Background: an optimization exercise with open tools, aiming at small area. Do not read the settings as production practice. At most, simulation tests tie the RTL to the original design; equivalence was not proved. Some runs may be left out. An edit can pass the tests and still lose a function that they never use. Function not checked in run 4: the RTL went through the layout flow alone.

==> design/flow/design.v <==
module mdu_array (
    input  logic [31:0] b,       
    input  logic [31:0] en,      
    input  logic [31:0] inj,     
    input  logic        divm,
    input  logic [31:0] z,       
    output logic [31:0] lo,      
    output logic [31:0] hi,      
    output logic [31:0] q        
);
    logic [31:0] xn [0:32];
    logic [31:0] h1, h2;
    assign xn[32] = '0;
    genvar i, k;
    generate
        for (i = 31; i >= 0; i = i - 1) begin : row
            logic [31:0] x, y, s;
            logic [32:0] c;
            assign x = {xn[i+1][30:0], inj[i]};
            assign y = b & {32{en[i]}};
            assign c[0] = divm;
            for (k = 0; k < 32; k = k + 1) begin : bitk
                assign s[k] = x[k] ^ y[k] ^ c[k];
                assign c[k+1] = (x[k] & y[k]) | (c[k] & (x[k] ^ y[k]));
            end
            assign q[i] = divm & z[i] & c[32-i];
            for (k = 0; k < 32; k = k + 1) begin : nxt
                if (k <= 31 - i) begin : d
                    assign xn[i][k] = (divm & ~q[i]) ? x[k] : s[k];
                end else begin : m
                    assign xn[i][k] = s[k];
                end
            end
            assign h1[i] = c[32];
            if (i >= 1) begin : hh
                assign h2[i-1] = xn[i][31];
            end
        end
    endgenerate
    assign h2[31] = 1'b0;
    assign lo = xn[0];
    assign hi = h1 + h2;
endmodule
module multiplier_unit (
    input  logic [31:0] i_a,         
    input  logic [31:0] i_b,         
    input  logic [2:0]  i_funct3,
    input  logic        i_shift,     
    input  logic        i_sra,
    input  logic [4:0]  i_shamt,
    output logic [31:0] o_result
);
    logic        divm, sa, sb, sra_s, inva, right;
    logic [31:0] am, bm, onehot, barr, lo, hi, q, z, sel;
    logic [4:0]  sh;
    logic        neg, cin;
    assign divm  = ~i_shift & i_funct3[2];
    assign sa    = ~i_shift & i_a[31] & (i_funct3[2] ? ~i_funct3[0] : (i_funct3[1] ^ i_funct3[0]));
    assign sb    = ~i_shift & i_b[31] & (i_funct3[2] ? ~i_funct3[0] : (~i_funct3[1] & i_funct3[0]));
    assign sra_s = i_shift & i_sra & i_a[31];
    assign right = i_shift & i_funct3[2];
    assign inva  = sa | sra_s;
    assign am = (i_a ^ {32{inva}}) + {31'b0, sa};
    assign bm = (i_b ^ {32{sb}}) + {31'b0, sb};
    assign sh = right ? ~i_shamt : i_shamt;
    assign onehot = 32'b1 << sh;
    assign barr = i_shift ? onehot : (bm ^ {32{divm}});
    assign z[0] = 1'b1;
    genvar i;
    generate
        for (i = 1; i < 32; i = i + 1) begin : zz
            assign z[i] = ~|bm[31:32-i];
        end
    endgenerate
    mdu_array u_arr (
        .b    (barr),
        .en   (am | {32{divm}}),
        .inj  (am & {32{divm}}),
        .divm (divm),
        .z    (z),
        .lo   (lo),
        .hi   (hi),
        .q    (q)
    );
    always_comb begin
        if (i_shift) begin
            sel = right ? {hi[30:0], lo[31]} : lo;
            neg = sra_s;
            cin = 1'b0;
        end else begin
            case (i_funct3)
                3'b000:                 begin sel = lo; neg = 1'b0;            cin = 1'b0; end
                3'b001, 3'b010, 3'b011: begin sel = hi; neg = sa ^ sb;         cin = (sa ^ sb) & ~|lo; end
                3'b100, 3'b101:         begin sel = q;  neg = (sa ^ sb) & |i_b; cin = (sa ^ sb) & |i_b; end
                default:                begin sel = lo; neg = sa;              cin = sa; end
            endcase
        end
    end
    assign o_result = (sel ^ {32{neg}}) + {31'b0, cin};
endmodule
module rca #(parameter int W = 32) (
    input  logic [W-1:0] a,
    input  logic [W-1:0] b,
    input  logic         ci,
    output logic [W-1:0] s,
    output logic         co
);
    logic [W:0] c;
    assign c[0] = ci;
    genvar k;
    generate
        for (k = 0; k < W; k = k + 1) begin : bitk
            assign s[k]   = a[k] ^ b[k] ^ c[k];
            assign c[k+1] = (a[k] & b[k]) | (c[k] & (a[k] ^ b[k]));
        end
    endgenerate
    assign co = c[W];
endmodule
module inc_rc #(parameter int W = 32) (
    input  logic [W-1:0] a,
    input  logic         ci,
    output logic [W-1:0] s
);
    logic [W:0] c;
    assign c[0] = ci;
    genvar k;
    generate
        for (k = 0; k < W; k = k + 1) begin : bitk
            assign s[k]   = a[k] ^ c[k];
            assign c[k+1] = a[k] & c[k];
        end
    endgenerate
endmodule
module dec_rc #(parameter int W = 32) (
    input  logic [W-1:0] a,
    output logic [W-1:0] s
);
    logic [W:0] bo;
    assign bo[0] = 1'b1;
    genvar k;
    generate
        for (k = 0; k < W; k = k + 1) begin : bitk
            assign s[k]    = a[k] ^ bo[k];
            assign bo[k+1] = ~a[k] & bo[k];
        end
    endgenerate
endmodule
module register_file (
    input  logic        i_clk,
    input  logic        i_rst_n,
    input  logic [4:0]  i_id_rs1,        
    input  logic [4:0]  i_id_rs2,
    input  logic [4:0]  i_ex_rd,         
    input  logic        i_ex_reg_write,  
    input  logic [4:0]  i_rd,            
    input  logic [31:0] i_rd_din,
    input  logic        i_reg_write,
    output logic [31:0] o_rs1_dout,      
    output logic [31:0] o_rs2_dout
);
    logic [31:0] rf [1:31];
    logic [31:1] valid, we, valid_nx;
    logic [31:1] sel1, sel2;             
    logic        fwd1, fwd2;             
    logic        fwd1_nx, fwd2_nx;
    genvar k;
    generate
        for (k = 1; k < 32; k = k + 1) begin : w
            assign we[k] = i_reg_write & (i_rd == k);
            assign valid_nx[k] = valid[k] | we[k];
            always_ff @(posedge i_clk) begin
                if (we[k]) rf[k] <= i_rd_din;
            end
            always_ff @(posedge i_clk or negedge i_rst_n) begin
                if (~i_rst_n) valid[k] <= 1'b0;
                else          valid[k] <= valid_nx[k];
            end
        end
    endgenerate
    assign fwd1_nx = i_ex_reg_write & (i_ex_rd == i_id_rs1);
    assign fwd2_nx = i_ex_reg_write & (i_ex_rd == i_id_rs2);
    always_ff @(posedge i_clk) begin
        fwd1 <= fwd1_nx;
        fwd2 <= fwd2_nx;
        for (int j = 1; j < 32; j = j + 1) begin
            sel1[j] <= valid_nx[j] & ~fwd1_nx & (i_id_rs1 == j);
            sel2[j] <= valid_nx[j] & ~fwd2_nx & (i_id_rs2 == j);
        end
    end
    always_comb begin
        o_rs1_dout = {32{fwd1}} & i_rd_din;
        o_rs2_dout = {32{fwd2}} & i_rd_din;
        for (int j = 1; j < 32; j = j + 1) begin
            o_rs1_dout = o_rs1_dout | ({32{sel1[j]}} & rf[j]);
            o_rs2_dout = o_rs2_dout | ({32{sel2[j]}} & rf[j]);
        end
    end
endmodule
module core #(
    parameter XLEN = 32,
    parameter FLEN = 32,
    parameter RESET_PC = 32'h4000_0000
) (
    input                       i_clk,
    input                       i_rst_n,
    output  logic   [XLEN-1:0]  o_instr_addr,
    input           [XLEN-1:0]  i_instr_data,
    output  logic   [XLEN-1:0]  o_data_addr,
    input           [XLEN-1:0]  i_data_rd_data,
    output  logic   [XLEN-1:0]  o_data_wr_data,
    output  logic   [1:0]       o_data_mask,
    output  logic               o_data_wr_en,
    output  logic               o_data_out_ready,
    output  logic               o_data_in_valid,
    output  logic   [7:0]       o_data_in
);
    logic [31:0] pc_curr;
    logic [1:0]  rst_cnt;            
    logic [31:2] id_instr, ex_instr;
    logic        id_v, ex_v;
    logic [31:0] wb_result;
    logic [4:0]  wb_rd;
    logic        wb_we, wb_load;
    logic [2:0]  wb_f3;
    logic [2:0]  frm;
    logic [4:0]  fflags;
    logic [7:0]  data_in_q;
    logic        data_in_valid_q, data_out_ready_q;
    logic        reg_write;
    logic [31:0] ins;
    assign ins = {ex_instr, 2'b11};
    logic [2:0] f3;
    logic [4:0] rd, rs1, rs2;
    assign f3  = ins[14:12];
    assign rd  = ins[11:7];
    assign rs1 = ins[19:15];
    assign rs2 = ins[24:20];
    logic op_load, op_opimm, op_auipc, op_store, op_op, op_lui, op_branch, op_jalr, op_jal, op_system;
    assign op_load   = ~ins[6] & ~ins[5] & ~ins[4];
    assign op_opimm  = ~ins[6] & ~ins[5] &  ins[4] & ~ins[2];
    assign op_auipc  = ~ins[6] & ~ins[5] &  ins[4] &  ins[2];
    assign op_store  = ~ins[6] &  ins[5] & ~ins[4];
    assign op_op     = ~ins[6] &  ins[5] &  ins[4] & ~ins[2];
    assign op_lui    = ~ins[6] &  ins[5] &  ins[4] &  ins[2];
    assign op_branch =  ins[6] & ~ins[4] & ~ins[2];
    assign op_jalr   =  ins[6] & ~ins[4] &  ins[2] & ~ins[3];
    assign op_jal    =  ins[3];
    assign op_system =  ins[6] &  ins[4];
    logic muldiv, is_shift;
    assign muldiv   = op_op & ins[25];
    assign is_shift = (op_op | op_opimm) & (f3[1:0] == 2'b01);
    logic [31:0] imm;
    always_comb begin
        if (op_store)
            imm = {{20{ins[31]}}, ins[31:25], ins[11:7]};
        else if (op_branch)
            imm = {{20{ins[31]}}, ins[7], ins[30:25], ins[11:8], 1'b0};
        else if (op_lui | op_auipc)
            imm = {ins[31:12], 12'b0};
        else if (op_jal)
            imm = {{12{ins[31]}}, ins[19:12], ins[20], ins[30:21], 1'b0};
        else
            imm = {{20{ins[31]}}, ins[31:20]};
    end
    logic [31:0] rd_din, rs1v, rs2v;
    register_file rf (
        .i_clk       (i_clk),
        .i_rst_n     (i_rst_n),
        .i_id_rs1    (id_instr[19:15]),
        .i_id_rs2    (id_instr[24:20]),
        .i_ex_rd     (rd),
        .i_ex_reg_write (reg_write),
        .i_rd        (wb_rd),
        .i_rd_din    (rd_din),
        .i_reg_write (wb_we),
        .o_rs1_dout  (rs1v),
        .o_rs2_dout  (rs2v)
    );
    logic ex_pcz;
    logic [31:0] pc_m8, ex_pc, link;
    assign ex_pcz = (rst_cnt == 2'd2);
    logic [31:2] pc_m12;
    assign pc_m8[2:0] = pc_curr[2:0];
    dec_rc #(29) u_m8  (.a(pc_curr[31:3]), .s(pc_m8[31:3]));
    dec_rc #(30) u_m12 (.a(pc_m8[31:2]),   .s(pc_m12));
    assign ex_pc  = ex_pcz ? 32'd0 : {pc_m12, pc_curr[1:0]};
    assign link   = ex_pcz ? 32'd4 : pc_m8;
    logic [31:0] op2, alu_b, alu_res;
    logic [32:0] sum;
    logic        sub, ltu, lt, eq;
    assign op2   = (op_op | op_branch) ? rs2v : imm;
    assign sub   = op_branch | ((op_op | op_opimm) & f3[1] & ~f3[2]) | (op_op & (f3 == 3'b000) & ins[30]);
    assign alu_b = op2 ^ {32{sub}};
    rca #(32) u_alu (.a(rs1v), .b(alu_b), .ci(sub), .s(sum[31:0]), .co(sum[32]));
    assign ltu   = ~sum[32];
    assign lt    = (rs1v[31] ^ op2[31]) ? rs1v[31] : ltu;
    assign eq    = ~|sum[31:0];
    always_comb begin
        case (f3)
            3'b010:  alu_res = {31'b0, lt};
            3'b011:  alu_res = {31'b0, ltu};
            3'b100:  alu_res = rs1v ^ op2;
            3'b110:  alu_res = rs1v | op2;
            3'b111:  alu_res = rs1v & op2;
            default: alu_res = sum[31:0];
        endcase
    end
    logic [31:0] mdu_res;
    multiplier_unit mdu (
        .i_a      (rs1v),
        .i_b      (rs2v),
        .i_funct3 (f3),
        .i_shift  (~muldiv),
        .i_sra    (ins[30]),
        .i_shamt  (op_op ? rs2v[4:0] : rs2),
        .o_result (mdu_res)
    );
    logic [31:0] tgt;
    logic        cond, taken;
    logic tgt_co;
    rca #(32) u_tgt (.a((op_jalr | op_load | op_store) ? rs1v : ex_pc), .b(imm), .ci(1'b0), .s(tgt), .co(tgt_co));
    assign cond  = (f3[2] ? (f3[1] ? ltu : lt) : eq) ^ f3[0];
    assign taken = ex_v & (op_jal | op_jalr | (op_branch & cond));
    assign o_instr_addr = taken ? tgt : pc_curr;
    logic [31:0] pc_next;
    assign pc_next[1:0] = o_instr_addr[1:0];
    inc_rc #(30) u_pc4 (.a(o_instr_addr[31:2]), .ci(1'b1), .s(pc_next[31:2]));
    logic mem_write, uart_w, uart_r;
    assign mem_write = ex_v & op_store;
    assign uart_w    = mem_write & (tgt == 32'h8000_0008);
    assign uart_r    = ex_v & op_load & (tgt == 32'h8000_0004);
    assign o_data_addr    = tgt;
    assign o_data_wr_data = rs2v;
    assign o_data_mask    = f3[1:0];
    assign o_data_wr_en   = mem_write & ~uart_w;
    always_ff @(posedge i_clk) begin
        data_in_q        <= rs2v[7:0];
        data_in_valid_q  <= uart_w;
        data_out_ready_q <= uart_r;
    end
    assign o_data_in        = data_in_q;
    assign o_data_in_valid  = data_in_valid_q;
    assign o_data_out_ready = data_out_ready_q;
    logic [31:0] csr_rdata, csr_src, csr_wdata;
    logic        csr_write;
    logic        a_ff, a_frm, a_fcsr;
    assign a_ff   = (ins[31:20] == 12'h001);
    assign a_frm  = (ins[31:20] == 12'h002);
    assign a_fcsr = (ins[31:20] == 12'h003);
    assign csr_rdata = a_fcsr ? {24'b0, frm, fflags} : a_ff ? {27'b0, fflags} : a_frm ? {29'b0, frm} : 32'b0;
    assign csr_src   = f3[2] ? {27'b0, rs1} : rs1v;
    always_comb begin
        case (f3[1:0])
            2'b10:   csr_wdata = csr_rdata | csr_src;
            2'b11:   csr_wdata = csr_rdata & ~csr_src;
            default: csr_wdata = csr_src;
        endcase
    end
    assign csr_write = ex_v & op_system & (f3[1:0] != 2'b00) & ((f3[1:0] == 2'b01) | (rs1 != 5'd0));
    always_ff @(posedge i_clk or negedge i_rst_n) begin
        if (~i_rst_n) begin
            frm    <= 3'b0;
            fflags <= 5'b0;
        end else if (csr_write) begin
            if (a_ff | a_fcsr) fflags <= csr_wdata[4:0];
            if (a_frm)         frm    <= csr_wdata[2:0];
            else if (a_fcsr)   frm    <= csr_wdata[7:5];
        end
    end
    logic [31:0] ex_result;
    always_comb begin
        if (op_jal | op_jalr)          ex_result = link;
        else if (op_lui)               ex_result = imm;
        else if (op_auipc)             ex_result = tgt;
        else if (op_system)            ex_result = csr_rdata;
        else if (muldiv | is_shift)    ex_result = mdu_res;
        else                           ex_result = alu_res;
    end
    assign reg_write = ex_v & (rd != 5'd0) &
                       (op_op | op_opimm | op_load | op_jal | op_jalr | op_auipc | op_lui |
                        (op_system & (f3[1:0] != 2'b00)));
    logic [31:0] ld;
    always_comb begin
        case (wb_f3[1:0])
            2'b00:   ld = {{24{~wb_f3[2] & i_data_rd_data[7]}},  i_data_rd_data[7:0]};
            2'b01:   ld = {{16{~wb_f3[2] & i_data_rd_data[15]}}, i_data_rd_data[15:0]};
            default: ld = i_data_rd_data;
        endcase
    end
    assign rd_din = wb_load ? ld : wb_result;
    always_ff @(posedge i_clk or negedge i_rst_n) begin
        if (~i_rst_n) begin
            pc_curr <= RESET_PC;
            rst_cnt <= 2'd0;
            id_v    <= 1'b0;
            ex_v    <= 1'b0;
            wb_we   <= 1'b0;
        end else begin
            pc_curr <= pc_next;
            if (rst_cnt != 2'd3) rst_cnt <= rst_cnt + 2'd1;
            id_v    <= ~taken;
            ex_v    <= id_v & ~taken;
            wb_we   <= reg_write;
        end
    end
    always_ff @(posedge i_clk) begin
        id_instr  <= i_instr_data[31:2];
        ex_instr  <= id_instr;
        wb_result <= ex_result;
        wb_rd     <= rd;
        wb_load   <= op_load;
        wb_f3     <= f3;
    end
endmodule
==> design/flow/run.sh <==
#!/bin/bash
# synth_recipe.tcl (not shown) runs the flow's synth.tcl, then flattens the netlist and writes it again
# the make line also repeats each setting of config.mk as NAME=value (left out here)
make -C /OpenROAD-flow-scripts/flow DESIGN_CONFIG=/design/flow/config.mk WORK_HOME=/design/flow/orfs CLKGATE_MAP_FILE= SYNTH_SCRIPT=/design/flow/synth_recipe.tcl finish
==> design/flow/config.mk <==
export PLATFORM = sky130hd
export DESIGN_NAME = core
export DESIGN_NICKNAME = core
export VERILOG_FILES = /design/flow/design.v
export SDC_FILE = /design/flow/constraint.sdc
export NUM_CORES = 8
export LEC_CHECK = 0
export CAP_MARGIN = 20
export CORE_MARGIN = 2
export CORE_UTILIZATION = 25
export PLACE_DENSITY = 0.4
export SLEW_MARGIN = 20
==> design/flow/constraint.sdc <==
create_clock -name core_clock -period 300.0 [get_ports {i_clk}]
set_input_delay 60.0000 -clock core_clock [delete_from_list [all_inputs] [get_ports {i_clk}]]
set_output_delay 60.0000 -clock core_clock [all_outputs]
set_load 0.01 [all_outputs]
==> impl_results.md, run 1 <==
* Clock network area share at 3.64%
* Well-tap cell count at 5428
* Post-synth cell types at 123
* Critical Path Sink Type: register
* Maximum fanout encountered on the critical timing path at 33
* DIE HEIGHT at 641 µm
* Area of the die at 0.411 mm²
* Worst Min Path Start: id_instr[27]
* Adder-Cell Fraction of Synth Area at 23.5%
* Basic-gate share of the synthesized area counting and, or, nand and nor cells at 15.5%
* Hold-fix buffer count after cts at 0
* TritonCTS clock tree: done
* Total of warnings raised by yosys at 6
* Cell kind with the greatest summed area: multi-input gates
* Commonest register cell after synthesis: sky130_fd_sc_hd__edfxtp_1
* Multi-input gate area at 0.0631 mm²
* DIE WIDTH at 641 µm
* Type of the worst min-delay path: reg2reg
* Count of flip-flops with a built-in enable after synthesis at 992
* Area Growth Syn to Fin at 18.6%
* Reg-to-reg endpoint: wb_result[30]
* IO Pins at 175
* Top cells by instance count after synthesis: sky130_fd_sc_hd__nor2_1 (1440), sky130_fd_sc_hd__fa_1 (1055), sky130_fd_sc_hd__edfxtp_1 (992)
* Startpoint types: primary input
* Most frequently used cell type in the post-synthesis netlist: sky130_fd_sc_hd__nor2_1
* Global-route wire length before repair at 805000 µm
* Dpl ws at 3.69 ns
* Total of fill cells in the finished design at 42200
* Yosys top cell area share at 29.3%
* Total inserted antenna cells at 21
* Clock skew after layout at 0.121 ns
* Biggest cell delay along the critical path at 0.82 ns
* Sink count of the clock tree at 1243
* Routed wire length at 598000 µm
* CTS root buffer: sky130_fd_sc_hd__clkbuf_16
* Largest cells by area after synthesis: sky130_fd_sc_hd__edfxtp_1 (29%), sky130_fd_sc_hd__fa_1 (21%), sky130_fd_sc_hd__nor2_1 (5.3%)
* MaxCap Viol Count at 0
* Remaining global-route overflow at 0
* Sequential share of the synthesized area at 34.6%
* Number of flip-flops and latches at 1243
* Run status: no timing/DRC/antenna violations
* Synthesized-area fraction occupied by xor and xnor cells at 2.09%
* Post-CTS Repair Setup Buffers at 0
* Depth of the worst register-to-register path at 727
* Critical path data arrival time at 294.43 ns
* Total count of hold-check failures in the final report at 0
* Fraction of final layout cells sized beyond drive strength 1 at 16.1%
* Worst relative slew slack at 16.6%
* Pre-Repair DR Iteration Count at 10
* Inverters, non-clock at 487
* Multi-input combinational area share at 52.4%
* Crit path max-delay family: adder cells
* Starting density of the core at 25.1%
* Crit share post-route at 97.9%
* Final net count at 12000
* Library cell appearing most often on the critical path: sky130_fd_sc_hd__fa_1
* Setup violators final at 0
* Per-cell via count in the routed design at 5.95
* Number of input and output port buffers inserted at 172
* Estimated wirelength of the detail-placed design at 419000 µm
* Maximum clock frequency at 3.40 MHz
* Cts bufs inserted at 140
* Combinational family with the most area after synthesis: adder cells
* Yosys reg bits at 1243
* Setup repair after global routing missed its margin: false
* Number of antenna violations at the first check in global routing at 42
* Compound-gate portion of the synthesized area at 18.1%
* Syn_nets at 11500
* Final setup slack of the worst path at 6.26 ns
* Synthesized area per cell at 10.0 µm²
* Maximum number of pins on one net before global-route repair at 82
* Critical path startpoint: i_data_rd_data[7]
* Transition time of the tightest slew-check pin at 1.24 ns
* H-Tree Depth at 4
* Required time reported for the critical path endpoint at 300.70 ns
* Post-route ant nets at 0
* Master of the slowest instance on the critical path: sky130_fd_sc_hd__or4b_2
* Cell type contributing the most total cell area after synthesis: sky130_fd_sc_hd__edfxtp_1
* Vias in the first global route at 93000
* Initial detailed-routing violation count at 14900
* Async S/R FF share, synth at 6.11%
* Commonest non-fill, non-tap cell in the layout: sky130_fd_sc_hd__nor2_1
* Max-slew violation total from the final report at 0
* Capture point of the worst path: wb_result[30]
* DRC violations left at 0
* Weighted congestion reported at the end of routability-driven placement at 0.980
run 1: flip-flops by register name, indices dropped and copies added (netlist names), 2 cells and up:
name / cells
data_in_q: 8
ex_instr: 30
fflags: 5
frm: 3
id_instr: 30
pc_curr: 32
rf.rf: 992
rf.sel1: 31
rf.sel2: 31
rf.valid: 31
rst_cnt: 2
wb_f3: 3
wb_rd: 5
wb_result: 32
run 1: cells by family after synthesis:
family                   after synthesis
buffers and inverters               1225
adder cells (fa/ha/maj)             1276
XOR/XNOR                             241
multiplexers                         137
AO/OA/AOI/OAI                       2544
flip-flops                          1243
AND/OR/NAND/NOR                     3455
run 1: per-stage QoR:
stage	std cells	area [µm²]	hold slack, ns	util (%)
after floorplan	10100	102000	0.310	-
after global placement	15900	116000	0.311	28.5
after detailed placement	15900	116000	0.312	28.6
after CTS	16200	120000	0.325	29.6
after global routing	16200	120000	0.330	29.7
final	16200	121000	0.324	29.7
run 1: routing by layer:
metal | GRT usage (%) | vias to the layer above | share of wire (%)
met5 | 0.189 | - | 0.050
met4 | 13.2 | 30 | 6.0
met3 | 8.23 | 1430 | 12
met2 | 40.3 | 7214 | 41
met1 | 39.0 | 49800 | 41
li1 | - | 37800 | -
### Wiring by layer, run 1

Drawn at 1 px/µm. Only two layers are drawn.
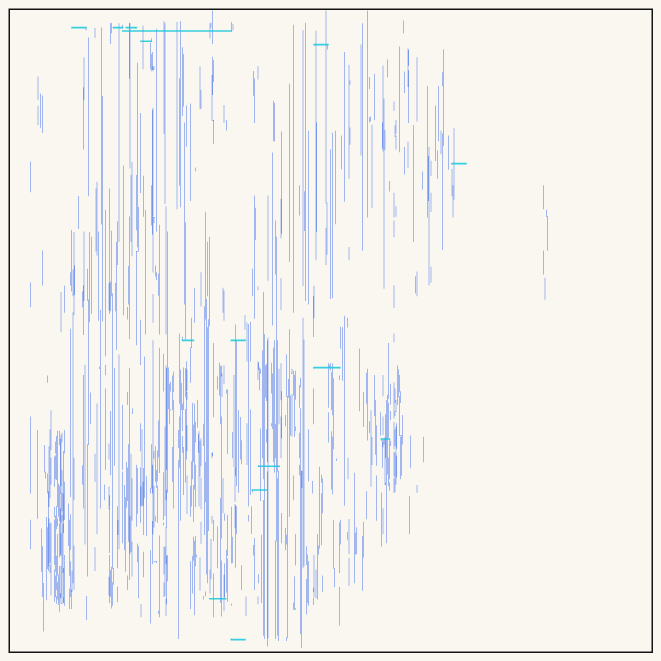
| layer | colour | wire length |
|---|---|---|
| metal 4 | blue | 35.7 mm |
| metal 5 | cyan | 302 µm |
GRT Util Overall: 28.3%
detail-routed net length per standard cell: 37.0 µm
via count: 96200

### Routing congestion, run 1

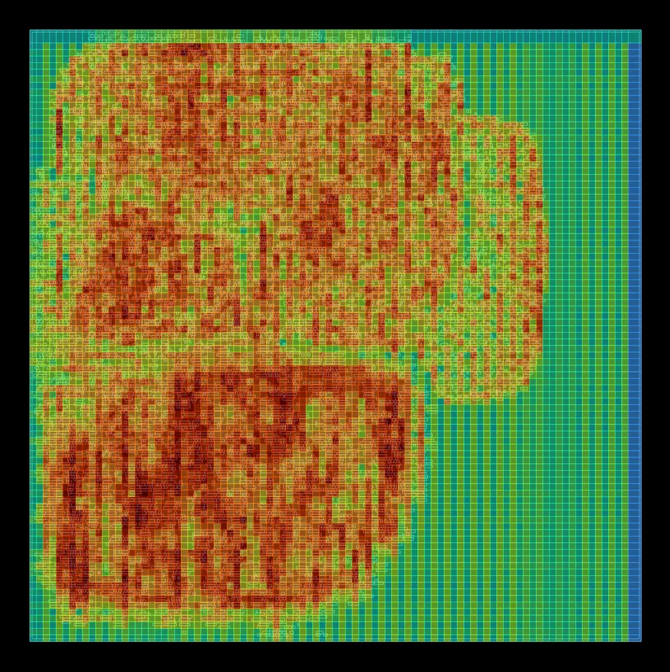
met2 routing resource usage after global routing: 40.3%
gr busiest metal: met2

### Sequential cells grouped by signal name, run 1

Drawn at 1 px/µm. Other sequential cells in the stronger grey, the rest of the logic in the fainter grey.
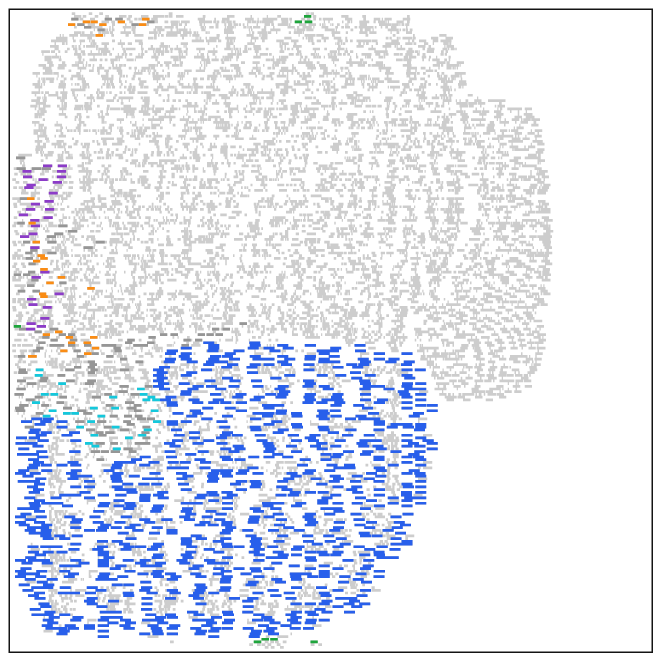
| name in the netlist | colour | sequential cells |
|---|---|---|
| rf.rf | blue | 992 |
| rf.sel2 | cyan | 31 |
| pc_curr | purple | 32 |
| data_in_q | green | 8 |
| ex_instr | orange | 30 |
not coloured: 150
flip-flop and latch share of the layout cell area: 29.3%
Finished Core Util: 29.7%
sequential cell area in the final layout: 0.0353 mm²

### Placed cells, one colour a class, run 1

Drawn at 1 px/µm.
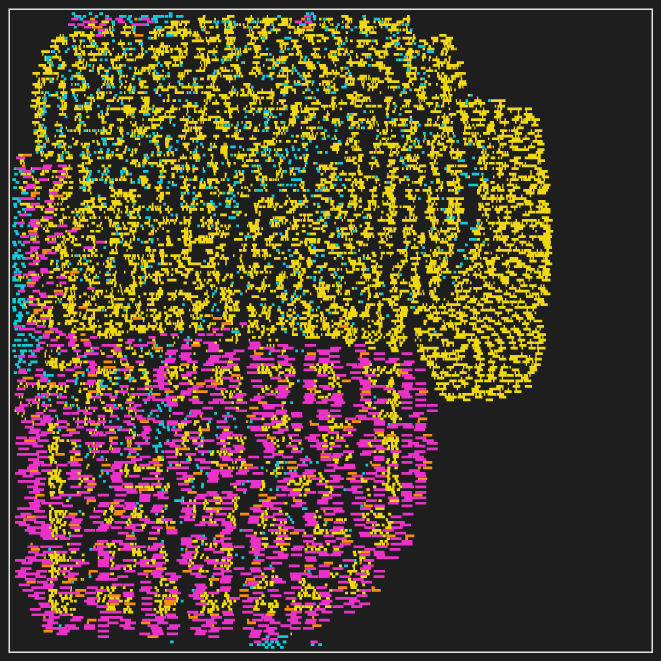
| class | colour | cells |
|---|---|---|
| combinational and other logic | yellow | 8140 |
| remaining buffers and delay cells | cyan | 1116 |
| clock drivers and dummy loads | orange | 238 |
| sequential cells | magenta | 1243 |
post-route cell area: 0.121 mm²
Row Count: 234
placeable core area: 0.406 mm²

### Signal metal coverage by tile, run 1

Drawn at 0.5 px/µm. 32 x 32 tiles, from dark blue (low) to red (high), scaled to the fullest tile. Values are wire area over tile area, all layers added.
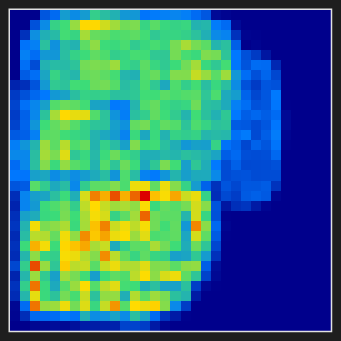

--- run 2 (diff from run 1) ---
--- a/design/flow/design.v
+++ b/design/flow/design.v
@@ -3,7 +3,7 @@
     input  logic [31:0] en,      
     input  logic [31:0] inj,     
     input  logic        divm,
-    input  logic [31:0] z,       
+    input  logic [31:0] cin,     
     output logic [31:0] lo,      
     output logic [31:0] hi,      
     output logic [31:0] q        
@@ -18,12 +18,12 @@
             logic [32:0] c;
             assign x = {xn[i+1][30:0], inj[i]};
             assign y = b & {32{en[i]}};
-            assign c[0] = divm;
+            assign c[0] = cin[i];
             for (k = 0; k < 32; k = k + 1) begin : bitk
                 assign s[k] = x[k] ^ y[k] ^ c[k];
                 assign c[k+1] = (x[k] & y[k]) | (c[k] & (x[k] ^ y[k]));
             end
-            assign q[i] = divm & z[i] & c[32-i];
+            assign q[i] = divm & c[32-i];
             for (k = 0; k < 32; k = k + 1) begin : nxt
                 if (k <= 31 - i) begin : d
                     assign xn[i][k] = (divm & ~q[i]) ? x[k] : s[k];
@@ -41,6 +41,18 @@
     assign lo = xn[0];
     assign hi = h1 + h2;
 endmodule
+module prefix_or (
+    input  logic [31:0] x,
+    output logic [31:0] po
+);
+    assign po[0] = 1'b0;
+    genvar k;
+    generate
+        for (k = 1; k < 32; k = k + 1) begin : p
+            assign po[k] = po[k-1] | x[k-1];
+        end
+    endgenerate
+endmodule
 module multiplier_unit (
     input  logic [31:0] i_a,         
     input  logic [31:0] i_b,         
@@ -60,9 +72,12 @@
     assign sra_s = i_shift & i_sra & i_a[31];
     assign right = i_shift & i_funct3[2];
     assign inva  = sa | sra_s;
-    assign am = (i_a ^ {32{inva}}) + {31'b0, sa};
-    assign bm = (i_b ^ {32{sb}}) + {31'b0, sb};
-    assign sh = right ? ~i_shamt : i_shamt;
+    logic [31:0] poa, pob, pos;
+    prefix_or u_poa (.x(i_a), .po(poa));
+    prefix_or u_pob (.x(i_b), .po(pob));
+    assign am = i_a ^ ({32{inva}} & (poa | {32{~sa}}));
+    assign bm = i_b ^ ({32{sb}} & pob);
+    assign sh = right ? (~i_shamt + 5'd1) : i_shamt;
     assign onehot = 32'b1 << sh;
     assign barr = i_shift ? onehot : (bm ^ {32{divm}});
     assign z[0] = 1'b1;
@@ -74,17 +89,17 @@
     endgenerate
     mdu_array u_arr (
         .b    (barr),
-        .en   (am | {32{divm}}),
+        .en   (divm ? z : am),
         .inj  (am & {32{divm}}),
         .divm (divm),
-        .z    (z),
+        .cin  (z & {32{divm}}),
         .lo   (lo),
         .hi   (hi),
         .q    (q)
     );
     always_comb begin
         if (i_shift) begin
-            sel = right ? {hi[30:0], lo[31]} : lo;
+            sel = (right & |i_shamt) ? hi : lo;
             neg = sra_s;
             cin = 1'b0;
         end else begin
@@ -96,7 +111,8 @@
             endcase
         end
     end
-    assign o_result = (sel ^ {32{neg}}) + {31'b0, cin};
+    prefix_or u_pos (.x(sel), .po(pos));
+    assign o_result = sel ^ ({32{neg}} & (pos | {32{~cin}}));
 endmodule
 module rca #(parameter int W = 32) (
     input  logic [W-1:0] a,
@@ -368,14 +384,17 @@
         end
     end
     logic [31:0] ex_result;
+    logic [31:0] other_result;
+    logic        use_mdu;
     always_comb begin
-        if (op_jal | op_jalr)          ex_result = link;
-        else if (op_lui)               ex_result = imm;
-        else if (op_auipc)             ex_result = tgt;
-        else if (op_system)            ex_result = csr_rdata;
-        else if (muldiv | is_shift)    ex_result = mdu_res;
-        else                           ex_result = alu_res;
+        if (op_jal | op_jalr)          other_result = link;
+        else if (op_lui)               other_result = imm;
+        else if (op_auipc)             other_result = tgt;
+        else if (op_system)            other_result = csr_rdata;
+        else                           other_result = alu_res;
     end
+    assign use_mdu   = muldiv | is_shift;
+    assign ex_result = use_mdu ? mdu_res : other_result;
     assign reg_write = ex_v & (rd != 5'd0) &
                        (op_op | op_opimm | op_load | op_jal | op_jalr | op_auipc | op_lui |
                         (op_system & (f3[1:0] != 2'b00)));
--- a/design/flow/config.mk
+++ b/design/flow/config.mk
@@ -7,6 +7,7 @@
 export LEC_CHECK = 0
 export CAP_MARGIN = 20
 export CORE_MARGIN = 2
-export CORE_UTILIZATION = 25
-export PLACE_DENSITY = 0.4
+export CORE_UTILIZATION = 50
+export CTS_BUF_LIST = sky130_fd_sc_hd__clkbuf_4
+export PLACE_DENSITY = 0.6
 export SLEW_MARGIN = 20
### Signal metal coverage by tile, run 2

23 x 23 tiles, from dark blue (low) to red (high), scaled to the fullest tile. Values are wire area over tile area, all layers added.
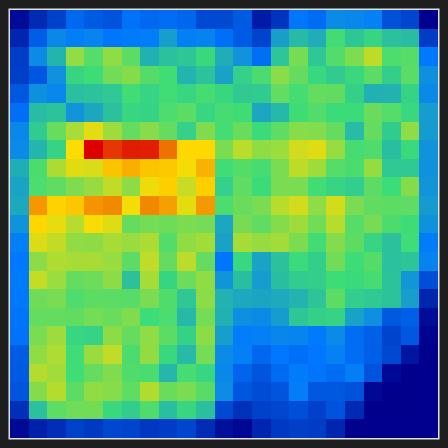
mean over tiles: 0.48
emptiest ninth of the die: bottom right
nearly empty tiles: 4.0%
fullest tile: 1.1
tiles over half the peak: 46%
GRT Util Overall: 49.6%
routed wire length: 515000 µm
detail-routed net length per standard cell: 39.3 µm
via count: 95800

### Placed cells, one colour a class, run 2

Drawn at 1 px/µm.
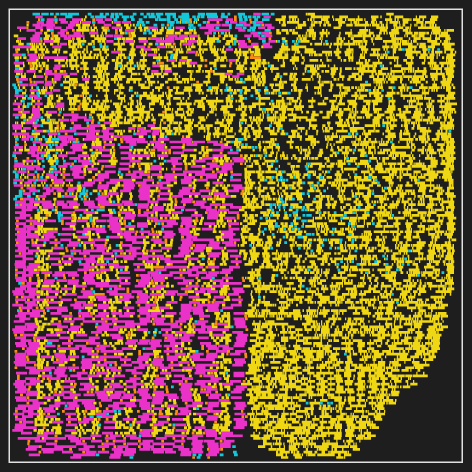
| class | colour | cells |
|---|---|---|
| clock drivers and dummy loads | orange | 516 |
| combinational and other logic | yellow | 8054 |
| sequential cells | magenta | 1243 |
| remaining buffers and delay cells | cyan | 583 |
placeable core area: 0.199 mm²
Row Count: 164
Finished Core Util: 55.2%
flip-flop and latch share of the layout cell area: 32.0%

### Routing congestion, run 2

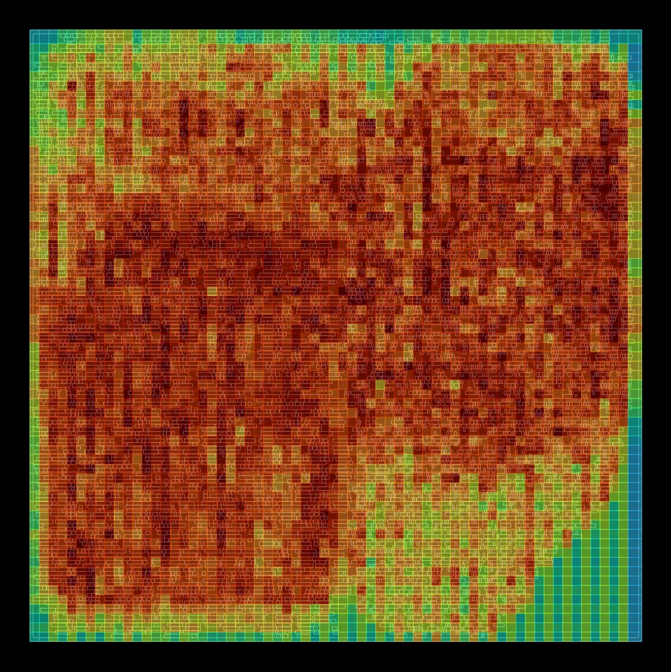
met2 routing resource usage after global routing: 70.1%
met3 global-route usage: 19.5%
M1 GR Usage: 58.3%

==> run 2 against run 1 <==
Net effect: clock skew is 0.011 ns higher; die area is 50% lower; area after synthesis is 1.4% lower; design area is 8.7% lower; sequential share of layout area is 2.8 points higher; still clean on timing, DRC and antenna; register-to-register slack worse by 1.7 ns; via count is 0.45% lower; global-route usage is 21 points higher.
==> impl_results.md, run 2 <==
* Commonest non-fill, non-tap cell in the layout: sky130_fd_sc_hd__nand2_1
* Number of antenna violations at the first check in global routing at 34
* Maximum fanout encountered on the critical timing path at 34
* Multi-input gate area at 0.0607 mm²
* DRC violations left at 0
* Async S/R FF share, synth at 6.11%
* Biggest regs: rf.rf: 992 flops, pc_curr: 32 flops, wb_result: 32 flops
* Post-route ant nets at 0
* Crit path max-delay family: adder cells
* Number of input and output port buffers inserted at 172
* Post-synth cell types at 122
* Startpoint types: primary input
* Estimated wirelength of the detail-placed design at 340000 µm
* Transition time of the tightest slew-check pin at 1.39 ns
* Total count of hold-check failures in the final report at 0
* Master of the slowest instance on the critical path: sky130_fd_sc_hd__a211o_1
* Type of the worst min-delay path: reg2reg
* Yosys reg bits at 1243
* Pre-Repair DR Iteration Count at 13
* Run status: no timing/DRC/antenna violations
* Number of placed instances with taps included at 12500
* Sequential share of the synthesized area at 35.1%
* Critical Path Sink Type: register
* Maximum number of pins on one net before global-route repair at 65
* Post-route met1 wirelength at 166000 µm
* Critical path data arrival time at 296.41 ns
* Area after detailed placement at 0.106 mm²
* Final net count at 11500
* Area Growth Syn to Fin at 9.90%
* Depth of the worst register-to-register path at 712
* Weighted congestion reported at the end of routability-driven placement at 1.11
* Synthesized area per cell at 10.0 µm²
* Clock skew after layout at 0.131 ns
* Initial detailed-routing violation count at 17700
* Cell type contributing the most total cell area after synthesis: sky130_fd_sc_hd__edfxtp_1
* Count of flip-flops with a built-in enable after synthesis at 992
* DIE HEIGHT at 452 µm
* Top cells by instance count after synthesis: sky130_fd_sc_hd__nand2_1 (1220), sky130_fd_sc_hd__nor2_1 (1188), sky130_fd_sc_hd__fa_1 (1055)
* Capture point of the worst path: wb_result[30]
* Hold-fix buffer count after cts at 0
* Routed wire length on met3 at 79000 µm
* Uppermost routed layer: met5
* Syn_nets at 11400
* Commonest register cell after synthesis: sky130_fd_sc_hd__edfxtp_1
* H-Tree Depth at 5
* Library cell appearing most often on the critical path: sky130_fd_sc_hd__fa_1
[run 2: stage by stage]
step | utilization (%) | worst slack [ns] | hold WS [ns]
after global placement | 53.3 | 6.57 | 0.311
final | 55.2 | 4.74 | 0.322
after detailed placement | 53.3 | 5.61 | 0.312
after floorplan | - | 24.13 | 0.310
after CTS | 55.1 | 5.79 | 0.319
after global routing | 55.2 | 0.0695 | 0.330
[run 2: logic make-up (layout without fill, tap and decap cells)]
| kind of cell | after synthesis | count (layout) | synth area share [%] |
|---|---|---|---|
| adder cells (fa/ha/maj) | 1276 | 1276 | 23.8 |
| other | 0 | 36 | 0 |
| flip-flops | 1243 | 1243 | 35.1 |
| buffers and inverters | 1315 | 1703 | 5.15 |
| XOR/XNOR | 198 | 198 | 1.73 |
| multiplexers | 127 | 127 | 1.35 |
| AO/OA/AOI/OAI | 2518 | 2518 | 18.0 |
| AND/OR/NAND/NOR | 3331 | 3331 | 14.7 |
[run 2: layout make-up]
class                   instances  area share (%)
inverters                     604            2.06
clock inverters                93           0.407
diodes                         36          0.0818
multi-input cells            7450            55.1
flip-flops and latches       1243            32.0
repair buffers                583            4.37
well taps                    2656            3.02
clock buffers                 423            2.88
### Sequential cells grouped by signal name, run 2

Drawn at 1 px/µm. Other sequential cells in the stronger grey, the rest of the logic in the fainter grey.
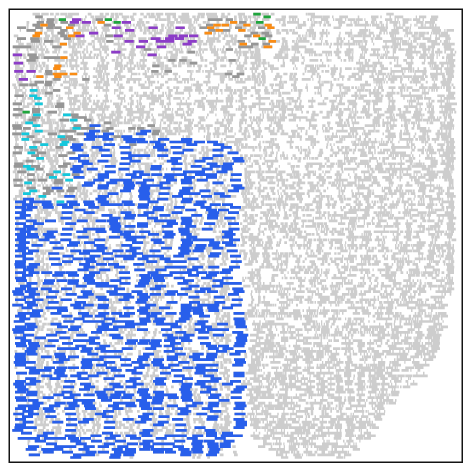

--- run 3 (diff from run 2) ---
==> design/flow/flow/run.sh (new file) <==
#!/bin/bash
export BUFFER_PORTS_ARGS="-buffer_cell sky130_fd_sc_hd__buf_1"
export CTS_ARGS="-sink_clustering_enable -repair_clock_nets -buf_list sky130_fd_sc_hd__clkbuf_4 -sink_clustering_size 8 -sink_clustering_max_diameter 40 -dont_use_dummy_load"
bash standard.sh > standard_flow.log 2>&1
==> design/flow/standard.sh (new file) <==
#!/bin/bash
# synth_recipe.tcl (not shown) runs the flow's synth.tcl, then flattens the netlist and writes it again
# the make line also repeats each setting of config.mk as NAME=value (left out here)
make -C /OpenROAD-flow-scripts/flow DESIGN_CONFIG=/design/flow/config.mk WORK_HOME=/design/flow/orfs CLKGATE_MAP_FILE= SYNTH_SCRIPT=/design/flow/synth_recipe.tcl "${@:-finish}"
removed: design/flow/run.sh
### Sequential cells grouped by signal name, run 3

Drawn at 1 px/µm. Other sequential cells in the stronger grey, the rest of the logic in the fainter grey.
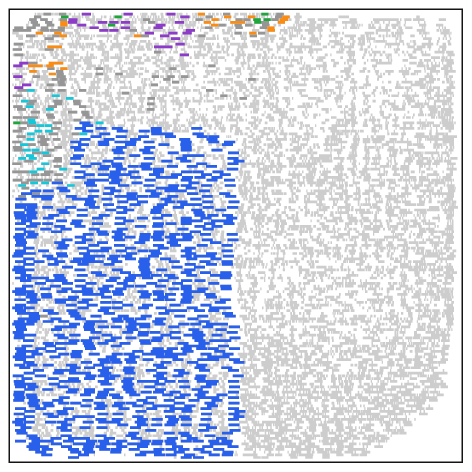
flip-flop and latch share of the layout cell area: 33.0%
Finished Core Util: 53.7%
sequential cell area in the final layout: 0.0353 mm²

### Routing congestion, run 3

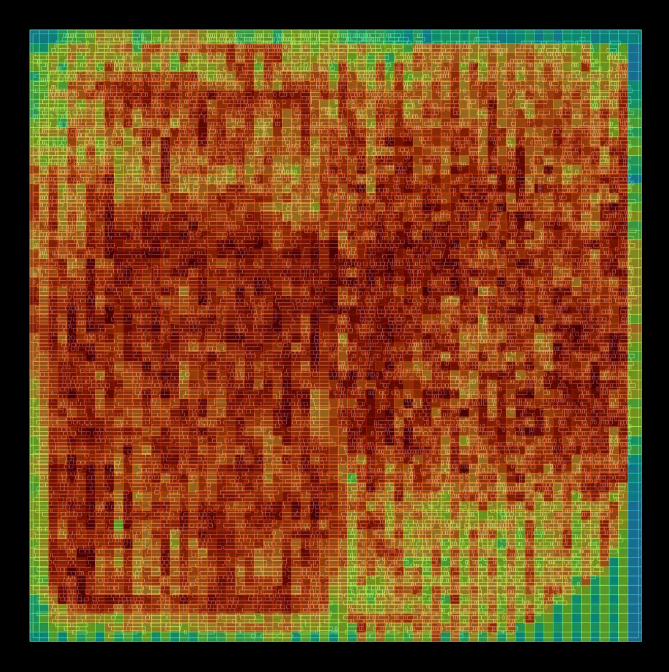
detail-routed net length per standard cell: 40.4 µm
GRT Util Overall: 50.0%
M1 GR Usage: 58.8%
met2 routing resource usage after global routing: 71.1%
met3 global-route usage: 19.1%

### Placed cells, one colour a class, run 3

Drawn at 1 px/µm.
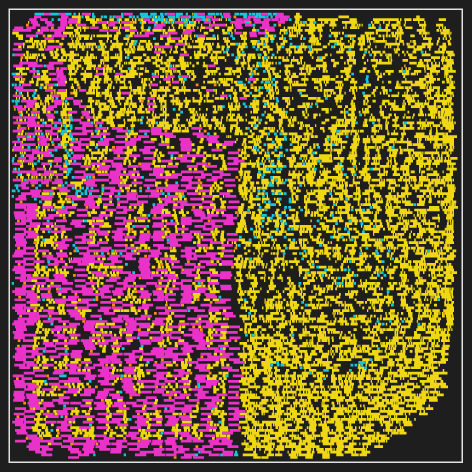
| class | colour | cells |
|---|---|---|
| sequential cells | magenta | 1243 |
| combinational and other logic | yellow | 8054 |
| clock drivers | orange | 183 |
| remaining buffers and delay cells | cyan | 622 |
post-route cell area: 0.107 mm²

==> run 3 against run 2 <==
Net effect: worst setup slack worse by 0.0063 ns; highest routed layer unchanged; synthesized cell count unchanged; area after synthesis is the same; routed wire length is 0.55% higher; register-to-register slack got worse by 0.15 ns; final cell count shrank 2.3%; worst hold slack worse by 0.053 ns; design area fell by 2.7%; flip-flop and latch count unchanged.
==> impl_results.md, run 3 <==
* Maximum clock frequency at 3.39 MHz
* Top cells by instance count after synthesis: sky130_fd_sc_hd__nand2_1 (1220), sky130_fd_sc_hd__nor2_1 (1188), sky130_fd_sc_hd__fa_1 (1055)
* Master of the slowest instance on the critical path: sky130_fd_sc_hd__a211o_1
* Sink count of the clock tree at 1243
* Largest cells by area after synthesis: sky130_fd_sc_hd__edfxtp_1 (30%), sky130_fd_sc_hd__fa_1 (21%), sky130_fd_sc_hd__nand2_1 (4.6%)
* Crit share post-route at 98.4%
* DIE HEIGHT at 452 µm
* Worst Min Path Start: id_instr[9]
* Number of placed instances with taps included at 12600
* CTS root buffer: sky130_fd_sc_hd__clkbuf_4
* Global-route wire length before repair at 710000 µm
* Commonest non-fill, non-tap cell in the layout: sky130_fd_sc_hd__nand2_1
* Via count at 94000
* Async S/R FF share, synth at 6.11%
* Setup repair after global routing missed its margin: false
* H-Tree Depth at 4
* Clock skew after layout at 0.188 ns
* Yosys top cell area share at 29.7%
* Max FFs per register at 992
* Number of antenna violations at the first check in global routing at 37
* Area of the die at 0.204 mm²
* Final setup slack of the worst path at 4.74 ns
* Row Count at 164
* Crit path max-delay family: adder cells
* Initial detailed-routing violation count at 16900
* Area after detailed placement at 0.105 mm²
* Worst relative slew slack at 7.33%
* Cell type contributing the most total cell area after synthesis: sky130_fd_sc_hd__edfxtp_1
* Critical path data arrival time at 296.34 ns
* Area Growth Syn to Fin at 6.88%
* Total count of hold-check failures in the final report at 0
* Total of warnings raised by yosys at 6
* Syn_nets at 11400
* Starting density of the core at 50.2%
* Fraction of final layout cells sized beyond drive strength 1 at 10.4%
* Type of the worst min-delay path: reg2reg
* Worst hold-check slack at 0.269 ns
* Pre-Repair DR Iteration Count at 13
* Count of flip-flops with a built-in enable after synthesis at 992
* Multi-input gate area at 0.0607 mm²
* Per-cell via count in the routed design at 7.35
* Biggest regs: rf.rf: 992 flops, pc_curr: 32 flops, wb_result: 32 flops
* Reg-to-reg endpoint: wb_result[30]
* Reg with most FFs: rf.rf
* Post-route ant nets at 0
* DIE WIDTH at 452 µm
* Non-Filler Instances at 12800
* IO Pins at 175
* Critical path startpoint: i_data_rd_data[7]
* Capture point of the worst path: wb_result[30]
* Run status: no timing/DRC/antenna violations
* Cts bufs inserted at 183
* Weighted congestion reported at the end of routability-driven placement at 1.07
* Critical Path Sink Type: register
* DRC violations left at 0
-- run 3: area by class of cell --
type,instances,share of cell area (%)
clock buffer,183,1.28
sequential,1243,33.0
inverter,604,2.12
tap,2656,3.10
multi-input combinational,7450,56.7
antenna,34,0.0795
timing repair buffer,622,3.79
-- run 3: cells by family (layout without fill, tap and decap cells) --
kind of cell / after synthesis / after routing / share of synthesized area [%]
other: 0 / 34 / 0
XOR/XNOR: 198 / 198 / 1.73
AO/OA/AOI/OAI: 2518 / 2518 / 18.0
multiplexers: 127 / 127 / 1.35
buffers and inverters: 1315 / 1409 / 5.15
flip-flops: 1243 / 1243 / 35.1
adder cells (fa/ha/maj): 1276 / 1276 / 23.8
AND/OR/NAND/NOR: 3331 / 3331 / 14.7
-- run 3: what timing repair did --
item,CTS,global route
resized for setup,0,13
setup endpoints to repair,0,32
hold endpoints to repair,0,0
setup buffers,0,1
-- run 3: per-layer routing --
metal,GRT usage [%],share of wire (%)
met1,58.8,33
met2,71.1,41
met3,19.1,15
met4,43.8,12
met5,1.49,0.11
### Signal metal coverage by tile, run 3

23 x 23 tiles, from dark blue (low) to red (high), scaled to the fullest tile. Values are wire area over tile area, all layers added.
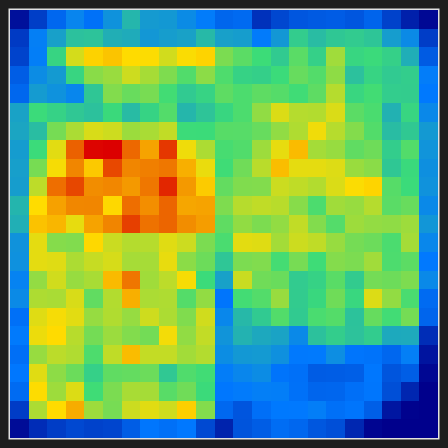

--- run 4 (diff from run 3) ---
--- a/design/flow/design.v
+++ b/design/flow/design.v
@@ -1,9 +1,9 @@
 module mdu_array (
     input  logic [31:0] b,       
-    input  logic [31:0] en,      
+    input  logic [31:0] a,       
     input  logic [31:0] inj,     
     input  logic        divm,
-    input  logic [31:0] cin,     
+    input  logic [31:0] z,       
     output logic [31:0] lo,      
     output logic [31:0] hi,      
     output logic [31:0] q        
@@ -14,24 +14,38 @@
     genvar i, k;
     generate
         for (i = 31; i >= 0; i = i - 1) begin : row
+            localparam int L = 32 - i;
             logic [31:0] x, y, s;
             logic [32:0] c;
+            logic keep, cm;
             assign x = {xn[i+1][30:0], inj[i]};
-            assign y = b & {32{en[i]}};
-            assign c[0] = cin[i];
-            for (k = 0; k < 32; k = k + 1) begin : bitk
-                assign s[k] = x[k] ^ y[k] ^ c[k];
-                assign c[k+1] = (x[k] & y[k]) | (c[k] & (x[k] ^ y[k]));
+            assign c[0] = divm;
+            for (k = 0; k < L; k = k + 1) begin : dbit
+                assign s[k] = x[k] ^ b[k] ^ c[k];
+                assign c[k+1] = (x[k] & b[k]) | (c[k] & (x[k] ^ b[k]));
+            end
+            assign q[i] = divm & z[i] & c[L];
+            assign keep = divm ? ~(z[i] & c[L]) : ~a[i];
+            if (L < 32) begin : mreg
+                assign cm = c[L] & a[i];
+                for (k = L; k < 32; k = k + 1) begin : mbit
+                    logic ck;
+                    assign ck = (k == L) ? cm : c[k];
+                    assign y[k] = b[k] & a[i];
+                    assign s[k] = x[k] ^ y[k] ^ ck;
+                    assign c[k+1] = (x[k] & y[k]) | (ck & (x[k] ^ y[k]));
+                end
+                assign h1[i] = c[32];
+            end else begin : nomreg
+                assign h1[i] = c[32] & a[i] & ~divm;
             end
-            assign q[i] = divm & c[32-i];
             for (k = 0; k < 32; k = k + 1) begin : nxt
-                if (k <= 31 - i) begin : d
-                    assign xn[i][k] = (divm & ~q[i]) ? x[k] : s[k];
+                if (k < L) begin : d
+                    assign xn[i][k] = keep ? x[k] : s[k];
                 end else begin : m
                     assign xn[i][k] = s[k];
                 end
             end
-            assign h1[i] = c[32];
             if (i >= 1) begin : hh
                 assign h2[i-1] = xn[i][31];
             end
@@ -89,10 +103,10 @@
     endgenerate
     mdu_array u_arr (
         .b    (barr),
-        .en   (divm ? z : am),
+        .a    (am),
         .inj  (am & {32{divm}}),
         .divm (divm),
-        .cin  (z & {32{divm}}),
+        .z    (z),
         .lo   (lo),
         .hi   (hi),
         .q    (q)
### Signal metal coverage by tile, run 4

22 x 22 tiles, from dark blue (low) to red (high), scaled to the fullest tile. Values are wire area over tile area, all layers added.
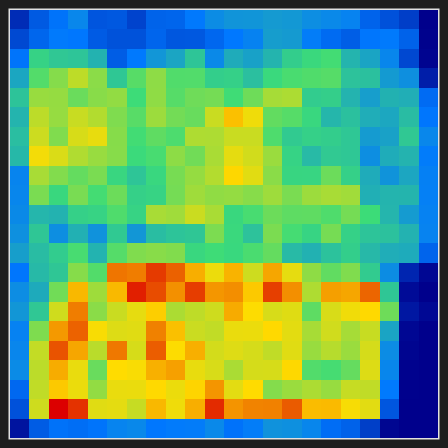
emptiest ninth of the die: top right
densest ninth of the die: bottom middle
nearly empty tiles: 3.9%
fullest tile: 0.90
detail-routed net length per standard cell: 39.7 µm
routed wire length: 478000 µm
via count: 89300

### Wiring by layer, run 4

Drawn at 1 px/µm. Only two layers are drawn.
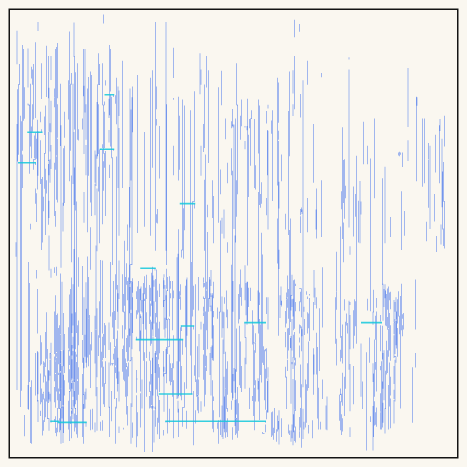
| layer | colour | wire length |
|---|---|---|
| metal 5 | cyan | 344 µm |
| metal 4 | blue | 37.1 mm |
GRT Util Overall: 47.4%

==> run 4 against run 3 <==
Net effect: critical path depth fell by 7; flip-flop and latch count did not move; routed wire length fell by 7.6%; via count fell by 5.0%; design area fell by 2.3%; area after synthesis fell by 2.1%; clock skew fell by 0.015 ns; largest cell class unchanged.
==> impl_results.md, run 4 <==
* Run status: no timing/DRC/antenna violations
* Mux share of post-synthesis cell area at 1.31%
* Non-Filler Instances at 12000
* Reg with most FFs: rf.rf
* Critical Path Sink Type: register
* Finished Core Util at 53.7%
* Biggest regs: rf.rf: 992 flops, pc_curr: 32 flops, wb_result: 32 flops
* Maximum number of pins on one net before global-route repair at 55
* Top cells by instance count after synthesis: sky130_fd_sc_hd__nor2_1 (1132), sky130_fd_sc_hd__fa_1 (1055), sky130_fd_sc_hd__edfxtp_1 (992)
* Initial detailed-routing violation count at 18200
* Dpl ws at 7.01 ns
* Synthesized-area fraction occupied by xor and xnor cells at 1.48%
* Critical path startpoint: i_data_rd_data[7]
* H-Tree Depth at 4
* Post-route met1 wirelength at 173000 µm
* Commonest non-fill, non-tap cell in the layout: sky130_fd_sc_hd__nor2_1
* Post-route ant nets at 0
* Type of the worst min-delay path: reg2reg
* Required time reported for the critical path endpoint at 301.07 ns
* Worst Min Path Start: id_instr[4]
* Combinational family with the most area after synthesis: adder cells
* Area of the die at 0.200 mm²
* Total count of hold-check failures in the final report at 0
* Capture point of the worst path: wb_result[31]
* Worst hold-check slack at 0.298 ns
* Biggest cell delay along the critical path at 0.94 ns
* Master of the slowest instance on the critical path: sky130_fd_sc_hd__a31oi_4
* Setup repair after global routing missed its margin: false
* Depth of the worst register-to-register path at 703
* Setup violators final at 0
* Number of antenna violations at the first check in global routing at 29
* Critical path data arrival time at 295.19 ns
* Adder-Cell Fraction of Synth Area at 24.3%
* Global-route wire length before repair at 659000 µm
* Estimated wirelength of the detail-placed design at 322000 µm
* Hold-fix buffer count after cts at 0
* Cell type contributing the most total cell area after synthesis: sky130_fd_sc_hd__edfxtp_1
* Basic-gate share of the synthesized area counting and, or, nand and nor cells at 13.4%
* Cts bufs inserted at 195
* DIE HEIGHT at 447 µm
* CTS root buffer: sky130_fd_sc_hd__clkbuf_4
* Fraction of final layout cells sized beyond drive strength 1 at 11.1%
* Post-synth cell types at 147
* Yosys reg bits at 1243
* DRC violations left at 0
* Yosys top cell area share at 30.4%
* Startpoint types: primary input
* Async S/R FF share, synth at 6.11%
* Reg-to-reg endpoint: wb_result[31]
* Final net count at 10700
* Largest cells by area after synthesis: sky130_fd_sc_hd__edfxtp_1 (30%), sky130_fd_sc_hd__fa_1 (22%), sky130_fd_sc_hd__a22oi_1 (4.9%)
* IO Pins at 175
* Vias in the first global route at 84700
* Starting density of the core at 50.3%
* Placeable core area at 0.195 mm²
* MaxCap Viol Count at 0
* Transition time of the tightest slew-check pin at 1.33 ns
* Area Growth Syn to Fin at 6.67%
* Crit path max-delay family: adder cells
* Area after detailed placement at 0.103 mm²
* Maximum fanout encountered on the critical timing path at 41
* Max FFs per register at 992
* TritonCTS clock tree: done
* Worst relative slew slack at 10.3%
* Uppermost routed layer: met5
* Routed wire length on met3 at 84000 µm
* Library cell appearing most often on the critical path: sky130_fd_sc_hd__fa_1
* Weighted congestion reported at the end of routability-driven placement at 1.04
* Remaining global-route overflow at 0
* Per-cell via count in the routed design at 7.41
* Clock skew after layout at 0.173 ns
* Max-slew violation total from the final report at 0
* Most frequently used cell type in the post-synthesis netlist: sky130_fd_sc_hd__nor2_1
### Routing congestion, run 4

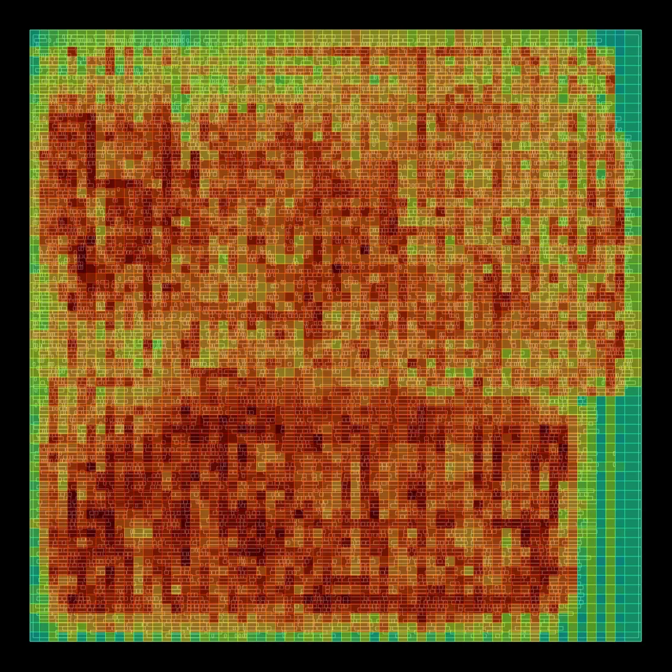
met2 routing resource usage after global routing: 62.5%
M1 GR Usage: 63.6%
met3 global-route usage: 21.5%
gr busiest metal: met1

run 4: cell count changes after synthesis, sizes merged, moves of 17 or more:
cell	change
nand2	-451
clkbuf	-190
a21oi	-124
inv	-102
a22oi	+93
buf	+87
a22o	-55
nor2	-49
nand4	+34
a221oi	-26
nand3	+24
a211oi	+20
nor3	-17
xor2	-17
run 4: cell families (layout without fill, tap and decap cells):
group / count (synthesis) / after routing
adder cells (fa/ha/maj): 1274 / 1274
buffers and inverters: 1110 / 1240
multiplexers: 120 / 120
other: 0 / 29
XOR/XNOR: 165 / 165
flip-flops: 1243 / 1243
AND/OR/NAND/NOR: 2851 / 2851
AO/OA/AOI/OAI: 2501 / 2501
run 4: area by class of cell:
type                            count  area (µm²)
Antenna cell                       29        72.6
Clock buffer                      195        1460
Fill cell                       17700       90400
Inverter                          502        1900
Multi-Input combinational cell   6911       59200
Sequential cell                  1243       35300
Tap cell                         2624        3280
Timing Repair Buffer              542        3420
Timing Repair inverter              1        5.00
run 4: timing repair:
| item | in CTS | in global routing |
|---|---|---|
| setup endpoints to repair | 0 | 29 |
| setup buffers | 0 | 5 |
| gates resized for setup | 0 | 18 |
### Sequential cells grouped by signal name, run 4

Drawn at 1 px/µm. Other sequential cells in the stronger grey, the rest of the logic in the fainter grey.
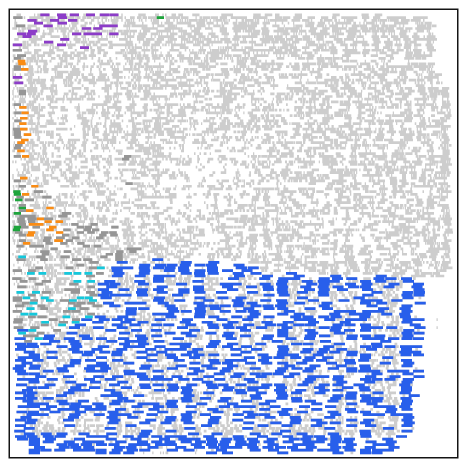

--- run 5 (diff from run 4) ---
--- a/design/flow/design.v
+++ b/design/flow/design.v
@@ -53,7 +53,14 @@
     endgenerate
     assign h2[31] = 1'b0;
     assign lo = xn[0];
-    assign hi = h1 + h2;
+    logic [31:0] hs, hc;
+    logic        hs_co;
+    rca #(32) u_hs (.a({h1[31:1], 1'b0}), .b(h2), .ci(1'b0), .s(hs), .co(hs_co));
+    assign hc[0] = h1[0];
+    for (k = 1; k < 32; k = k + 1) begin : inc
+        assign hc[k] = hc[k-1] & hs[k-1];
+    end
+    assign hi = hs ^ hc;
 endmodule
 module prefix_or (
     input  logic [31:0] x,
### Sequential cells grouped by signal name, run 5

Drawn at 1 px/µm. Other sequential cells in the stronger grey, the rest of the logic in the fainter grey.
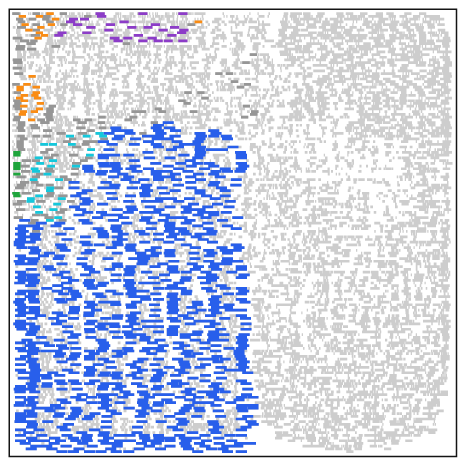
| name in the netlist | colour | sequential cells |
|---|---|---|
| rf.sel2 | cyan | 31 |
| data_in_q | green | 8 |
| ex_instr | orange | 30 |
| rf.rf | blue | 992 |
| pc_curr | purple | 32 |
not coloured: 150
Finished Core Util: 54.0%

### Signal metal coverage by tile, run 5

22 x 22 tiles, from dark blue (low) to red (high), scaled to the fullest tile. Values are wire area over tile area, all layers added.
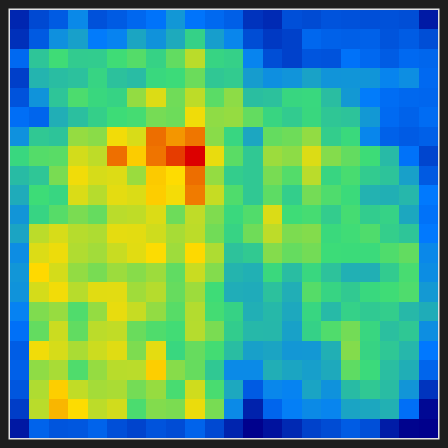
fullest tile: 1.0
tiles over half the peak: 43%
nearly empty tiles: 0.80%
emptiest ninth of the die: top right
mean over tiles: 0.47
GRT Util Overall: 49.3%
via count: 89400
detail-routed net length per standard cell: 41.5 µm

### Wiring by layer, run 5

Drawn at 1 px/µm. Only two layers are drawn.
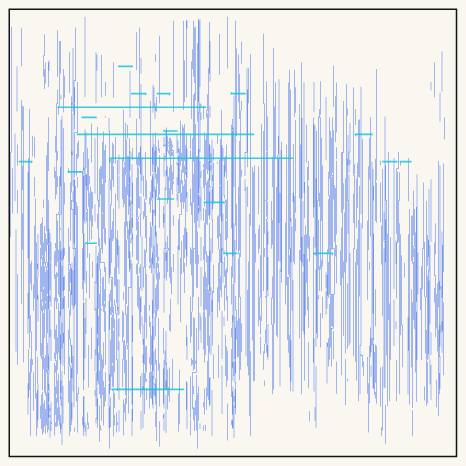
| layer | colour | wire length |
|---|---|---|
| metal 4 | blue | 55.2 mm |
| metal 5 | cyan | 801 µm |
routed wire length: 496000 µm

==> run 5 against run 4 <==
Net effect: worst setup slack lost 0.94 ns; first-iteration DRC count shrank 7.0%; worst hold slack gained 0.021 ns; area after synthesis shrank 0.52%; via count grew 0.13%; clock skew shrank 0.035 ns; design area grew 0.37%.
==> impl_results.md, run 5 <==
* Post-route met1 wirelength at 164000 µm
* Global-route wire length before repair at 680000 µm
* DIE HEIGHT at 446 µm
* Area Growth Syn to Fin at 7.63%
* Post-route ant nets at 0
* Crit path max-delay family: adder cells
* Uppermost routed layer: met5
* Total count of hold-check failures in the final report at 0
* Pre-Repair DR Iteration Count at 13
* Max FFs per register at 992
* Critical Path Sink Type: register
* M1 GR Usage at 58.9%
* Required time reported for the critical path endpoint at 301.18 ns
* Commonest non-fill, non-tap cell in the layout: sky130_fd_sc_hd__fa_1
* Worst relative slew slack at 10.4%
* Critical path startpoint: i_data_rd_data[7]
* Vias in the first global route at 86700
* Met3 global-route usage at 17.3%
* Cell type contributing the most total cell area after synthesis: sky130_fd_sc_hd__edfxtp_1
* Met2 routing resource usage after global routing at 71.6%
* Syn_nets at 10500
* Number of input and output port buffers inserted at 172
* MaxCap Viol Count at 0
* DIE WIDTH at 446 µm
* Startpoint types: primary input
* Biggest cell delay along the critical path at 0.90 ns
* Critical path data arrival time at 296.24 ns
* Synthesized-area fraction occupied by xor and xnor cells at 1.36%
* Gr busiest metal: met2
* H-Tree Depth at 4
* Transition time of the tightest slew-check pin at 1.34 ns
* Setup repair after global routing missed its margin: false
* Yosys top cell area share at 30.5%
* Count of flip-flops with a built-in enable after synthesis at 992
* Starting density of the core at 50.2%
* Library cell appearing most often on the critical path: sky130_fd_sc_hd__fa_1
* Hold-fix buffer count after cts at 0
* Clock skew after layout at 0.138 ns
* Placeable core area at 0.194 mm²
* Number of antenna violations at the first check in global routing at 40
* Maximum clock frequency at 3.39 MHz
* Total of fill cells in the finished design at 17200
* Sequential share of the synthesized area at 36.1%
* CTS root buffer: sky130_fd_sc_hd__clkbuf_4
* Maximum number of pins on one net before global-route repair at 65
* Cts bufs inserted at 180
* DRC violations left at 0
* Run status: no timing/DRC/antenna violations
* Type of the worst min-delay path: reg2reg
* Depth of the worst register-to-register path at 714
* Sequential cell area in the final layout at 0.0353 mm²
* Combinational family with the most area after synthesis: adder cells
* Largest cells by area after synthesis: sky130_fd_sc_hd__edfxtp_1 (31%), sky130_fd_sc_hd__fa_1 (22%), sky130_fd_sc_hd__a22oi_1 (4.7%)
* Max-slew violation total from the final report at 0
* Met2 wire length at 206000 µm
* Reg-to-reg endpoint: wb_result[31]
* Weighted congestion reported at the end of routability-driven placement at 1.04
* Reg with most FFs: rf.rf
* Yosys reg bits at 1243
* Basic-gate share of the synthesized area counting and, or, nand and nor cells at 13.1%
* Routed wire length on met3 at 69800 µm
* Area of the die at 0.199 mm²
* Top cells by instance count after synthesis: sky130_fd_sc_hd__nor2_1 (1105), sky130_fd_sc_hd__fa_1 (1083), sky130_fd_sc_hd__edfxtp_1 (992)
* Cell area after technology mapping at 0.0976 mm²
* Commonest register cell after synthesis: sky130_fd_sc_hd__edfxtp_1
* Synthesized area per cell at 10.6 µm²
* Estimated wirelength of the detail-placed design at 337000 µm
* Fraction of final layout cells sized beyond drive strength 1 at 11.5%
* Multi-input gate area at 0.0594 mm²
* Cells on Worst Hold Path at 0
* Mux share of post-synthesis cell area at 1.22%
* IO Pins at 175
* Capture point of the worst path: wb_result[31]
* Remaining global-route overflow at 0
* Adder-Cell Fraction of Synth Area at 25.0%
* Maximum fanout encountered on the critical timing path at 38
* Crit share post-route at 98.4%
* Row Count at 162
* Per-cell via count in the routed design at 7.48
* TritonCTS clock tree: done
* Worst Min Path Start: id_instr[13]
* Sink count of the clock tree at 1243
* Total of warnings raised by yosys at 6
* Post-synth cell types at 121
* Most frequently used cell type in the post-synthesis netlist: sky130_fd_sc_hd__nor2_1
* Compound-gate portion of the synthesized area at 19.0%
* Setup violators final at 0
* Async S/R FF share, synth at 6.11%
* Master of the slowest instance on the critical path: sky130_fd_sc_hd__or4_1
==> run 5: repair_timing <==
item / in CTS / in global routing
setup buffers: 0 / 4
gates resized for setup: 0 / 38
setup endpoints to repair: 0 / 32
==> run 5: cell families after synthesis <==
| family | Yosys count |
|---|---|
| AO/OA/AOI/OAI | 2537 |
| buffers and inverters | 1012 |
| XOR/XNOR | 152 |
| multiplexers | 112 |
| adder cells (fa/ha/maj) | 1303 |
| flip-flops | 1243 |
| AND/OR/NAND/NOR | 2821 |
==> run 5: through the flow <==
stage	area, µm²	cells	hold WS, ns	setup WS (ns)
floorplan	97600	9180	0.310	31.30
global placement	103000	11700	0.311	4.10
detailed placement	103000	11700	0.312	3.92
CTS	105000	11900	0.324	3.89
global route	105000	11900	0.327	0.0899
finish	105000	12000	0.319	4.94
==> run 5: area by class of cell <==
cell class,instances,area share [%]
diodes,34,0.0810
clock buffers,180,1.29
inverters,380,1.36
multi-input cells,6925,56.6
flip-flops and latches,1243,33.6
well taps,2542,3.03
repair buffers,647,4.03
### Routing congestion, run 5

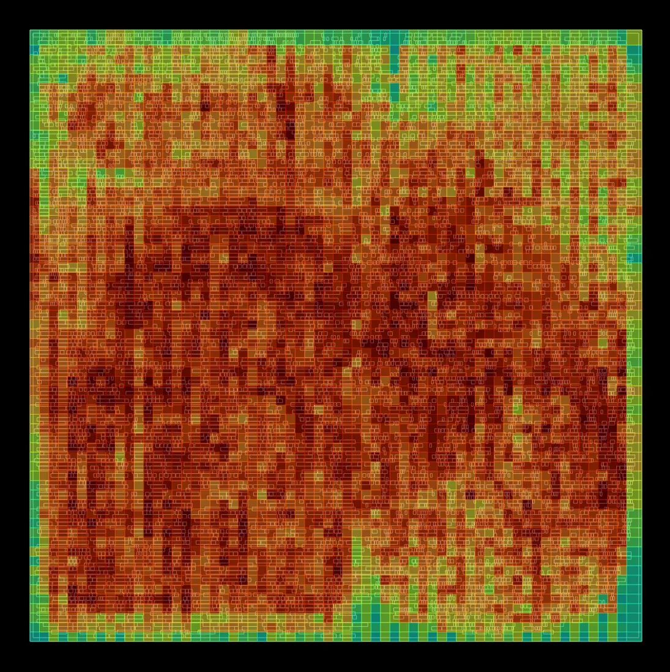

--- run 6 (diff from run 5) ---
==> design/flow/run.sh (new file) <==
#!/bin/bash
# synth_recipe.tcl (not shown) runs the flow's synth.tcl, then flattens the netlist and writes it again
# the make line also repeats each setting of config.mk as NAME=value (left out here)
make -C /OpenROAD-flow-scripts/flow DESIGN_CONFIG=/design/flow/config.mk WORK_HOME=/design/flow/orfs CLKGATE_MAP_FILE= SYNTH_SCRIPT=/design/flow/synth_recipe.tcl finish
--- a/design/flow/config.mk
+++ b/design/flow/config.mk
@@ -9,5 +9,7 @@
 export CORE_MARGIN = 2
 export CORE_UTILIZATION = 50
 export CTS_BUF_LIST = sky130_fd_sc_hd__clkbuf_4
+export CTS_CLUSTER_DIAMETER = 40
+export CTS_CLUSTER_SIZE = 8
 export PLACE_DENSITY = 0.6
 export SLEW_MARGIN = 20
removed: design/flow/flow/run.sh
removed: design/flow/standard.sh
### Routing congestion, run 6

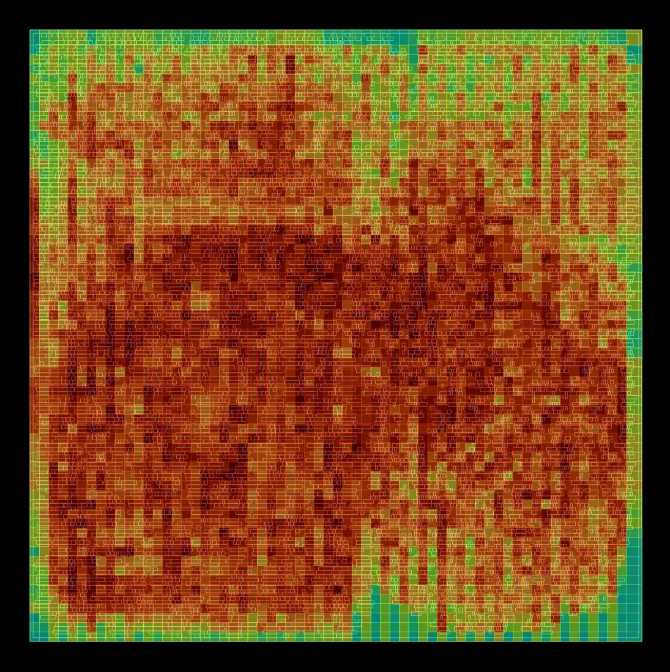
GRT Util Overall: 48.7%
detail-routed net length per standard cell: 40.8 µm

### Placed cells, one colour a class, run 6

Drawn at 1 px/µm.
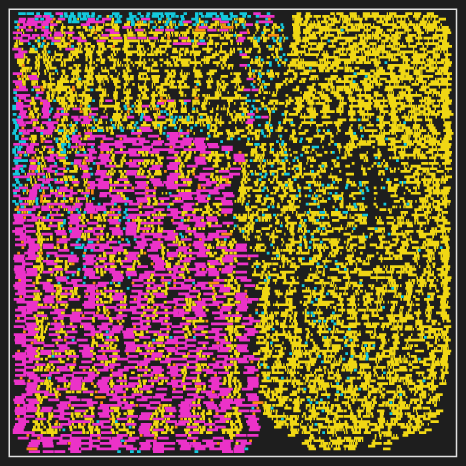
Finished Core Util: 54.9%
Row Count: 162

==> run 6 against run 5 <==
Net effect: still clean; final cell count increased by 0.69%; routed wire length decreased by 1.1%; register-to-register slack improved by 0.08 ns; worst hold slack got worse by 0.0035 ns; critical endpoint unchanged; largest cell class unchanged.
==> impl_results.md, run 6 <==
* Area Growth Syn to Fin at 9.48%
* Setup repair after global routing missed its margin: false
* Cell type contributing the most total cell area after synthesis: sky130_fd_sc_hd__edfxtp_1
* Synthesized area per cell at 10.6 µm²
* Sink count of the clock tree at 1243
* Max FFs per register at 992
* Non-Filler Instances at 12000
* Cell area after technology mapping at 0.0976 mm²
* Biggest regs: rf.rf: 992 flops, pc_curr: 32 flops, wb_result: 32 flops
* Run status: no timing/DRC/antenna violations
* Per-cell via count in the routed design at 7.43
* Setup violators final at 0
* Dpl ws at 4.19 ns
* Area after detailed placement at 0.104 mm²
* Total of warnings raised by yosys at 6
* Clock skew after layout at 0.129 ns
* Estimated wirelength of the detail-placed design at 329000 µm
* IO Pins at 175
* Sequential share of the synthesized area at 36.1%
* Count of flip-flops with a built-in enable after synthesis at 992
* Most frequently used cell type in the post-synthesis netlist: sky130_fd_sc_hd__nor2_1
* Worst hold-check slack at 0.315 ns
* DIE HEIGHT at 446 µm
* Max-slew violation total from the final report at 0
* Initial detailed-routing violation count at 16300
* Critical Path Sink Type: register
* Crit share post-route at 98.4%
* Final net count at 10800
* Weighted congestion reported at the end of routability-driven placement at 1.05
* Master of the slowest instance on the critical path: sky130_fd_sc_hd__or4_1
* CTS root buffer: sky130_fd_sc_hd__clkbuf_4
* Maximum number of pins on one net before global-route repair at 77
* Number of placed instances with taps included at 11700
* Critical path startpoint: i_data_rd_data[7]
* Startpoint types: primary input
* Library cell appearing most often on the critical path: sky130_fd_sc_hd__fa_1
* Cts bufs inserted at 183
* Number of antenna violations at the first check in global routing at 32
* Largest cells by area after synthesis: sky130_fd_sc_hd__edfxtp_1 (31%), sky130_fd_sc_hd__fa_1 (22%), sky130_fd_sc_hd__a22oi_1 (4.7%)
* TritonCTS clock tree: done
* Reg-to-reg endpoint: wb_result[31]
### Wiring by layer, run 6

Drawn at 1 px/µm. Only two layers are drawn.
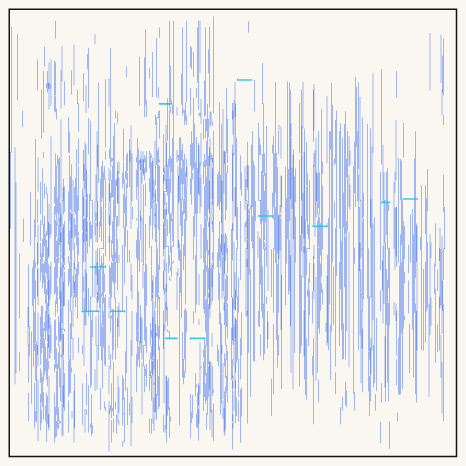
via count: 89500
routed wire length: 491000 µm

run 6: cell counts after synthesis:
No cell type changed its count.
run 6: layer usage:
metal / track usage, % / wire (µm) / share of wire (%)
met5: 0.440 / 144 / 0.029
met4: 39.0 / 51500 / 11
met3: 17.4 / 69100 / 14
met2: 71.1 / 206000 / 42
met1: 58.2 / 164000 / 33
run 6: kinds of logic after synthesis:
logic type	share of synthesized area [%]
AOI/OAI and AO/OA	19.0
muxes	1.22
xor gates and xnor gates	1.36
adders and majority gates	25.0
buffers and inverters	4.15
and+or+nand+nor	13.1
DFF	36.1
run 6: what timing repair did:
| item | CTS | global route |
|---|---|---|
| setup buffers | 0 | 11 |
| endpoints found under the setup margin | 0 | 32 |
| gates resized for setup | 0 | 32 |
run 6: final cells by class:
| type | instances | share of cell area (%) |
|---|---|---|
| multi-input combinational | 6926 | 55.7 |
| sequential | 1243 | 33.0 |
| timing repair buffer | 649 | 4.98 |
| tap | 2542 | 2.98 |
| clock buffer | 213 | 1.50 |
| inverter | 380 | 1.34 |
| clock inverter | 36 | 0.414 |
| antenna | 45 | 0.105 |
### Sequential cells grouped by signal name, run 6

Drawn at 1 px/µm. Other sequential cells in the stronger grey, the rest of the logic in the fainter grey.
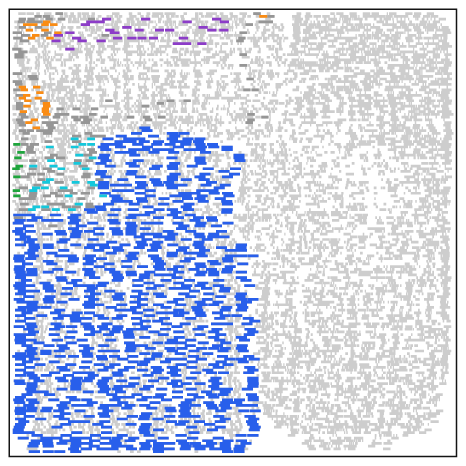

--- run 7 (diff from run 6) ---
--- a/design/flow/design.v
+++ b/design/flow/design.v
@@ -81,7 +81,9 @@
     input  logic        i_shift,     
     input  logic        i_sra,
     input  logic [4:0]  i_shamt,
-    output logic [31:0] o_result
+    output logic [31:0] o_result,    
+    output logic        o_neg,       
+    output logic        o_cin
 );
     logic        divm, sa, sb, sra_s, inva, right;
     logic [31:0] am, bm, onehot, barr, lo, hi, q, z, sel;
@@ -93,7 +95,7 @@
     assign sra_s = i_shift & i_sra & i_a[31];
     assign right = i_shift & i_funct3[2];
     assign inva  = sa | sra_s;
-    logic [31:0] poa, pob, pos;
+    logic [31:0] poa, pob;
     prefix_or u_poa (.x(i_a), .po(poa));
     prefix_or u_pob (.x(i_b), .po(pob));
     assign am = i_a ^ ({32{inva}} & (poa | {32{~sa}}));
@@ -132,8 +134,9 @@
             endcase
         end
     end
-    prefix_or u_pos (.x(sel), .po(pos));
-    assign o_result = sel ^ ({32{neg}} & (pos | {32{~cin}}));
+    assign o_result = sel;
+    assign o_neg    = neg;
+    assign o_cin    = neg & cin;
 endmodule
 module rca #(parameter int W = 32) (
     input  logic [W-1:0] a,
@@ -257,7 +260,7 @@
     logic        id_v, ex_v;
     logic [31:0] wb_result;
     logic [4:0]  wb_rd;
-    logic        wb_we, wb_load;
+    logic        wb_we, wb_load, wb_neg, wb_cin;
     logic [2:0]  wb_f3;
     logic [2:0]  frm;
     logic [4:0]  fflags;
@@ -343,6 +346,7 @@
         endcase
     end
     logic [31:0] mdu_res;
+    logic        mdu_neg, mdu_cin;
     multiplier_unit mdu (
         .i_a      (rs1v),
         .i_b      (rs2v),
@@ -350,7 +354,9 @@
         .i_shift  (~muldiv),
         .i_sra    (ins[30]),
         .i_shamt  (op_op ? rs2v[4:0] : rs2),
-        .o_result (mdu_res)
+        .o_result (mdu_res),
+        .o_neg    (mdu_neg),
+        .o_cin    (mdu_cin)
     );
     logic [31:0] tgt;
     logic        cond, taken;
@@ -427,7 +433,9 @@
             default: ld = i_data_rd_data;
         endcase
     end
-    assign rd_din = wb_load ? ld : wb_result;
+    logic [31:0] wb_val;
+    inc_rc #(32) u_wbneg (.a(wb_result ^ {32{wb_neg}}), .ci(wb_cin), .s(wb_val));
+    assign rd_din = wb_load ? ld : wb_val;
     always_ff @(posedge i_clk or negedge i_rst_n) begin
         if (~i_rst_n) begin
             pc_curr <= RESET_PC;
@@ -449,6 +457,8 @@
         wb_result <= ex_result;
         wb_rd     <= rd;
         wb_load   <= op_load;
+        wb_neg    <= use_mdu & mdu_neg;
+        wb_cin    <= use_mdu & mdu_cin;
         wb_f3     <= f3;
     end
 endmodule
### Sequential cells grouped by signal name, run 7

Drawn at 1 px/µm. Other sequential cells in the stronger grey, the rest of the logic in the fainter grey.
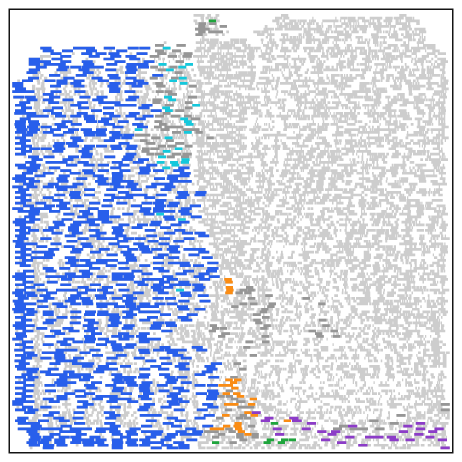
| name in the netlist | colour | sequential cells |
|---|---|---|
| rf.sel2 | cyan | 31 |
| pc_curr | purple | 32 |
| rf.rf | blue | 992 |
| data_in_q | green | 8 |
| ex_instr | orange | 30 |
not coloured: 152
Finished Core Util: 55.2%
flip-flop and latch share of the layout cell area: 33.6%
sequential cell area in the final layout: 0.0353 mm²

### Routing congestion, run 7

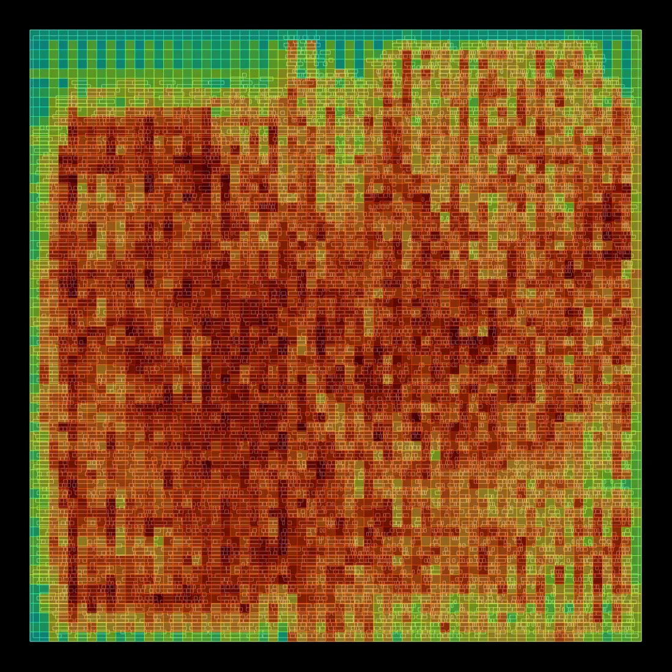
GRT Util Overall: 46.0%
met2 routing resource usage after global routing: 68.8%
M1 GR Usage: 54.2%
met3 global-route usage: 17.4%
detail-routed net length per standard cell: 39.2 µm

### Wiring by layer, run 7

Drawn at 1 px/µm. Only two layers are drawn.
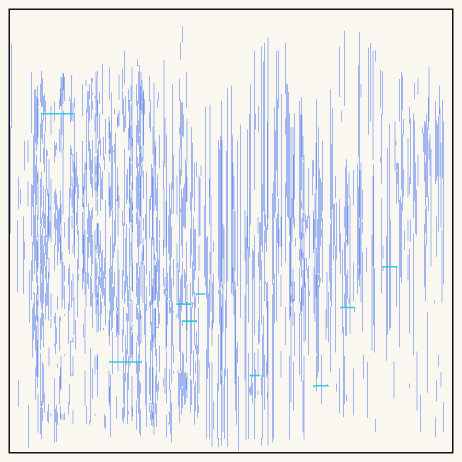
via count: 85000
routed wire length: 457000 µm

==> run 7 against run 6 <==
Net effect: via count decreased by 5.0%; final cell count decreased by 3.0%; routed wire length fell by 6.8%; maximum frequency is 0.29% higher; area after synthesis decreased by 1.7%; clock skew shrank 0.016 ns; core utilization grew 0.30 points; critical path type unchanged; highest routed layer unchanged.
==> impl_results.md, run 7 <==
* Run status: no timing/DRC/antenna violations
* Row Count at 160
* Critical path data arrival time at 295.37 ns
* Number of input and output port buffers inserted at 172
* Placeable core area at 0.190 mm²
* Count of flip-flops with a built-in enable after synthesis at 992
* TritonCTS clock tree: done
* Area of the die at 0.195 mm²
* Compound-gate portion of the synthesized area at 17.5%
* Total of warnings raised by yosys at 6
* Capture point of the worst path: wb_result[31]
* Fraction of final layout cells sized beyond drive strength 1 at 12.5%
* Vias in the first global route at 83200
* Cell area after technology mapping at 0.0959 mm²
* Mux share of post-synthesis cell area at 1.43%
* H-Tree Depth at 4
* Sequential share of the synthesized area at 36.7%
* Biggest regs: rf.rf: 992 flops, pc_curr: 32 flops, wb_result: 32 flops
* Library cell appearing most often on the critical path: sky130_fd_sc_hd__fa_1
* Hold-fix buffer count after cts at 0
* Number of antenna violations at the first check in global routing at 30
* Reg with most FFs: rf.rf
* DRC violations left at 0
* Sink count of the clock tree at 1245
* Cells on Worst Hold Path at 0
* Post-synth cell types at 135
* Setup violators final at 0
* MaxCap Viol Count at 0
* Top cells by instance count after synthesis: sky130_fd_sc_hd__nor2_1 (1100), sky130_fd_sc_hd__fa_1 (1083), sky130_fd_sc_hd__edfxtp_1 (992)
* Max-slew violation total from the final report at 0
* Area Growth Syn to Fin at 9.63%
* Commonest register cell after synthesis: sky130_fd_sc_hd__edfxtp_1
* Worst Min Path Start: id_instr[27]
* Post-CTS Repair Setup Buffers at 0
* Total count of hold-check failures in the final report at 0
* Starting density of the core at 50.4%
* Initial detailed-routing violation count at 14300
* Required time reported for the critical path endpoint at 301.08 ns
* Critical path startpoint: i_data_rd_data[15]
* Reg-to-reg endpoint: wb_result[31]
* Transition time of the tightest slew-check pin at 1.34 ns
* Post-route ant nets at 0
* Dpl ws at 6.89 ns
* Crit share post-route at 98.1%
* Syn_nets at 10200
* Estimated wirelength of the detail-placed design at 314000 µm
* Async S/R FF share, synth at 6.10%
* IO Pins at 175
* DIE HEIGHT at 442 µm
* Yosys reg bits at 1245
* Maximum fanout encountered on the critical timing path at 40
* Maximum clock frequency at 3.40 MHz
* Final setup slack of the worst path at 5.71 ns
* Biggest cell delay along the critical path at 0.92 ns
* Type of the worst min-delay path: reg2reg
* Commonest non-fill, non-tap cell in the layout: sky130_fd_sc_hd__fa_1
* Weighted congestion reported at the end of routability-driven placement at 1.04
* Combinational family with the most area after synthesis: adder cells
* Basic-gate share of the synthesized area counting and, or, nand and nor cells at 12.7%
* Max FFs per register at 992
* CTS root buffer: sky130_fd_sc_hd__clkbuf_4
* Synthesized area per cell at 10.9 µm²
* Global-route wire length before repair at 634000 µm
* Number of gates given a new drive strength after cts at 0
* Synthesized-area fraction occupied by xor and xnor cells at 1.55%
* Critical Path Sink Type: register
* Adder-Cell Fraction of Synth Area at 25.9%
* Total of fill cells in the finished design at 16600
* Setup repair after global routing missed its margin: false
* Largest cells by area after synthesis: sky130_fd_sc_hd__edfxtp_1 (31%), sky130_fd_sc_hd__fa_1 (23%), sky130_fd_sc_hd__a22oi_1 (5.4%)
* Cell type contributing the most total cell area after synthesis: sky130_fd_sc_hd__edfxtp_1
* Yosys top cell area share at 31.0%
* Pre-Repair DR Iteration Count at 11
* Clock skew after layout at 0.113 ns
* Cts bufs inserted at 207
* Most frequently used cell type in the post-synthesis netlist: sky130_fd_sc_hd__nor2_1
* Master of the slowest instance on the critical path: sky130_fd_sc_hd__nor4b_2
* DIE WIDTH at 442 µm
* Remaining global-route overflow at 0
* Multi-input gate area at 0.0577 mm²
==> run 7: cell count changes after synthesis, sizes merged, moves of 27 or more <==
cell | previous run | this run
a21oi | 334 | 285
clkbuf | 409 | 359
o22ai | 58 | 19
ha | 220 | 251
nor3 | 169 | 139
a22o | 179 | 135
xor2 | 26 | 66
a221oi | 210 | 174
inv | 378 | 351
a22oi | 616 | 694
==> run 7: cell type report <==
class,count,area share [%]
Multi-Input combinational cell,6629,54.8
Tap cell,2511,2.99
Inverter,354,1.27
Timing Repair Buffer,559,4.45
Clock buffer,254,1.81
Antenna cell,30,0.0714
Clock inverter,87,1.01
Sequential cell,1245,33.6
==> run 7: metrics by stage <==
step | hold slack, ns | cells | area, µm²
3_3_place_gp | 0.314 | 11300 | 102000
3_5_place_dp | 0.313 | 11300 | 102000
5_1_grt | 0.263 | 11700 | 105000
2_1_floorplan | 0.310 | 8833 | 95900
6_report | 0.287 | 11700 | 105000
4_1_cts | 0.278 | 11600 | 105000
==> run 7: per-layer routing <==
metal,wire (µm),vias up,global-route usage [%]
li1,-,33000,-
met1,151000,42500,54.2
met2,196000,7298,68.8
met3,66400,2218,17.4
met4,44100,18,33.8
met5,148,-,0.366
### Placed cells, one colour a class, run 7

Drawn at 1 px/µm.
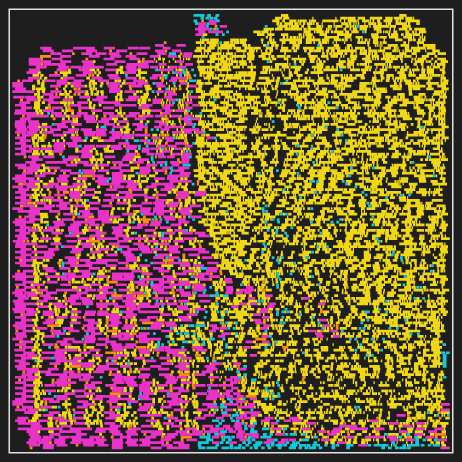

--- run 8 (diff from run 7) ---
--- a/design/flow/config.mk
+++ b/design/flow/config.mk
@@ -11,5 +11,5 @@
 export CTS_BUF_LIST = sky130_fd_sc_hd__clkbuf_4
 export CTS_CLUSTER_DIAMETER = 40
 export CTS_CLUSTER_SIZE = 8
-export PLACE_DENSITY = 0.6
+export PLACE_DENSITY = 0.8
 export SLEW_MARGIN = 20
### Placed cells, one colour a class, run 8

Drawn at 1 px/µm.
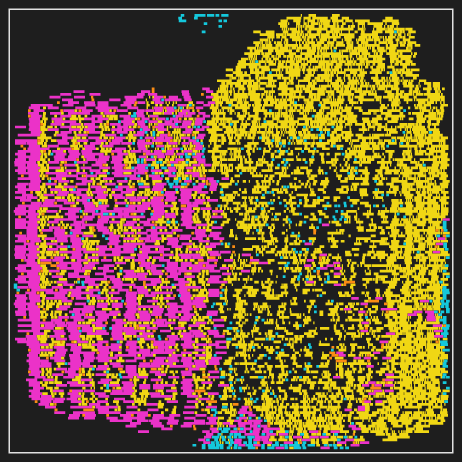
| class | colour | cells |
|---|---|---|
| sequential cells | magenta | 1245 |
| clock drivers and dummy loads | orange | 282 |
| combinational and other logic | yellow | 6983 |
| remaining buffers and delay cells | cyan | 514 |
post-route cell area: 0.104 mm²
Row Count: 160
placeable core area: 0.190 mm²

### Routing congestion, run 8

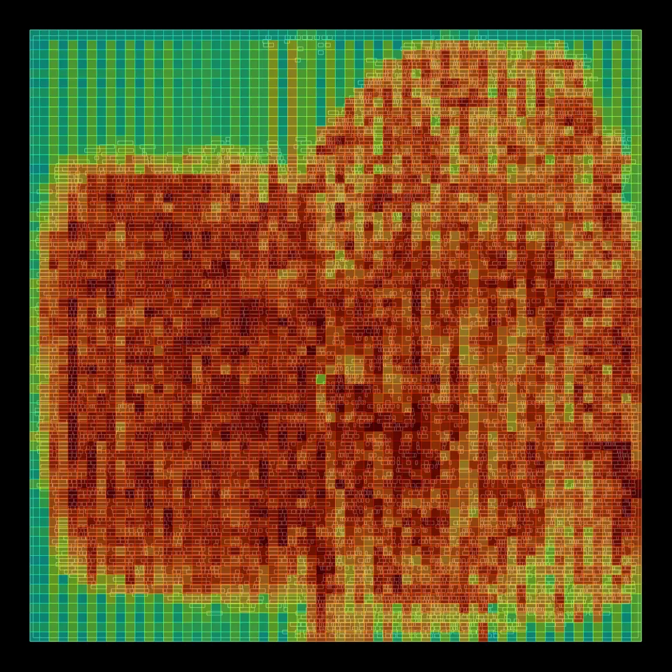
met3 global-route usage: 20.6%
met2 routing resource usage after global routing: 63.9%
Finished Core Util: 54.7%
GRT Util Overall: 44.9%
M1 GR Usage: 52.0%

==> run 8 against run 7 <==
Net effect: sequential share of layout area increased by 0.33 points; register-to-register slack worse by 0.79 ns; synthesized cell count unchanged; core utilization is 0.55 points lower; routed wire length is 1.8% lower; non-clock buffer count decreased by 45; via count up 2.0%; die area is the same; global-route usage shrank 1.1 points; highest routed layer unchanged.
==> impl_results.md, run 8 <==
* Run status: no timing/DRC/antenna violations
* Capture point of the worst path: wb_result[31]
* Worst Min Path Start: id_instr[13]
* Clock skew after layout at 0.199 ns
* Cell type contributing the most total cell area after synthesis: sky130_fd_sc_hd__edfxtp_1
* DIE WIDTH at 442 µm
* Max FFs per register at 992
* Maximum number of pins on one net before global-route repair at 62
* Cts bufs inserted at 193
* Vias in the first global route at 83700
* Most frequently used cell type in the post-synthesis netlist: sky130_fd_sc_hd__nor2_1
* Post-synth cell types at 135
* Master of the slowest instance on the critical path: sky130_fd_sc_hd__or4_1
* Via count at 86700
* Final setup slack of the worst path at 4.60 ns
* Area of the die at 0.195 mm²
* Cells on Worst Hold Path at 0
* Reg-to-reg endpoint: wb_result[31]
* Pre-Repair DR Iteration Count at 15
* Commonest non-fill, non-tap cell in the layout: sky130_fd_sc_hd__fa_1
* Initial detailed-routing violation count at 17900
* Total count of hold-check failures in the final report at 0
* Worst relative slew slack at 10.5%
* Sequential share of the synthesized area at 36.7%
* Area Growth Syn to Fin at 8.54%
* Dpl ws at 5.93 ns
* Yosys top cell area share at 31.0%
* Crit share post-route at 98.5%
* Count of flip-flops with a built-in enable after synthesis at 992
* Yosys reg bits at 1245
* Fraction of final layout cells sized beyond drive strength 1 at 11.6%
* MaxCap Viol Count at 0
* TritonCTS clock tree: done
* CTS root buffer: sky130_fd_sc_hd__clkbuf_4
* Post-route ant nets at 0
* Critical Path Sink Type: register
* Number of input and output port buffers inserted at 172
* Area after detailed placement at 0.102 mm²
* Total of warnings raised by yosys at 6
* Crit path max-delay family: adder cells
* Syn_nets at 10200
* Cell area after technology mapping at 0.0959 mm²
* Reg with most FFs: rf.rf
* Max-slew violation total from the final report at 0
* Number of antenna violations at the first check in global routing at 33
* Type of the worst min-delay path: reg2reg
* Final net count at 10300
* Biggest cell delay along the critical path at 0.86 ns
* Largest cells by area after synthesis: sky130_fd_sc_hd__edfxtp_1 (31%), sky130_fd_sc_hd__fa_1 (23%), sky130_fd_sc_hd__a22oi_1 (5.4%)
* Worst hold-check slack at 0.323 ns
* Maximum fanout encountered on the critical timing path at 32
* Maximum clock frequency at 3.39 MHz
* Setup violators final at 0
* Non-Filler Instances at 11600
* Sink count of the clock tree at 1245
* IO Pins at 175
* Detail-routed net length per standard cell at 38.8 µm
* Startpoint types: primary input
* Estimated wirelength of the detail-placed design at 303000 µm
* Bufs on Longest Clock Path at 3
* Depth of the worst register-to-register path at 718
* Per-cell via count in the routed design at 7.50
* Critical path startpoint: i_data_rd_data[0]
* Highest-count cells in the layout ignoring fill and taps: sky130_fd_sc_hd__fa_1 (1083), sky130_fd_sc_hd__nor2_1 (1066), sky130_fd_sc_hd__edfxtp_1 (992)
* Top cells by instance count after synthesis: sky130_fd_sc_hd__nor2_1 (1100), sky130_fd_sc_hd__fa_1 (1083), sky130_fd_sc_hd__edfxtp_1 (992)
* Async S/R FF share, synth at 6.10%
* Number of placed instances with taps included at 11300
* Weighted congestion reported at the end of routability-driven placement at 1.08
* Critical path data arrival time at 296.47 ns
* Remaining global-route overflow at 0
* DIE HEIGHT at 442 µm
* H-Tree Depth at 4
* Commonest register cell after synthesis: sky130_fd_sc_hd__edfxtp_1
* DRC violations left at 0
### Sequential cells grouped by signal name, run 8

Drawn at 1 px/µm. Other sequential cells in the stronger grey, the rest of the logic in the fainter grey.
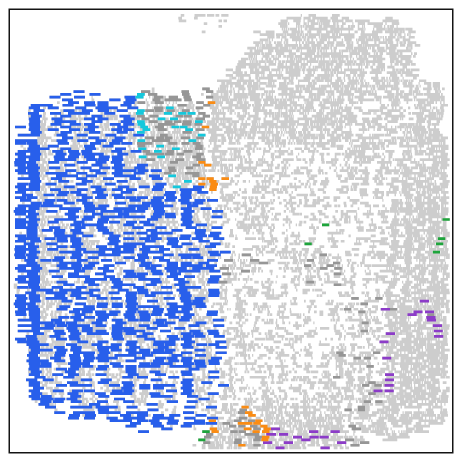
| name in the netlist | colour | sequential cells |
|---|---|---|
| rf.sel2 | cyan | 31 |
| ex_instr | orange | 30 |
| pc_curr | purple | 32 |
| data_in_q | green | 8 |
| rf.rf | blue | 992 |
flip-flop and latch share of the layout cell area: 33.9%

run 8: cell counts after synthesis:
No cell type changed its count.
run 8: kinds of logic (layout without fill, tap and decap cells):
logic type                 count (synthesis)  in the layout  share of synthesized area [%]
AOI/OAI and AO/OA                       2299           2299                           17.5
xor gates and xnor gates                 167            167                           1.55
adders and majority gates               1334           1334                           25.9
buffers and inverters                    959           1150                           4.12
DFF                                     1245           1245                           36.7
muxes                                    128            128                           1.43
other                                      0             23                              0
and+or+nand+nor                         2701           2701                           12.7
run 8: per-layer routing:
layer	GRT usage (%)	wire, µm	up-vias
met5	1.49	813	-
met4	36.1	49600	48
met3	20.6	74700	3012
met2	63.9	183000	8877
met1	52.0	140000	42000
li1	-	-	32800
run 8: layout make-up:
cell class | instances | area (µm²)
fill | 16100 | 86200
multi-input combinational | 6629 | 57700
sequential | 1245 | 35300
timing repair buffer | 514 | 4290
tap | 2511 | 3140
clock buffer | 227 | 1700
inverter | 354 | 1330
clock inverter | 55 | 587
antenna | 23 | 57.6
run 8: what timing repair did:
action | in CTS | in global routing
hold buffers | 0 | 0
endpoints found under the setup margin | 0 | 9
resized for setup | 0 | 10
hold endpoints to repair | 0 | 0
### Wiring by layer, run 8

Drawn at 1 px/µm. Only two layers are drawn.
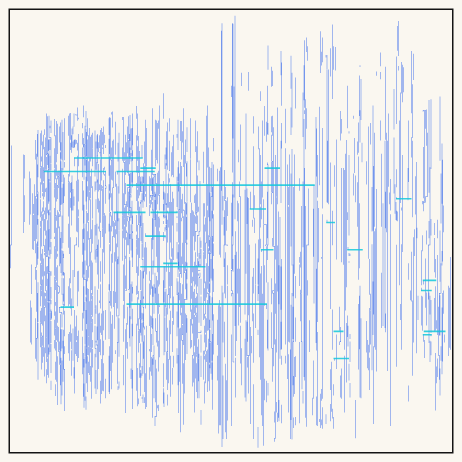

--- run 9 (diff from run 8) ---
==> design/flow/flow/run.sh (new file) <==
#!/bin/bash
export BUFFER_PORTS_ARGS="-buffer_cell sky130_fd_sc_hd__buf_1"
export CTS_ARGS="-sink_clustering_enable -repair_clock_nets -buf_list sky130_fd_sc_hd__clkbuf_4 -sink_clustering_size 8 -sink_clustering_max_diameter 40 -dont_use_dummy_load"
bash standard.sh > standard_flow.log 2>&1
==> design/flow/standard.sh (new file) <==
#!/bin/bash
# synth_recipe.tcl (not shown) runs the flow's synth.tcl, then flattens the netlist and writes it again
# the make line also repeats each setting of config.mk as NAME=value (left out here)
make -C /OpenROAD-flow-scripts/flow DESIGN_CONFIG=/design/flow/config.mk WORK_HOME=/design/flow/orfs CLKGATE_MAP_FILE= SYNTH_SCRIPT=/design/flow/synth_recipe.tcl "${@:-finish}"
--- a/design/flow/config.mk
+++ b/design/flow/config.mk
@@ -9,7 +9,5 @@
 export CORE_MARGIN = 2
 export CORE_UTILIZATION = 50
 export CTS_BUF_LIST = sky130_fd_sc_hd__clkbuf_4
-export CTS_CLUSTER_DIAMETER = 40
-export CTS_CLUSTER_SIZE = 8
-export PLACE_DENSITY = 0.8
+export PLACE_DENSITY = 0.6
 export SLEW_MARGIN = 20
removed: design/flow/run.sh
### Wiring by layer, run 9

Drawn at 1 px/µm. Only two layers are drawn.
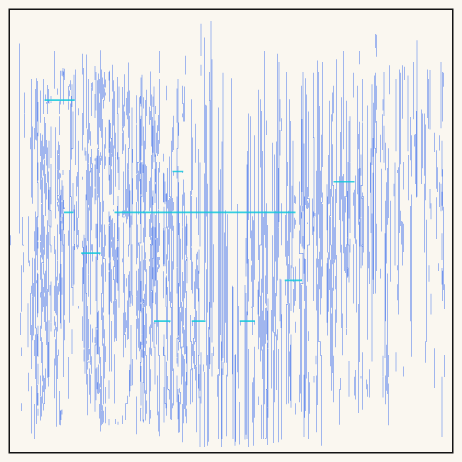
| layer | colour | wire length |
|---|---|---|
| metal 5 | cyan | 318 µm |
| metal 4 | blue | 49.2 mm |
via count: 85000
detail-routed net length per standard cell: 40.0 µm
GRT Util Overall: 46.5%
routed wire length: 462000 µm

### Routing congestion, run 9

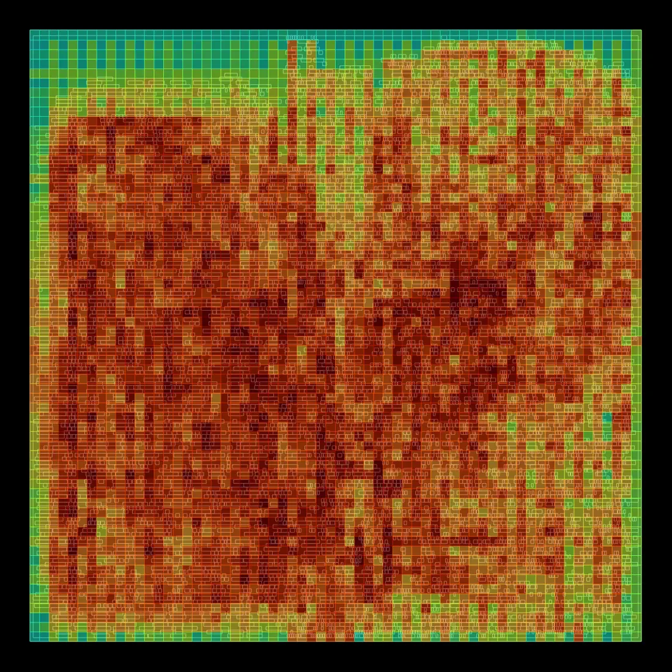
M1 GR Usage: 54.2%
met2 routing resource usage after global routing: 68.3%
gr busiest metal: met2

==> run 9 against run 8 <==
Net effect: still clean; core utilization down 0.68 points; non-clock buffer count grew 67; worst hold slack got worse by 0.020 ns; flip-flop and latch count unchanged; register-to-register slack improved by 1.8 ns; final cell count is 0.11% lower; maximum frequency rose by 0.58%; via count down 2.0%; die area stayed put.
==> impl_results.md, run 9 <==
* Run status: no timing/DRC/antenna violations
* DIE WIDTH at 442 µm
* Commonest register cell after synthesis: sky130_fd_sc_hd__edfxtp_1
* Setup violators final at 0
* Async S/R FF share, synth at 6.10%
* Library cell appearing most often on the critical path: sky130_fd_sc_hd__fa_1
* Post-CTS Repair Setup Buffers at 0
* IO Pins at 175
* TritonCTS clock tree: done
* Clock skew after layout at 0.152 ns
* Number of antenna violations at the first check in global routing at 26
* DIE HEIGHT at 442 µm
* Estimated wirelength of the detail-placed design at 319000 µm
* Critical path startpoint: i_data_rd_data[2]
* Type of the worst min-delay path: reg2reg
* Worst Min Path Start: id_instr[13]
* Reg with most FFs: rf.rf
* Cts bufs inserted at 204
* Initial detailed-routing violation count at 14600
* Master of the slowest instance on the critical path: sky130_fd_sc_hd__nor4b_2
* Remaining global-route overflow at 0
* Hold-fix buffer count after cts at 0
* Sequential share of the synthesized area at 36.7%
* Yosys top cell area share at 31.0%
* Total count of hold-check failures in the final report at 0
* Row Count at 160
* CTS root buffer: sky130_fd_sc_hd__clkbuf_4
* Synthesized area per cell at 10.9 µm²
* Max-slew violation total from the final report at 0
* Yosys reg bits at 1245
* Area after detailed placement at 0.101 mm²
* Highest-count cells in the layout ignoring fill and taps: sky130_fd_sc_hd__fa_1 (1083), sky130_fd_sc_hd__nor2_1 (1067), sky130_fd_sc_hd__edfxtp_1 (992)
* Biggest cell delay along the critical path at 0.93 ns
* Maximum number of pins on one net before global-route repair at 68
* Post-route ant nets at 0
* Commonest non-fill, non-tap cell in the layout: sky130_fd_sc_hd__fa_1
* Cell type contributing the most total cell area after synthesis: sky130_fd_sc_hd__edfxtp_1
* Startpoint types: primary input
* Number of gates given a new drive strength after cts at 0
* Worst relative slew slack at 7.46%
* Number of input and output port buffers inserted at 172
* Global-route wire length before repair at 638000 µm
* Count of flip-flops with a built-in enable after synthesis at 992
* Most frequently used cell type in the post-synthesis netlist: sky130_fd_sc_hd__nor2_1
* Reg-to-reg endpoint: wb_result[31]
* Critical Path Sink Type: register
* MaxCap Viol Count at 0
* Vias in the first global route at 82700
* Crit path max-delay family: adder cells
* Final net count at 10400
* Syn_nets at 10200
* Placeable core area at 0.190 mm²
* Capture point of the worst path: wb_result[31]
* Required time reported for the critical path endpoint at 301.01 ns
* Top cells by instance count after synthesis: sky130_fd_sc_hd__nor2_1 (1100), sky130_fd_sc_hd__fa_1 (1083), sky130_fd_sc_hd__edfxtp_1 (992)
* Maximum fanout encountered on the critical timing path at 34
* H-Tree Depth at 4
* Largest cells by area after synthesis: sky130_fd_sc_hd__edfxtp_1 (31%), sky130_fd_sc_hd__fa_1 (23%), sky130_fd_sc_hd__a22oi_1 (5.4%)
* Cell area after technology mapping at 0.0959 mm²
* Biggest regs: rf.rf: 992 flops, pc_curr: 32 flops, wb_result: 32 flops
* Transition time of the tightest slew-check pin at 1.38 ns
* DRC violations left at 0
### Sequential cells grouped by signal name, run 9

Drawn at 1 px/µm. Other sequential cells in the stronger grey, the rest of the logic in the fainter grey.
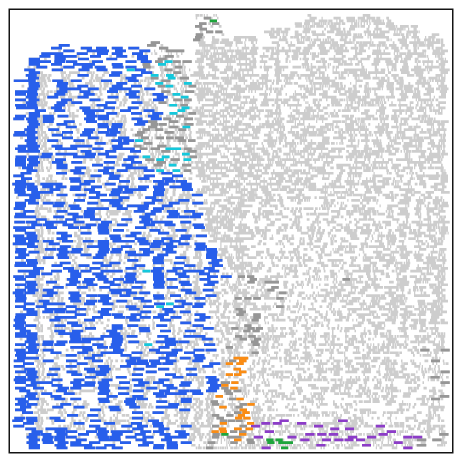
| name in the netlist | colour | sequential cells |
|---|---|---|
| data_in_q | green | 8 |
| pc_curr | purple | 32 |
| ex_instr | orange | 30 |
| rf.sel2 | cyan | 31 |
| rf.rf | blue | 992 |
Finished Core Util: 54.0%

-- run 9: cell counts after synthesis --
No cell type changed its count.
-- run 9: logic make-up after synthesis --
family | share of synthesized area, %
AND/OR/NAND/NOR | 12.7
AO/OA/AOI/OAI | 17.5
adder cells (fa/ha/maj) | 25.9
flip-flops | 36.7
buffers and inverters | 4.12
XOR/XNOR | 1.55
multiplexers | 1.43
-- run 9: layout make-up --
| type | count | area (µm²) |
|---|---|---|
| flip-flops and latches | 1245 | 35300 |
| inverters | 354 | 1330 |
| multi-input cells | 6629 | 57700 |
| clock buffers | 204 | 1530 |
| repair buffers | 581 | 3800 |
| diodes | 21 | 52.6 |
| well taps | 2511 | 3140 |
| fillers | 16900 | 87500 |
-- run 9: metrics by stage --
stage	std cells	hold WS, ns	setup slack, ns
floorplan	8833	0.310	33.46
global placement	11300	0.313	8.08
detailed placement	11300	0.312	7.15
CTS	11500	0.308	7.94
global route	11500	0.314	0.671
finish	11500	0.303	6.30
-- run 9: layer usage --
metal | wire (µm) | track usage [%]
met5 | 318 | 0.635
met4 | 49200 | 38.0
met3 | 66600 | 17.6
met2 | 195000 | 68.3
met1 | 151000 | 54.2
### Signal metal coverage by tile, run 9

22 x 22 tiles, from dark blue (low) to red (high), scaled to the fullest tile. Values are wire area over tile area, all layers added.
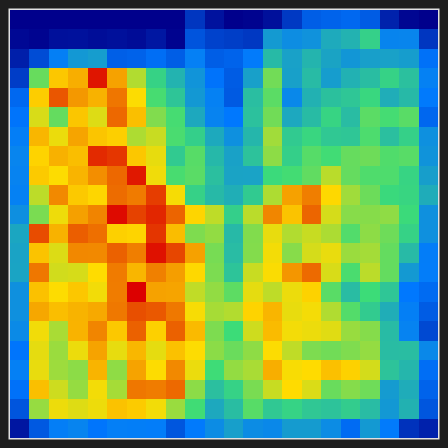

--- run 10 (diff from run 9) ---
--- a/design/flow/config.mk
+++ b/design/flow/config.mk
@@ -9,5 +9,5 @@
 export CORE_MARGIN = 2
 export CORE_UTILIZATION = 50
 export CTS_BUF_LIST = sky130_fd_sc_hd__clkbuf_4
-export PLACE_DENSITY = 0.6
+export PLACE_DENSITY = 0.8
 export SLEW_MARGIN = 20
### Signal metal coverage by tile, run 10

22 x 22 tiles, from dark blue (low) to red (high), scaled to the fullest tile. Values are wire area over tile area, all layers added.
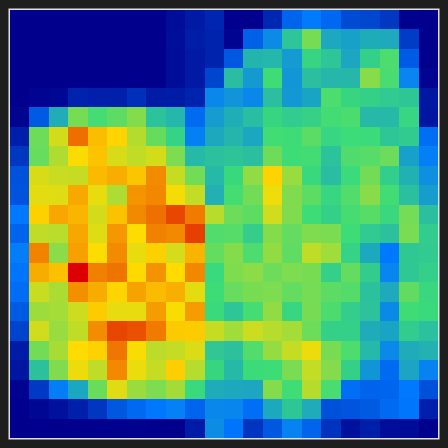
nearly empty tiles: 12%
fullest tile: 1.0
densest ninth of the die: left middle
emptiest ninth of the die: top left
mean over tiles: 0.44
routed wire length: 445000 µm
GRT Util Overall: 44.6%
via count: 86700
detail-routed net length per standard cell: 38.8 µm

### Sequential cells grouped by signal name, run 10

Drawn at 1 px/µm. Other sequential cells in the stronger grey, the rest of the logic in the fainter grey.
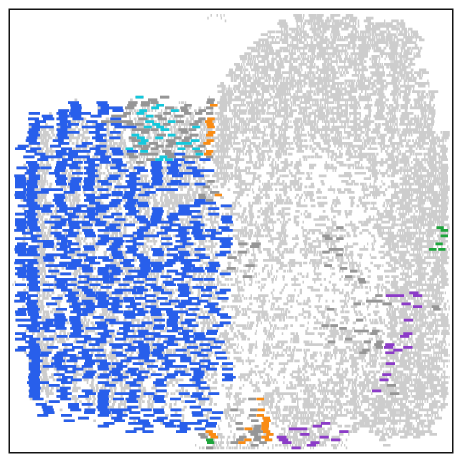
| name in the netlist | colour | sequential cells |
|---|---|---|
| data_in_q | green | 8 |
| pc_curr | purple | 32 |
| ex_instr | orange | 30 |
| rf.rf | blue | 992 |
| rf.sel2 | cyan | 31 |
not coloured: 152
flip-flop and latch share of the layout cell area: 34.6%
Finished Core Util: 53.6%
sequential cell area in the final layout: 0.0353 mm²

### Placed cells, one colour a class, run 10

Drawn at 1 px/µm.
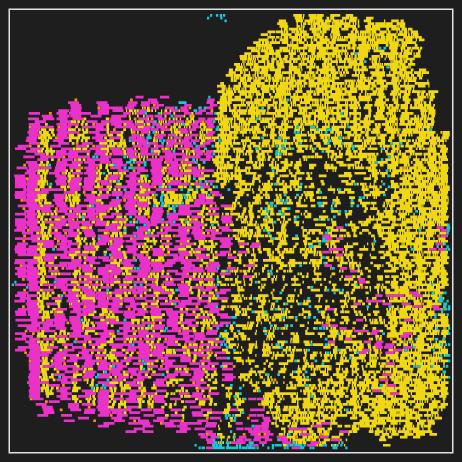
| class | colour | cells |
|---|---|---|
| clock drivers | orange | 183 |
| combinational and other logic | yellow | 6983 |
| sequential cells | magenta | 1245 |
| remaining buffers and delay cells | cyan | 502 |
post-route cell area: 0.102 mm²

==> run 10 against run 9 <==
Net effect: still clean on timing, DRC and antenna; final cell count shrank 0.83%; count of clock-buffer cells in the layout is 21 lower; sequential share of layout area up 0.28 points; critical path depth shrank 1; flip-flop and latch count unchanged; design area shrank 0.78%; critical endpoint unchanged.
==> impl_results.md, run 10 <==
* Post-synth cell types at 135
* Global-route wire length before repair at 620000 µm
* Starting density of the core at 50.4%
* Total count of hold-check failures in the final report at 0
* IO Pins at 175
* Setup violators final at 0
* Master of the slowest instance on the critical path: sky130_fd_sc_hd__o32ai_2
* Dpl ws at 8.67 ns
* Mux share of post-synthesis cell area at 1.43%
* Syn_nets at 10200
* Maximum number of pins on one net before global-route repair at 63
* Biggest regs: rf.rf: 992 flops, pc_curr: 32 flops, wb_result: 32 flops
* Worst Min Path Start: id_instr[14]
* Per-cell via count in the routed design at 7.57
* Setup repair after global routing missed its margin: false
* Row Count at 160
* Adder-Cell Fraction of Synth Area at 25.9%
* Max-slew violation total from the final report at 0
* Async S/R FF share, synth at 6.10%
* Fraction of final layout cells sized beyond drive strength 1 at 10.6%
* DRC violations left at 0
* Yosys top cell area share at 31.0%
* Reg-to-reg endpoint: wb_result[31]
* Crit share post-route at 98.1%
* Basic-gate share of the synthesized area counting and, or, nand and nor cells at 12.7%
* Cell area after technology mapping at 0.0959 mm²
* Biggest cell delay along the critical path at 0.91 ns
* Clock insertion delay at the later pin of the skew report at 1.26 ns
* Startpoint types: primary input
* Cells on Worst Hold Path at 0
* Top cells by instance count after synthesis: sky130_fd_sc_hd__nor2_1 (1100), sky130_fd_sc_hd__fa_1 (1083), sky130_fd_sc_hd__edfxtp_1 (992)
* Vias in the first global route at 84000
* Required time reported for the critical path endpoint at 301.05 ns
* Post-route met1 wirelength at 138000 µm
* TritonCTS clock tree: done
* Estimated wirelength of the detail-placed design at 302000 µm
* Run status: no timing/DRC/antenna violations
* Combinational family with the most area after synthesis: adder cells
* Total of warnings raised by yosys at 6
* Most frequently used cell type in the post-synthesis netlist: sky130_fd_sc_hd__nor2_1
* Max FFs per register at 992
* Uppermost routed layer: met5
* Cell type contributing the most total cell area after synthesis: sky130_fd_sc_hd__edfxtp_1
* Commonest register cell after synthesis: sky130_fd_sc_hd__edfxtp_1
* Bufs on Longest Clock Path at 3
* Placeable core area at 0.190 mm²
* MaxCap Viol Count at 0
* DIE WIDTH at 442 µm
* Transition time of the tightest slew-check pin at 1.36 ns
* Maximum clock frequency at 3.40 MHz
* DIE HEIGHT at 442 µm
* Capture point of the worst path: wb_result[31]
* Post-route ant nets at 0
* Commonest non-fill, non-tap cell in the layout: sky130_fd_sc_hd__fa_1
* Largest cells by area after synthesis: sky130_fd_sc_hd__edfxtp_1 (31%), sky130_fd_sc_hd__fa_1 (23%), sky130_fd_sc_hd__a22oi_1 (5.4%)
* Area Growth Syn to Fin at 6.35%
* Initial detailed-routing violation count at 17600
* Number of input and output port buffers inserted at 172
* Worst relative slew slack at 9.60%
* Remaining global-route overflow at 0
* Count of flip-flops with a built-in enable after synthesis at 992
* Weighted congestion reported at the end of routability-driven placement at 1.08
* Maximum fanout encountered on the critical timing path at 34
* Sink count of the clock tree at 1245
* Met2 wire length at 180000 µm
* Critical path data arrival time at 295.39 ns
* Reg with most FFs: rf.rf
* Crit path max-delay family: adder cells
* Critical path startpoint: i_data_rd_data[7]
* Critical Path Sink Type: register
* Cts bufs inserted at 183
* Total of fill cells in the finished design at 16300
* Hold-fix buffer count after cts at 0
* Yosys reg bits at 1245
* CTS root buffer: sky130_fd_sc_hd__clkbuf_4
* Compound-gate portion of the synthesized area at 17.5%
* Number of gates given a new drive strength after cts at 0
* Synthesized-area fraction occupied by xor and xnor cells at 1.55%
* Sequential share of the synthesized area at 36.7%
* Number of antenna violations at the first check in global routing at 20
* Pre-Repair DR Iteration Count at 13
* Library cell appearing most often on the critical path: sky130_fd_sc_hd__fa_1
* Synthesized area per cell at 10.9 µm²
* Worst hold-check slack at 0.329 ns
## run 10: cell count changes in the layout (fill, tap and decap cells not counted), moves of 3 or more
cell	change
sky130_fd_sc_hd__diode_2	+4
sky130_fd_sc_hd__buf_12	-3
sky130_fd_sc_hd__nor3_1	+3
sky130_fd_sc_hd__dfxtp_2	-4
sky130_fd_sc_hd__clkbuf_4	-21
sky130_fd_sc_hd__dfxtp_4	+4
sky130_fd_sc_hd__buf_4	-73
sky130_fd_sc_hd__nor3_2	-3
## run 10: through the flow
step           std cells  cell area (µm²)
6_report           11400           102000
5_1_grt            11400           102000
4_1_cts            11400           102000
3_5_place_dp       11200           101000
3_3_place_gp       11200           101000
2_1_floorplan       8833            95900
## run 10: final cells by class
type / count / area (µm²) / share of cell area (%)
repair buffers: 502 / 3130 / 3.06
multi-input cells: 6629 / 57700 / 56.5
flip-flops and latches: 1245 / 35300 / 34.6
inverters: 354 / 1330 / 1.30
diodes: 25 / 62.6 / 0.0613
well taps: 2511 / 3140 / 3.08
clock buffers: 183 / 1370 / 1.35
## run 10: metal layers
metal,vias up,GRT usage (%)
li1,32600,-
met1,42000,51.8
met2,8951,63.3
met3,3003,20.5
met4,28,35.5
met5,-,0.928

## Gallery

Wiring by layer.
Drawn at 1 px/µm. Only two layers are drawn.
Plate I
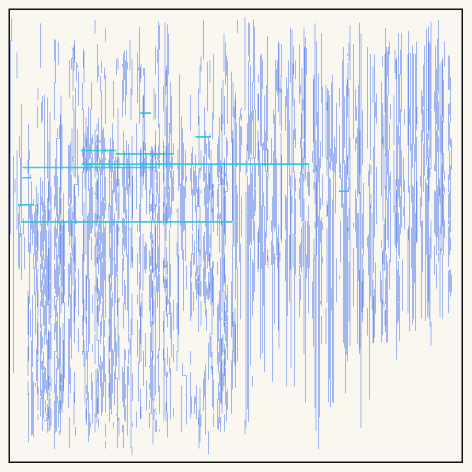
Plate II
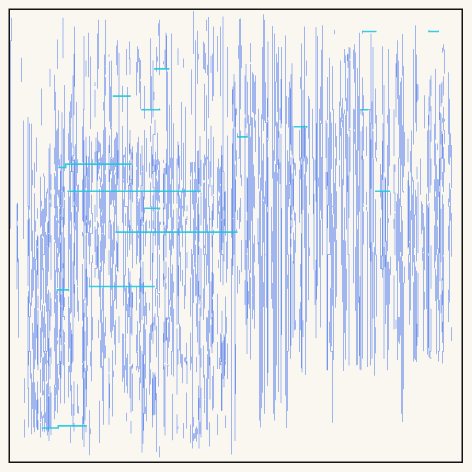
Plate III
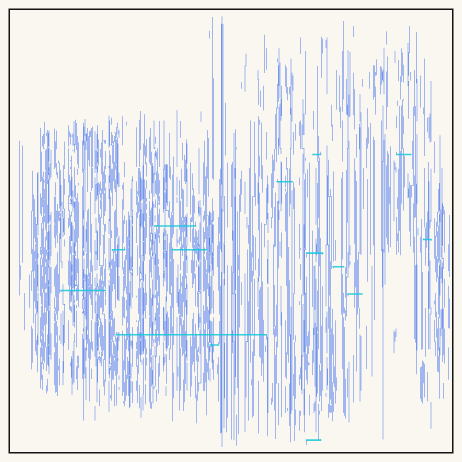
Plate II: run 3
Plate I: run 2
Plate III: run 10

Key to Plate III:
| layer | colour | wire length |
|---|---|---|
| metal 5 | cyan | 386 µm |
| metal 4 | blue | 49.8 mm |


## Gallery

Placed cells, one colour a class.
Drawn at 1 px/µm.
panel A
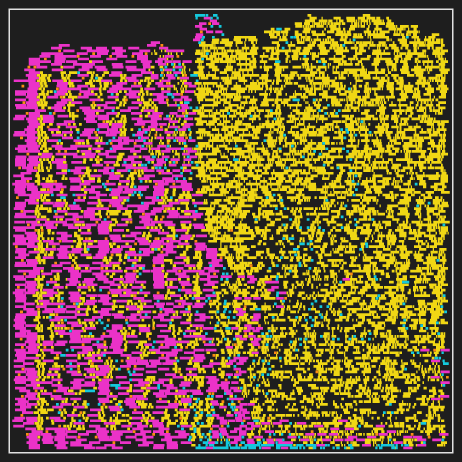
panel B
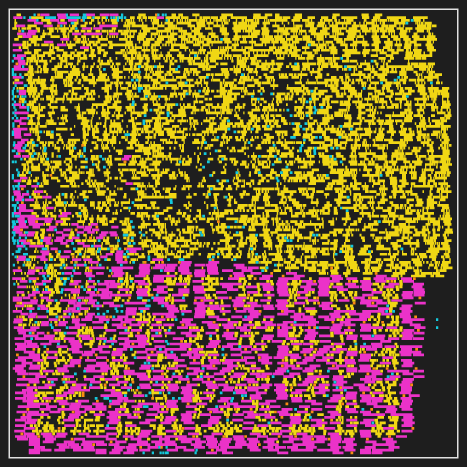
panel C
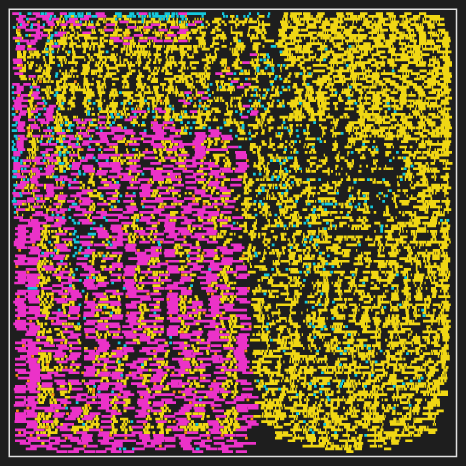
Panel C is run 5.
Panel B is run 4.
Panel A is run 9.

Key to panel B:
| class | colour | cells |
|---|---|---|
| clock drivers | orange | 195 |
| remaining buffers and delay cells | cyan | 542 |
| combinational and other logic | yellow | 7414 |
| sequential cells | magenta | 1243 |

-- afterwards: timing with drivers on the ports --
In the flow no input, the clock included, has a driving cell. The finished layouts below were timed again as built, in two steps. Step 1, drivers: a clkbuf_16 drives i_clk and a buf_2 each remaining input, both assumed. Step 2, shift: input delay + t, output delay - t, t = (earliest + latest rising clock arrival at the registers) / 2. This alone moves slack from input paths to output paths. Three values: no drivers, after step 1, after step 2; two values: the first two.
| run | shift t [ns] | setup WS [ns] | hold WS [ns] | worst setup path at the end | cell pins on the clock port's net |
|---|---|---|---|---|---|
| run 1 | 0.906 | 6.264 / 6.312 / 5.406 | 0.324 / 0.324 / 0.324 | input to register | 1 |
| run 2 | 1.325 | 4.744 / 4.796 / 3.470 | 0.322 / 0.322 / 0.322 | input to register | 1 |
| run 3 | 1.239 | 4.738 / 4.788 / 3.549 | 0.269 / 0.269 / 0.269 | input to register | 1 |
| run 4 | 1.383 | 5.887 / 5.942 / 4.559 | 0.298 / 0.298 / 0.298 | input to register | 1 |
| run 5 | 1.297 | 4.944 / 4.995 / 3.698 | 0.319 / 0.319 / 0.319 | input to register | 1 |
| run 6 | 1.351 | 4.851 / 4.902 / 3.551 | 0.315 / 0.315 / 0.315 | input to register | 1 |
| run 7 | 1.388 | 5.714 / 5.769 / 4.381 | 0.287 / 0.287 / 0.287 | input to register | 1 |
| run 8 | 1.358 | 4.596 / 4.655 / 3.297 | 0.323 / 0.323 / 0.323 | input to register | 1 |
| run 9 | 1.311 | 6.297 / 6.374 / 5.063 | 0.303 / 0.303 / 0.303 | input to register | 1 |
| run 10 | 1.241 | 5.666 / 5.727 / 4.486 | 0.329 / 0.329 / 0.329 | input to register | 1 |
After both steps setup and hold are still met in every run listed. For run 7, which loses most, drivers alone change the setup slack by +0.055 ns; drivers and shift together by -1.333 ns.
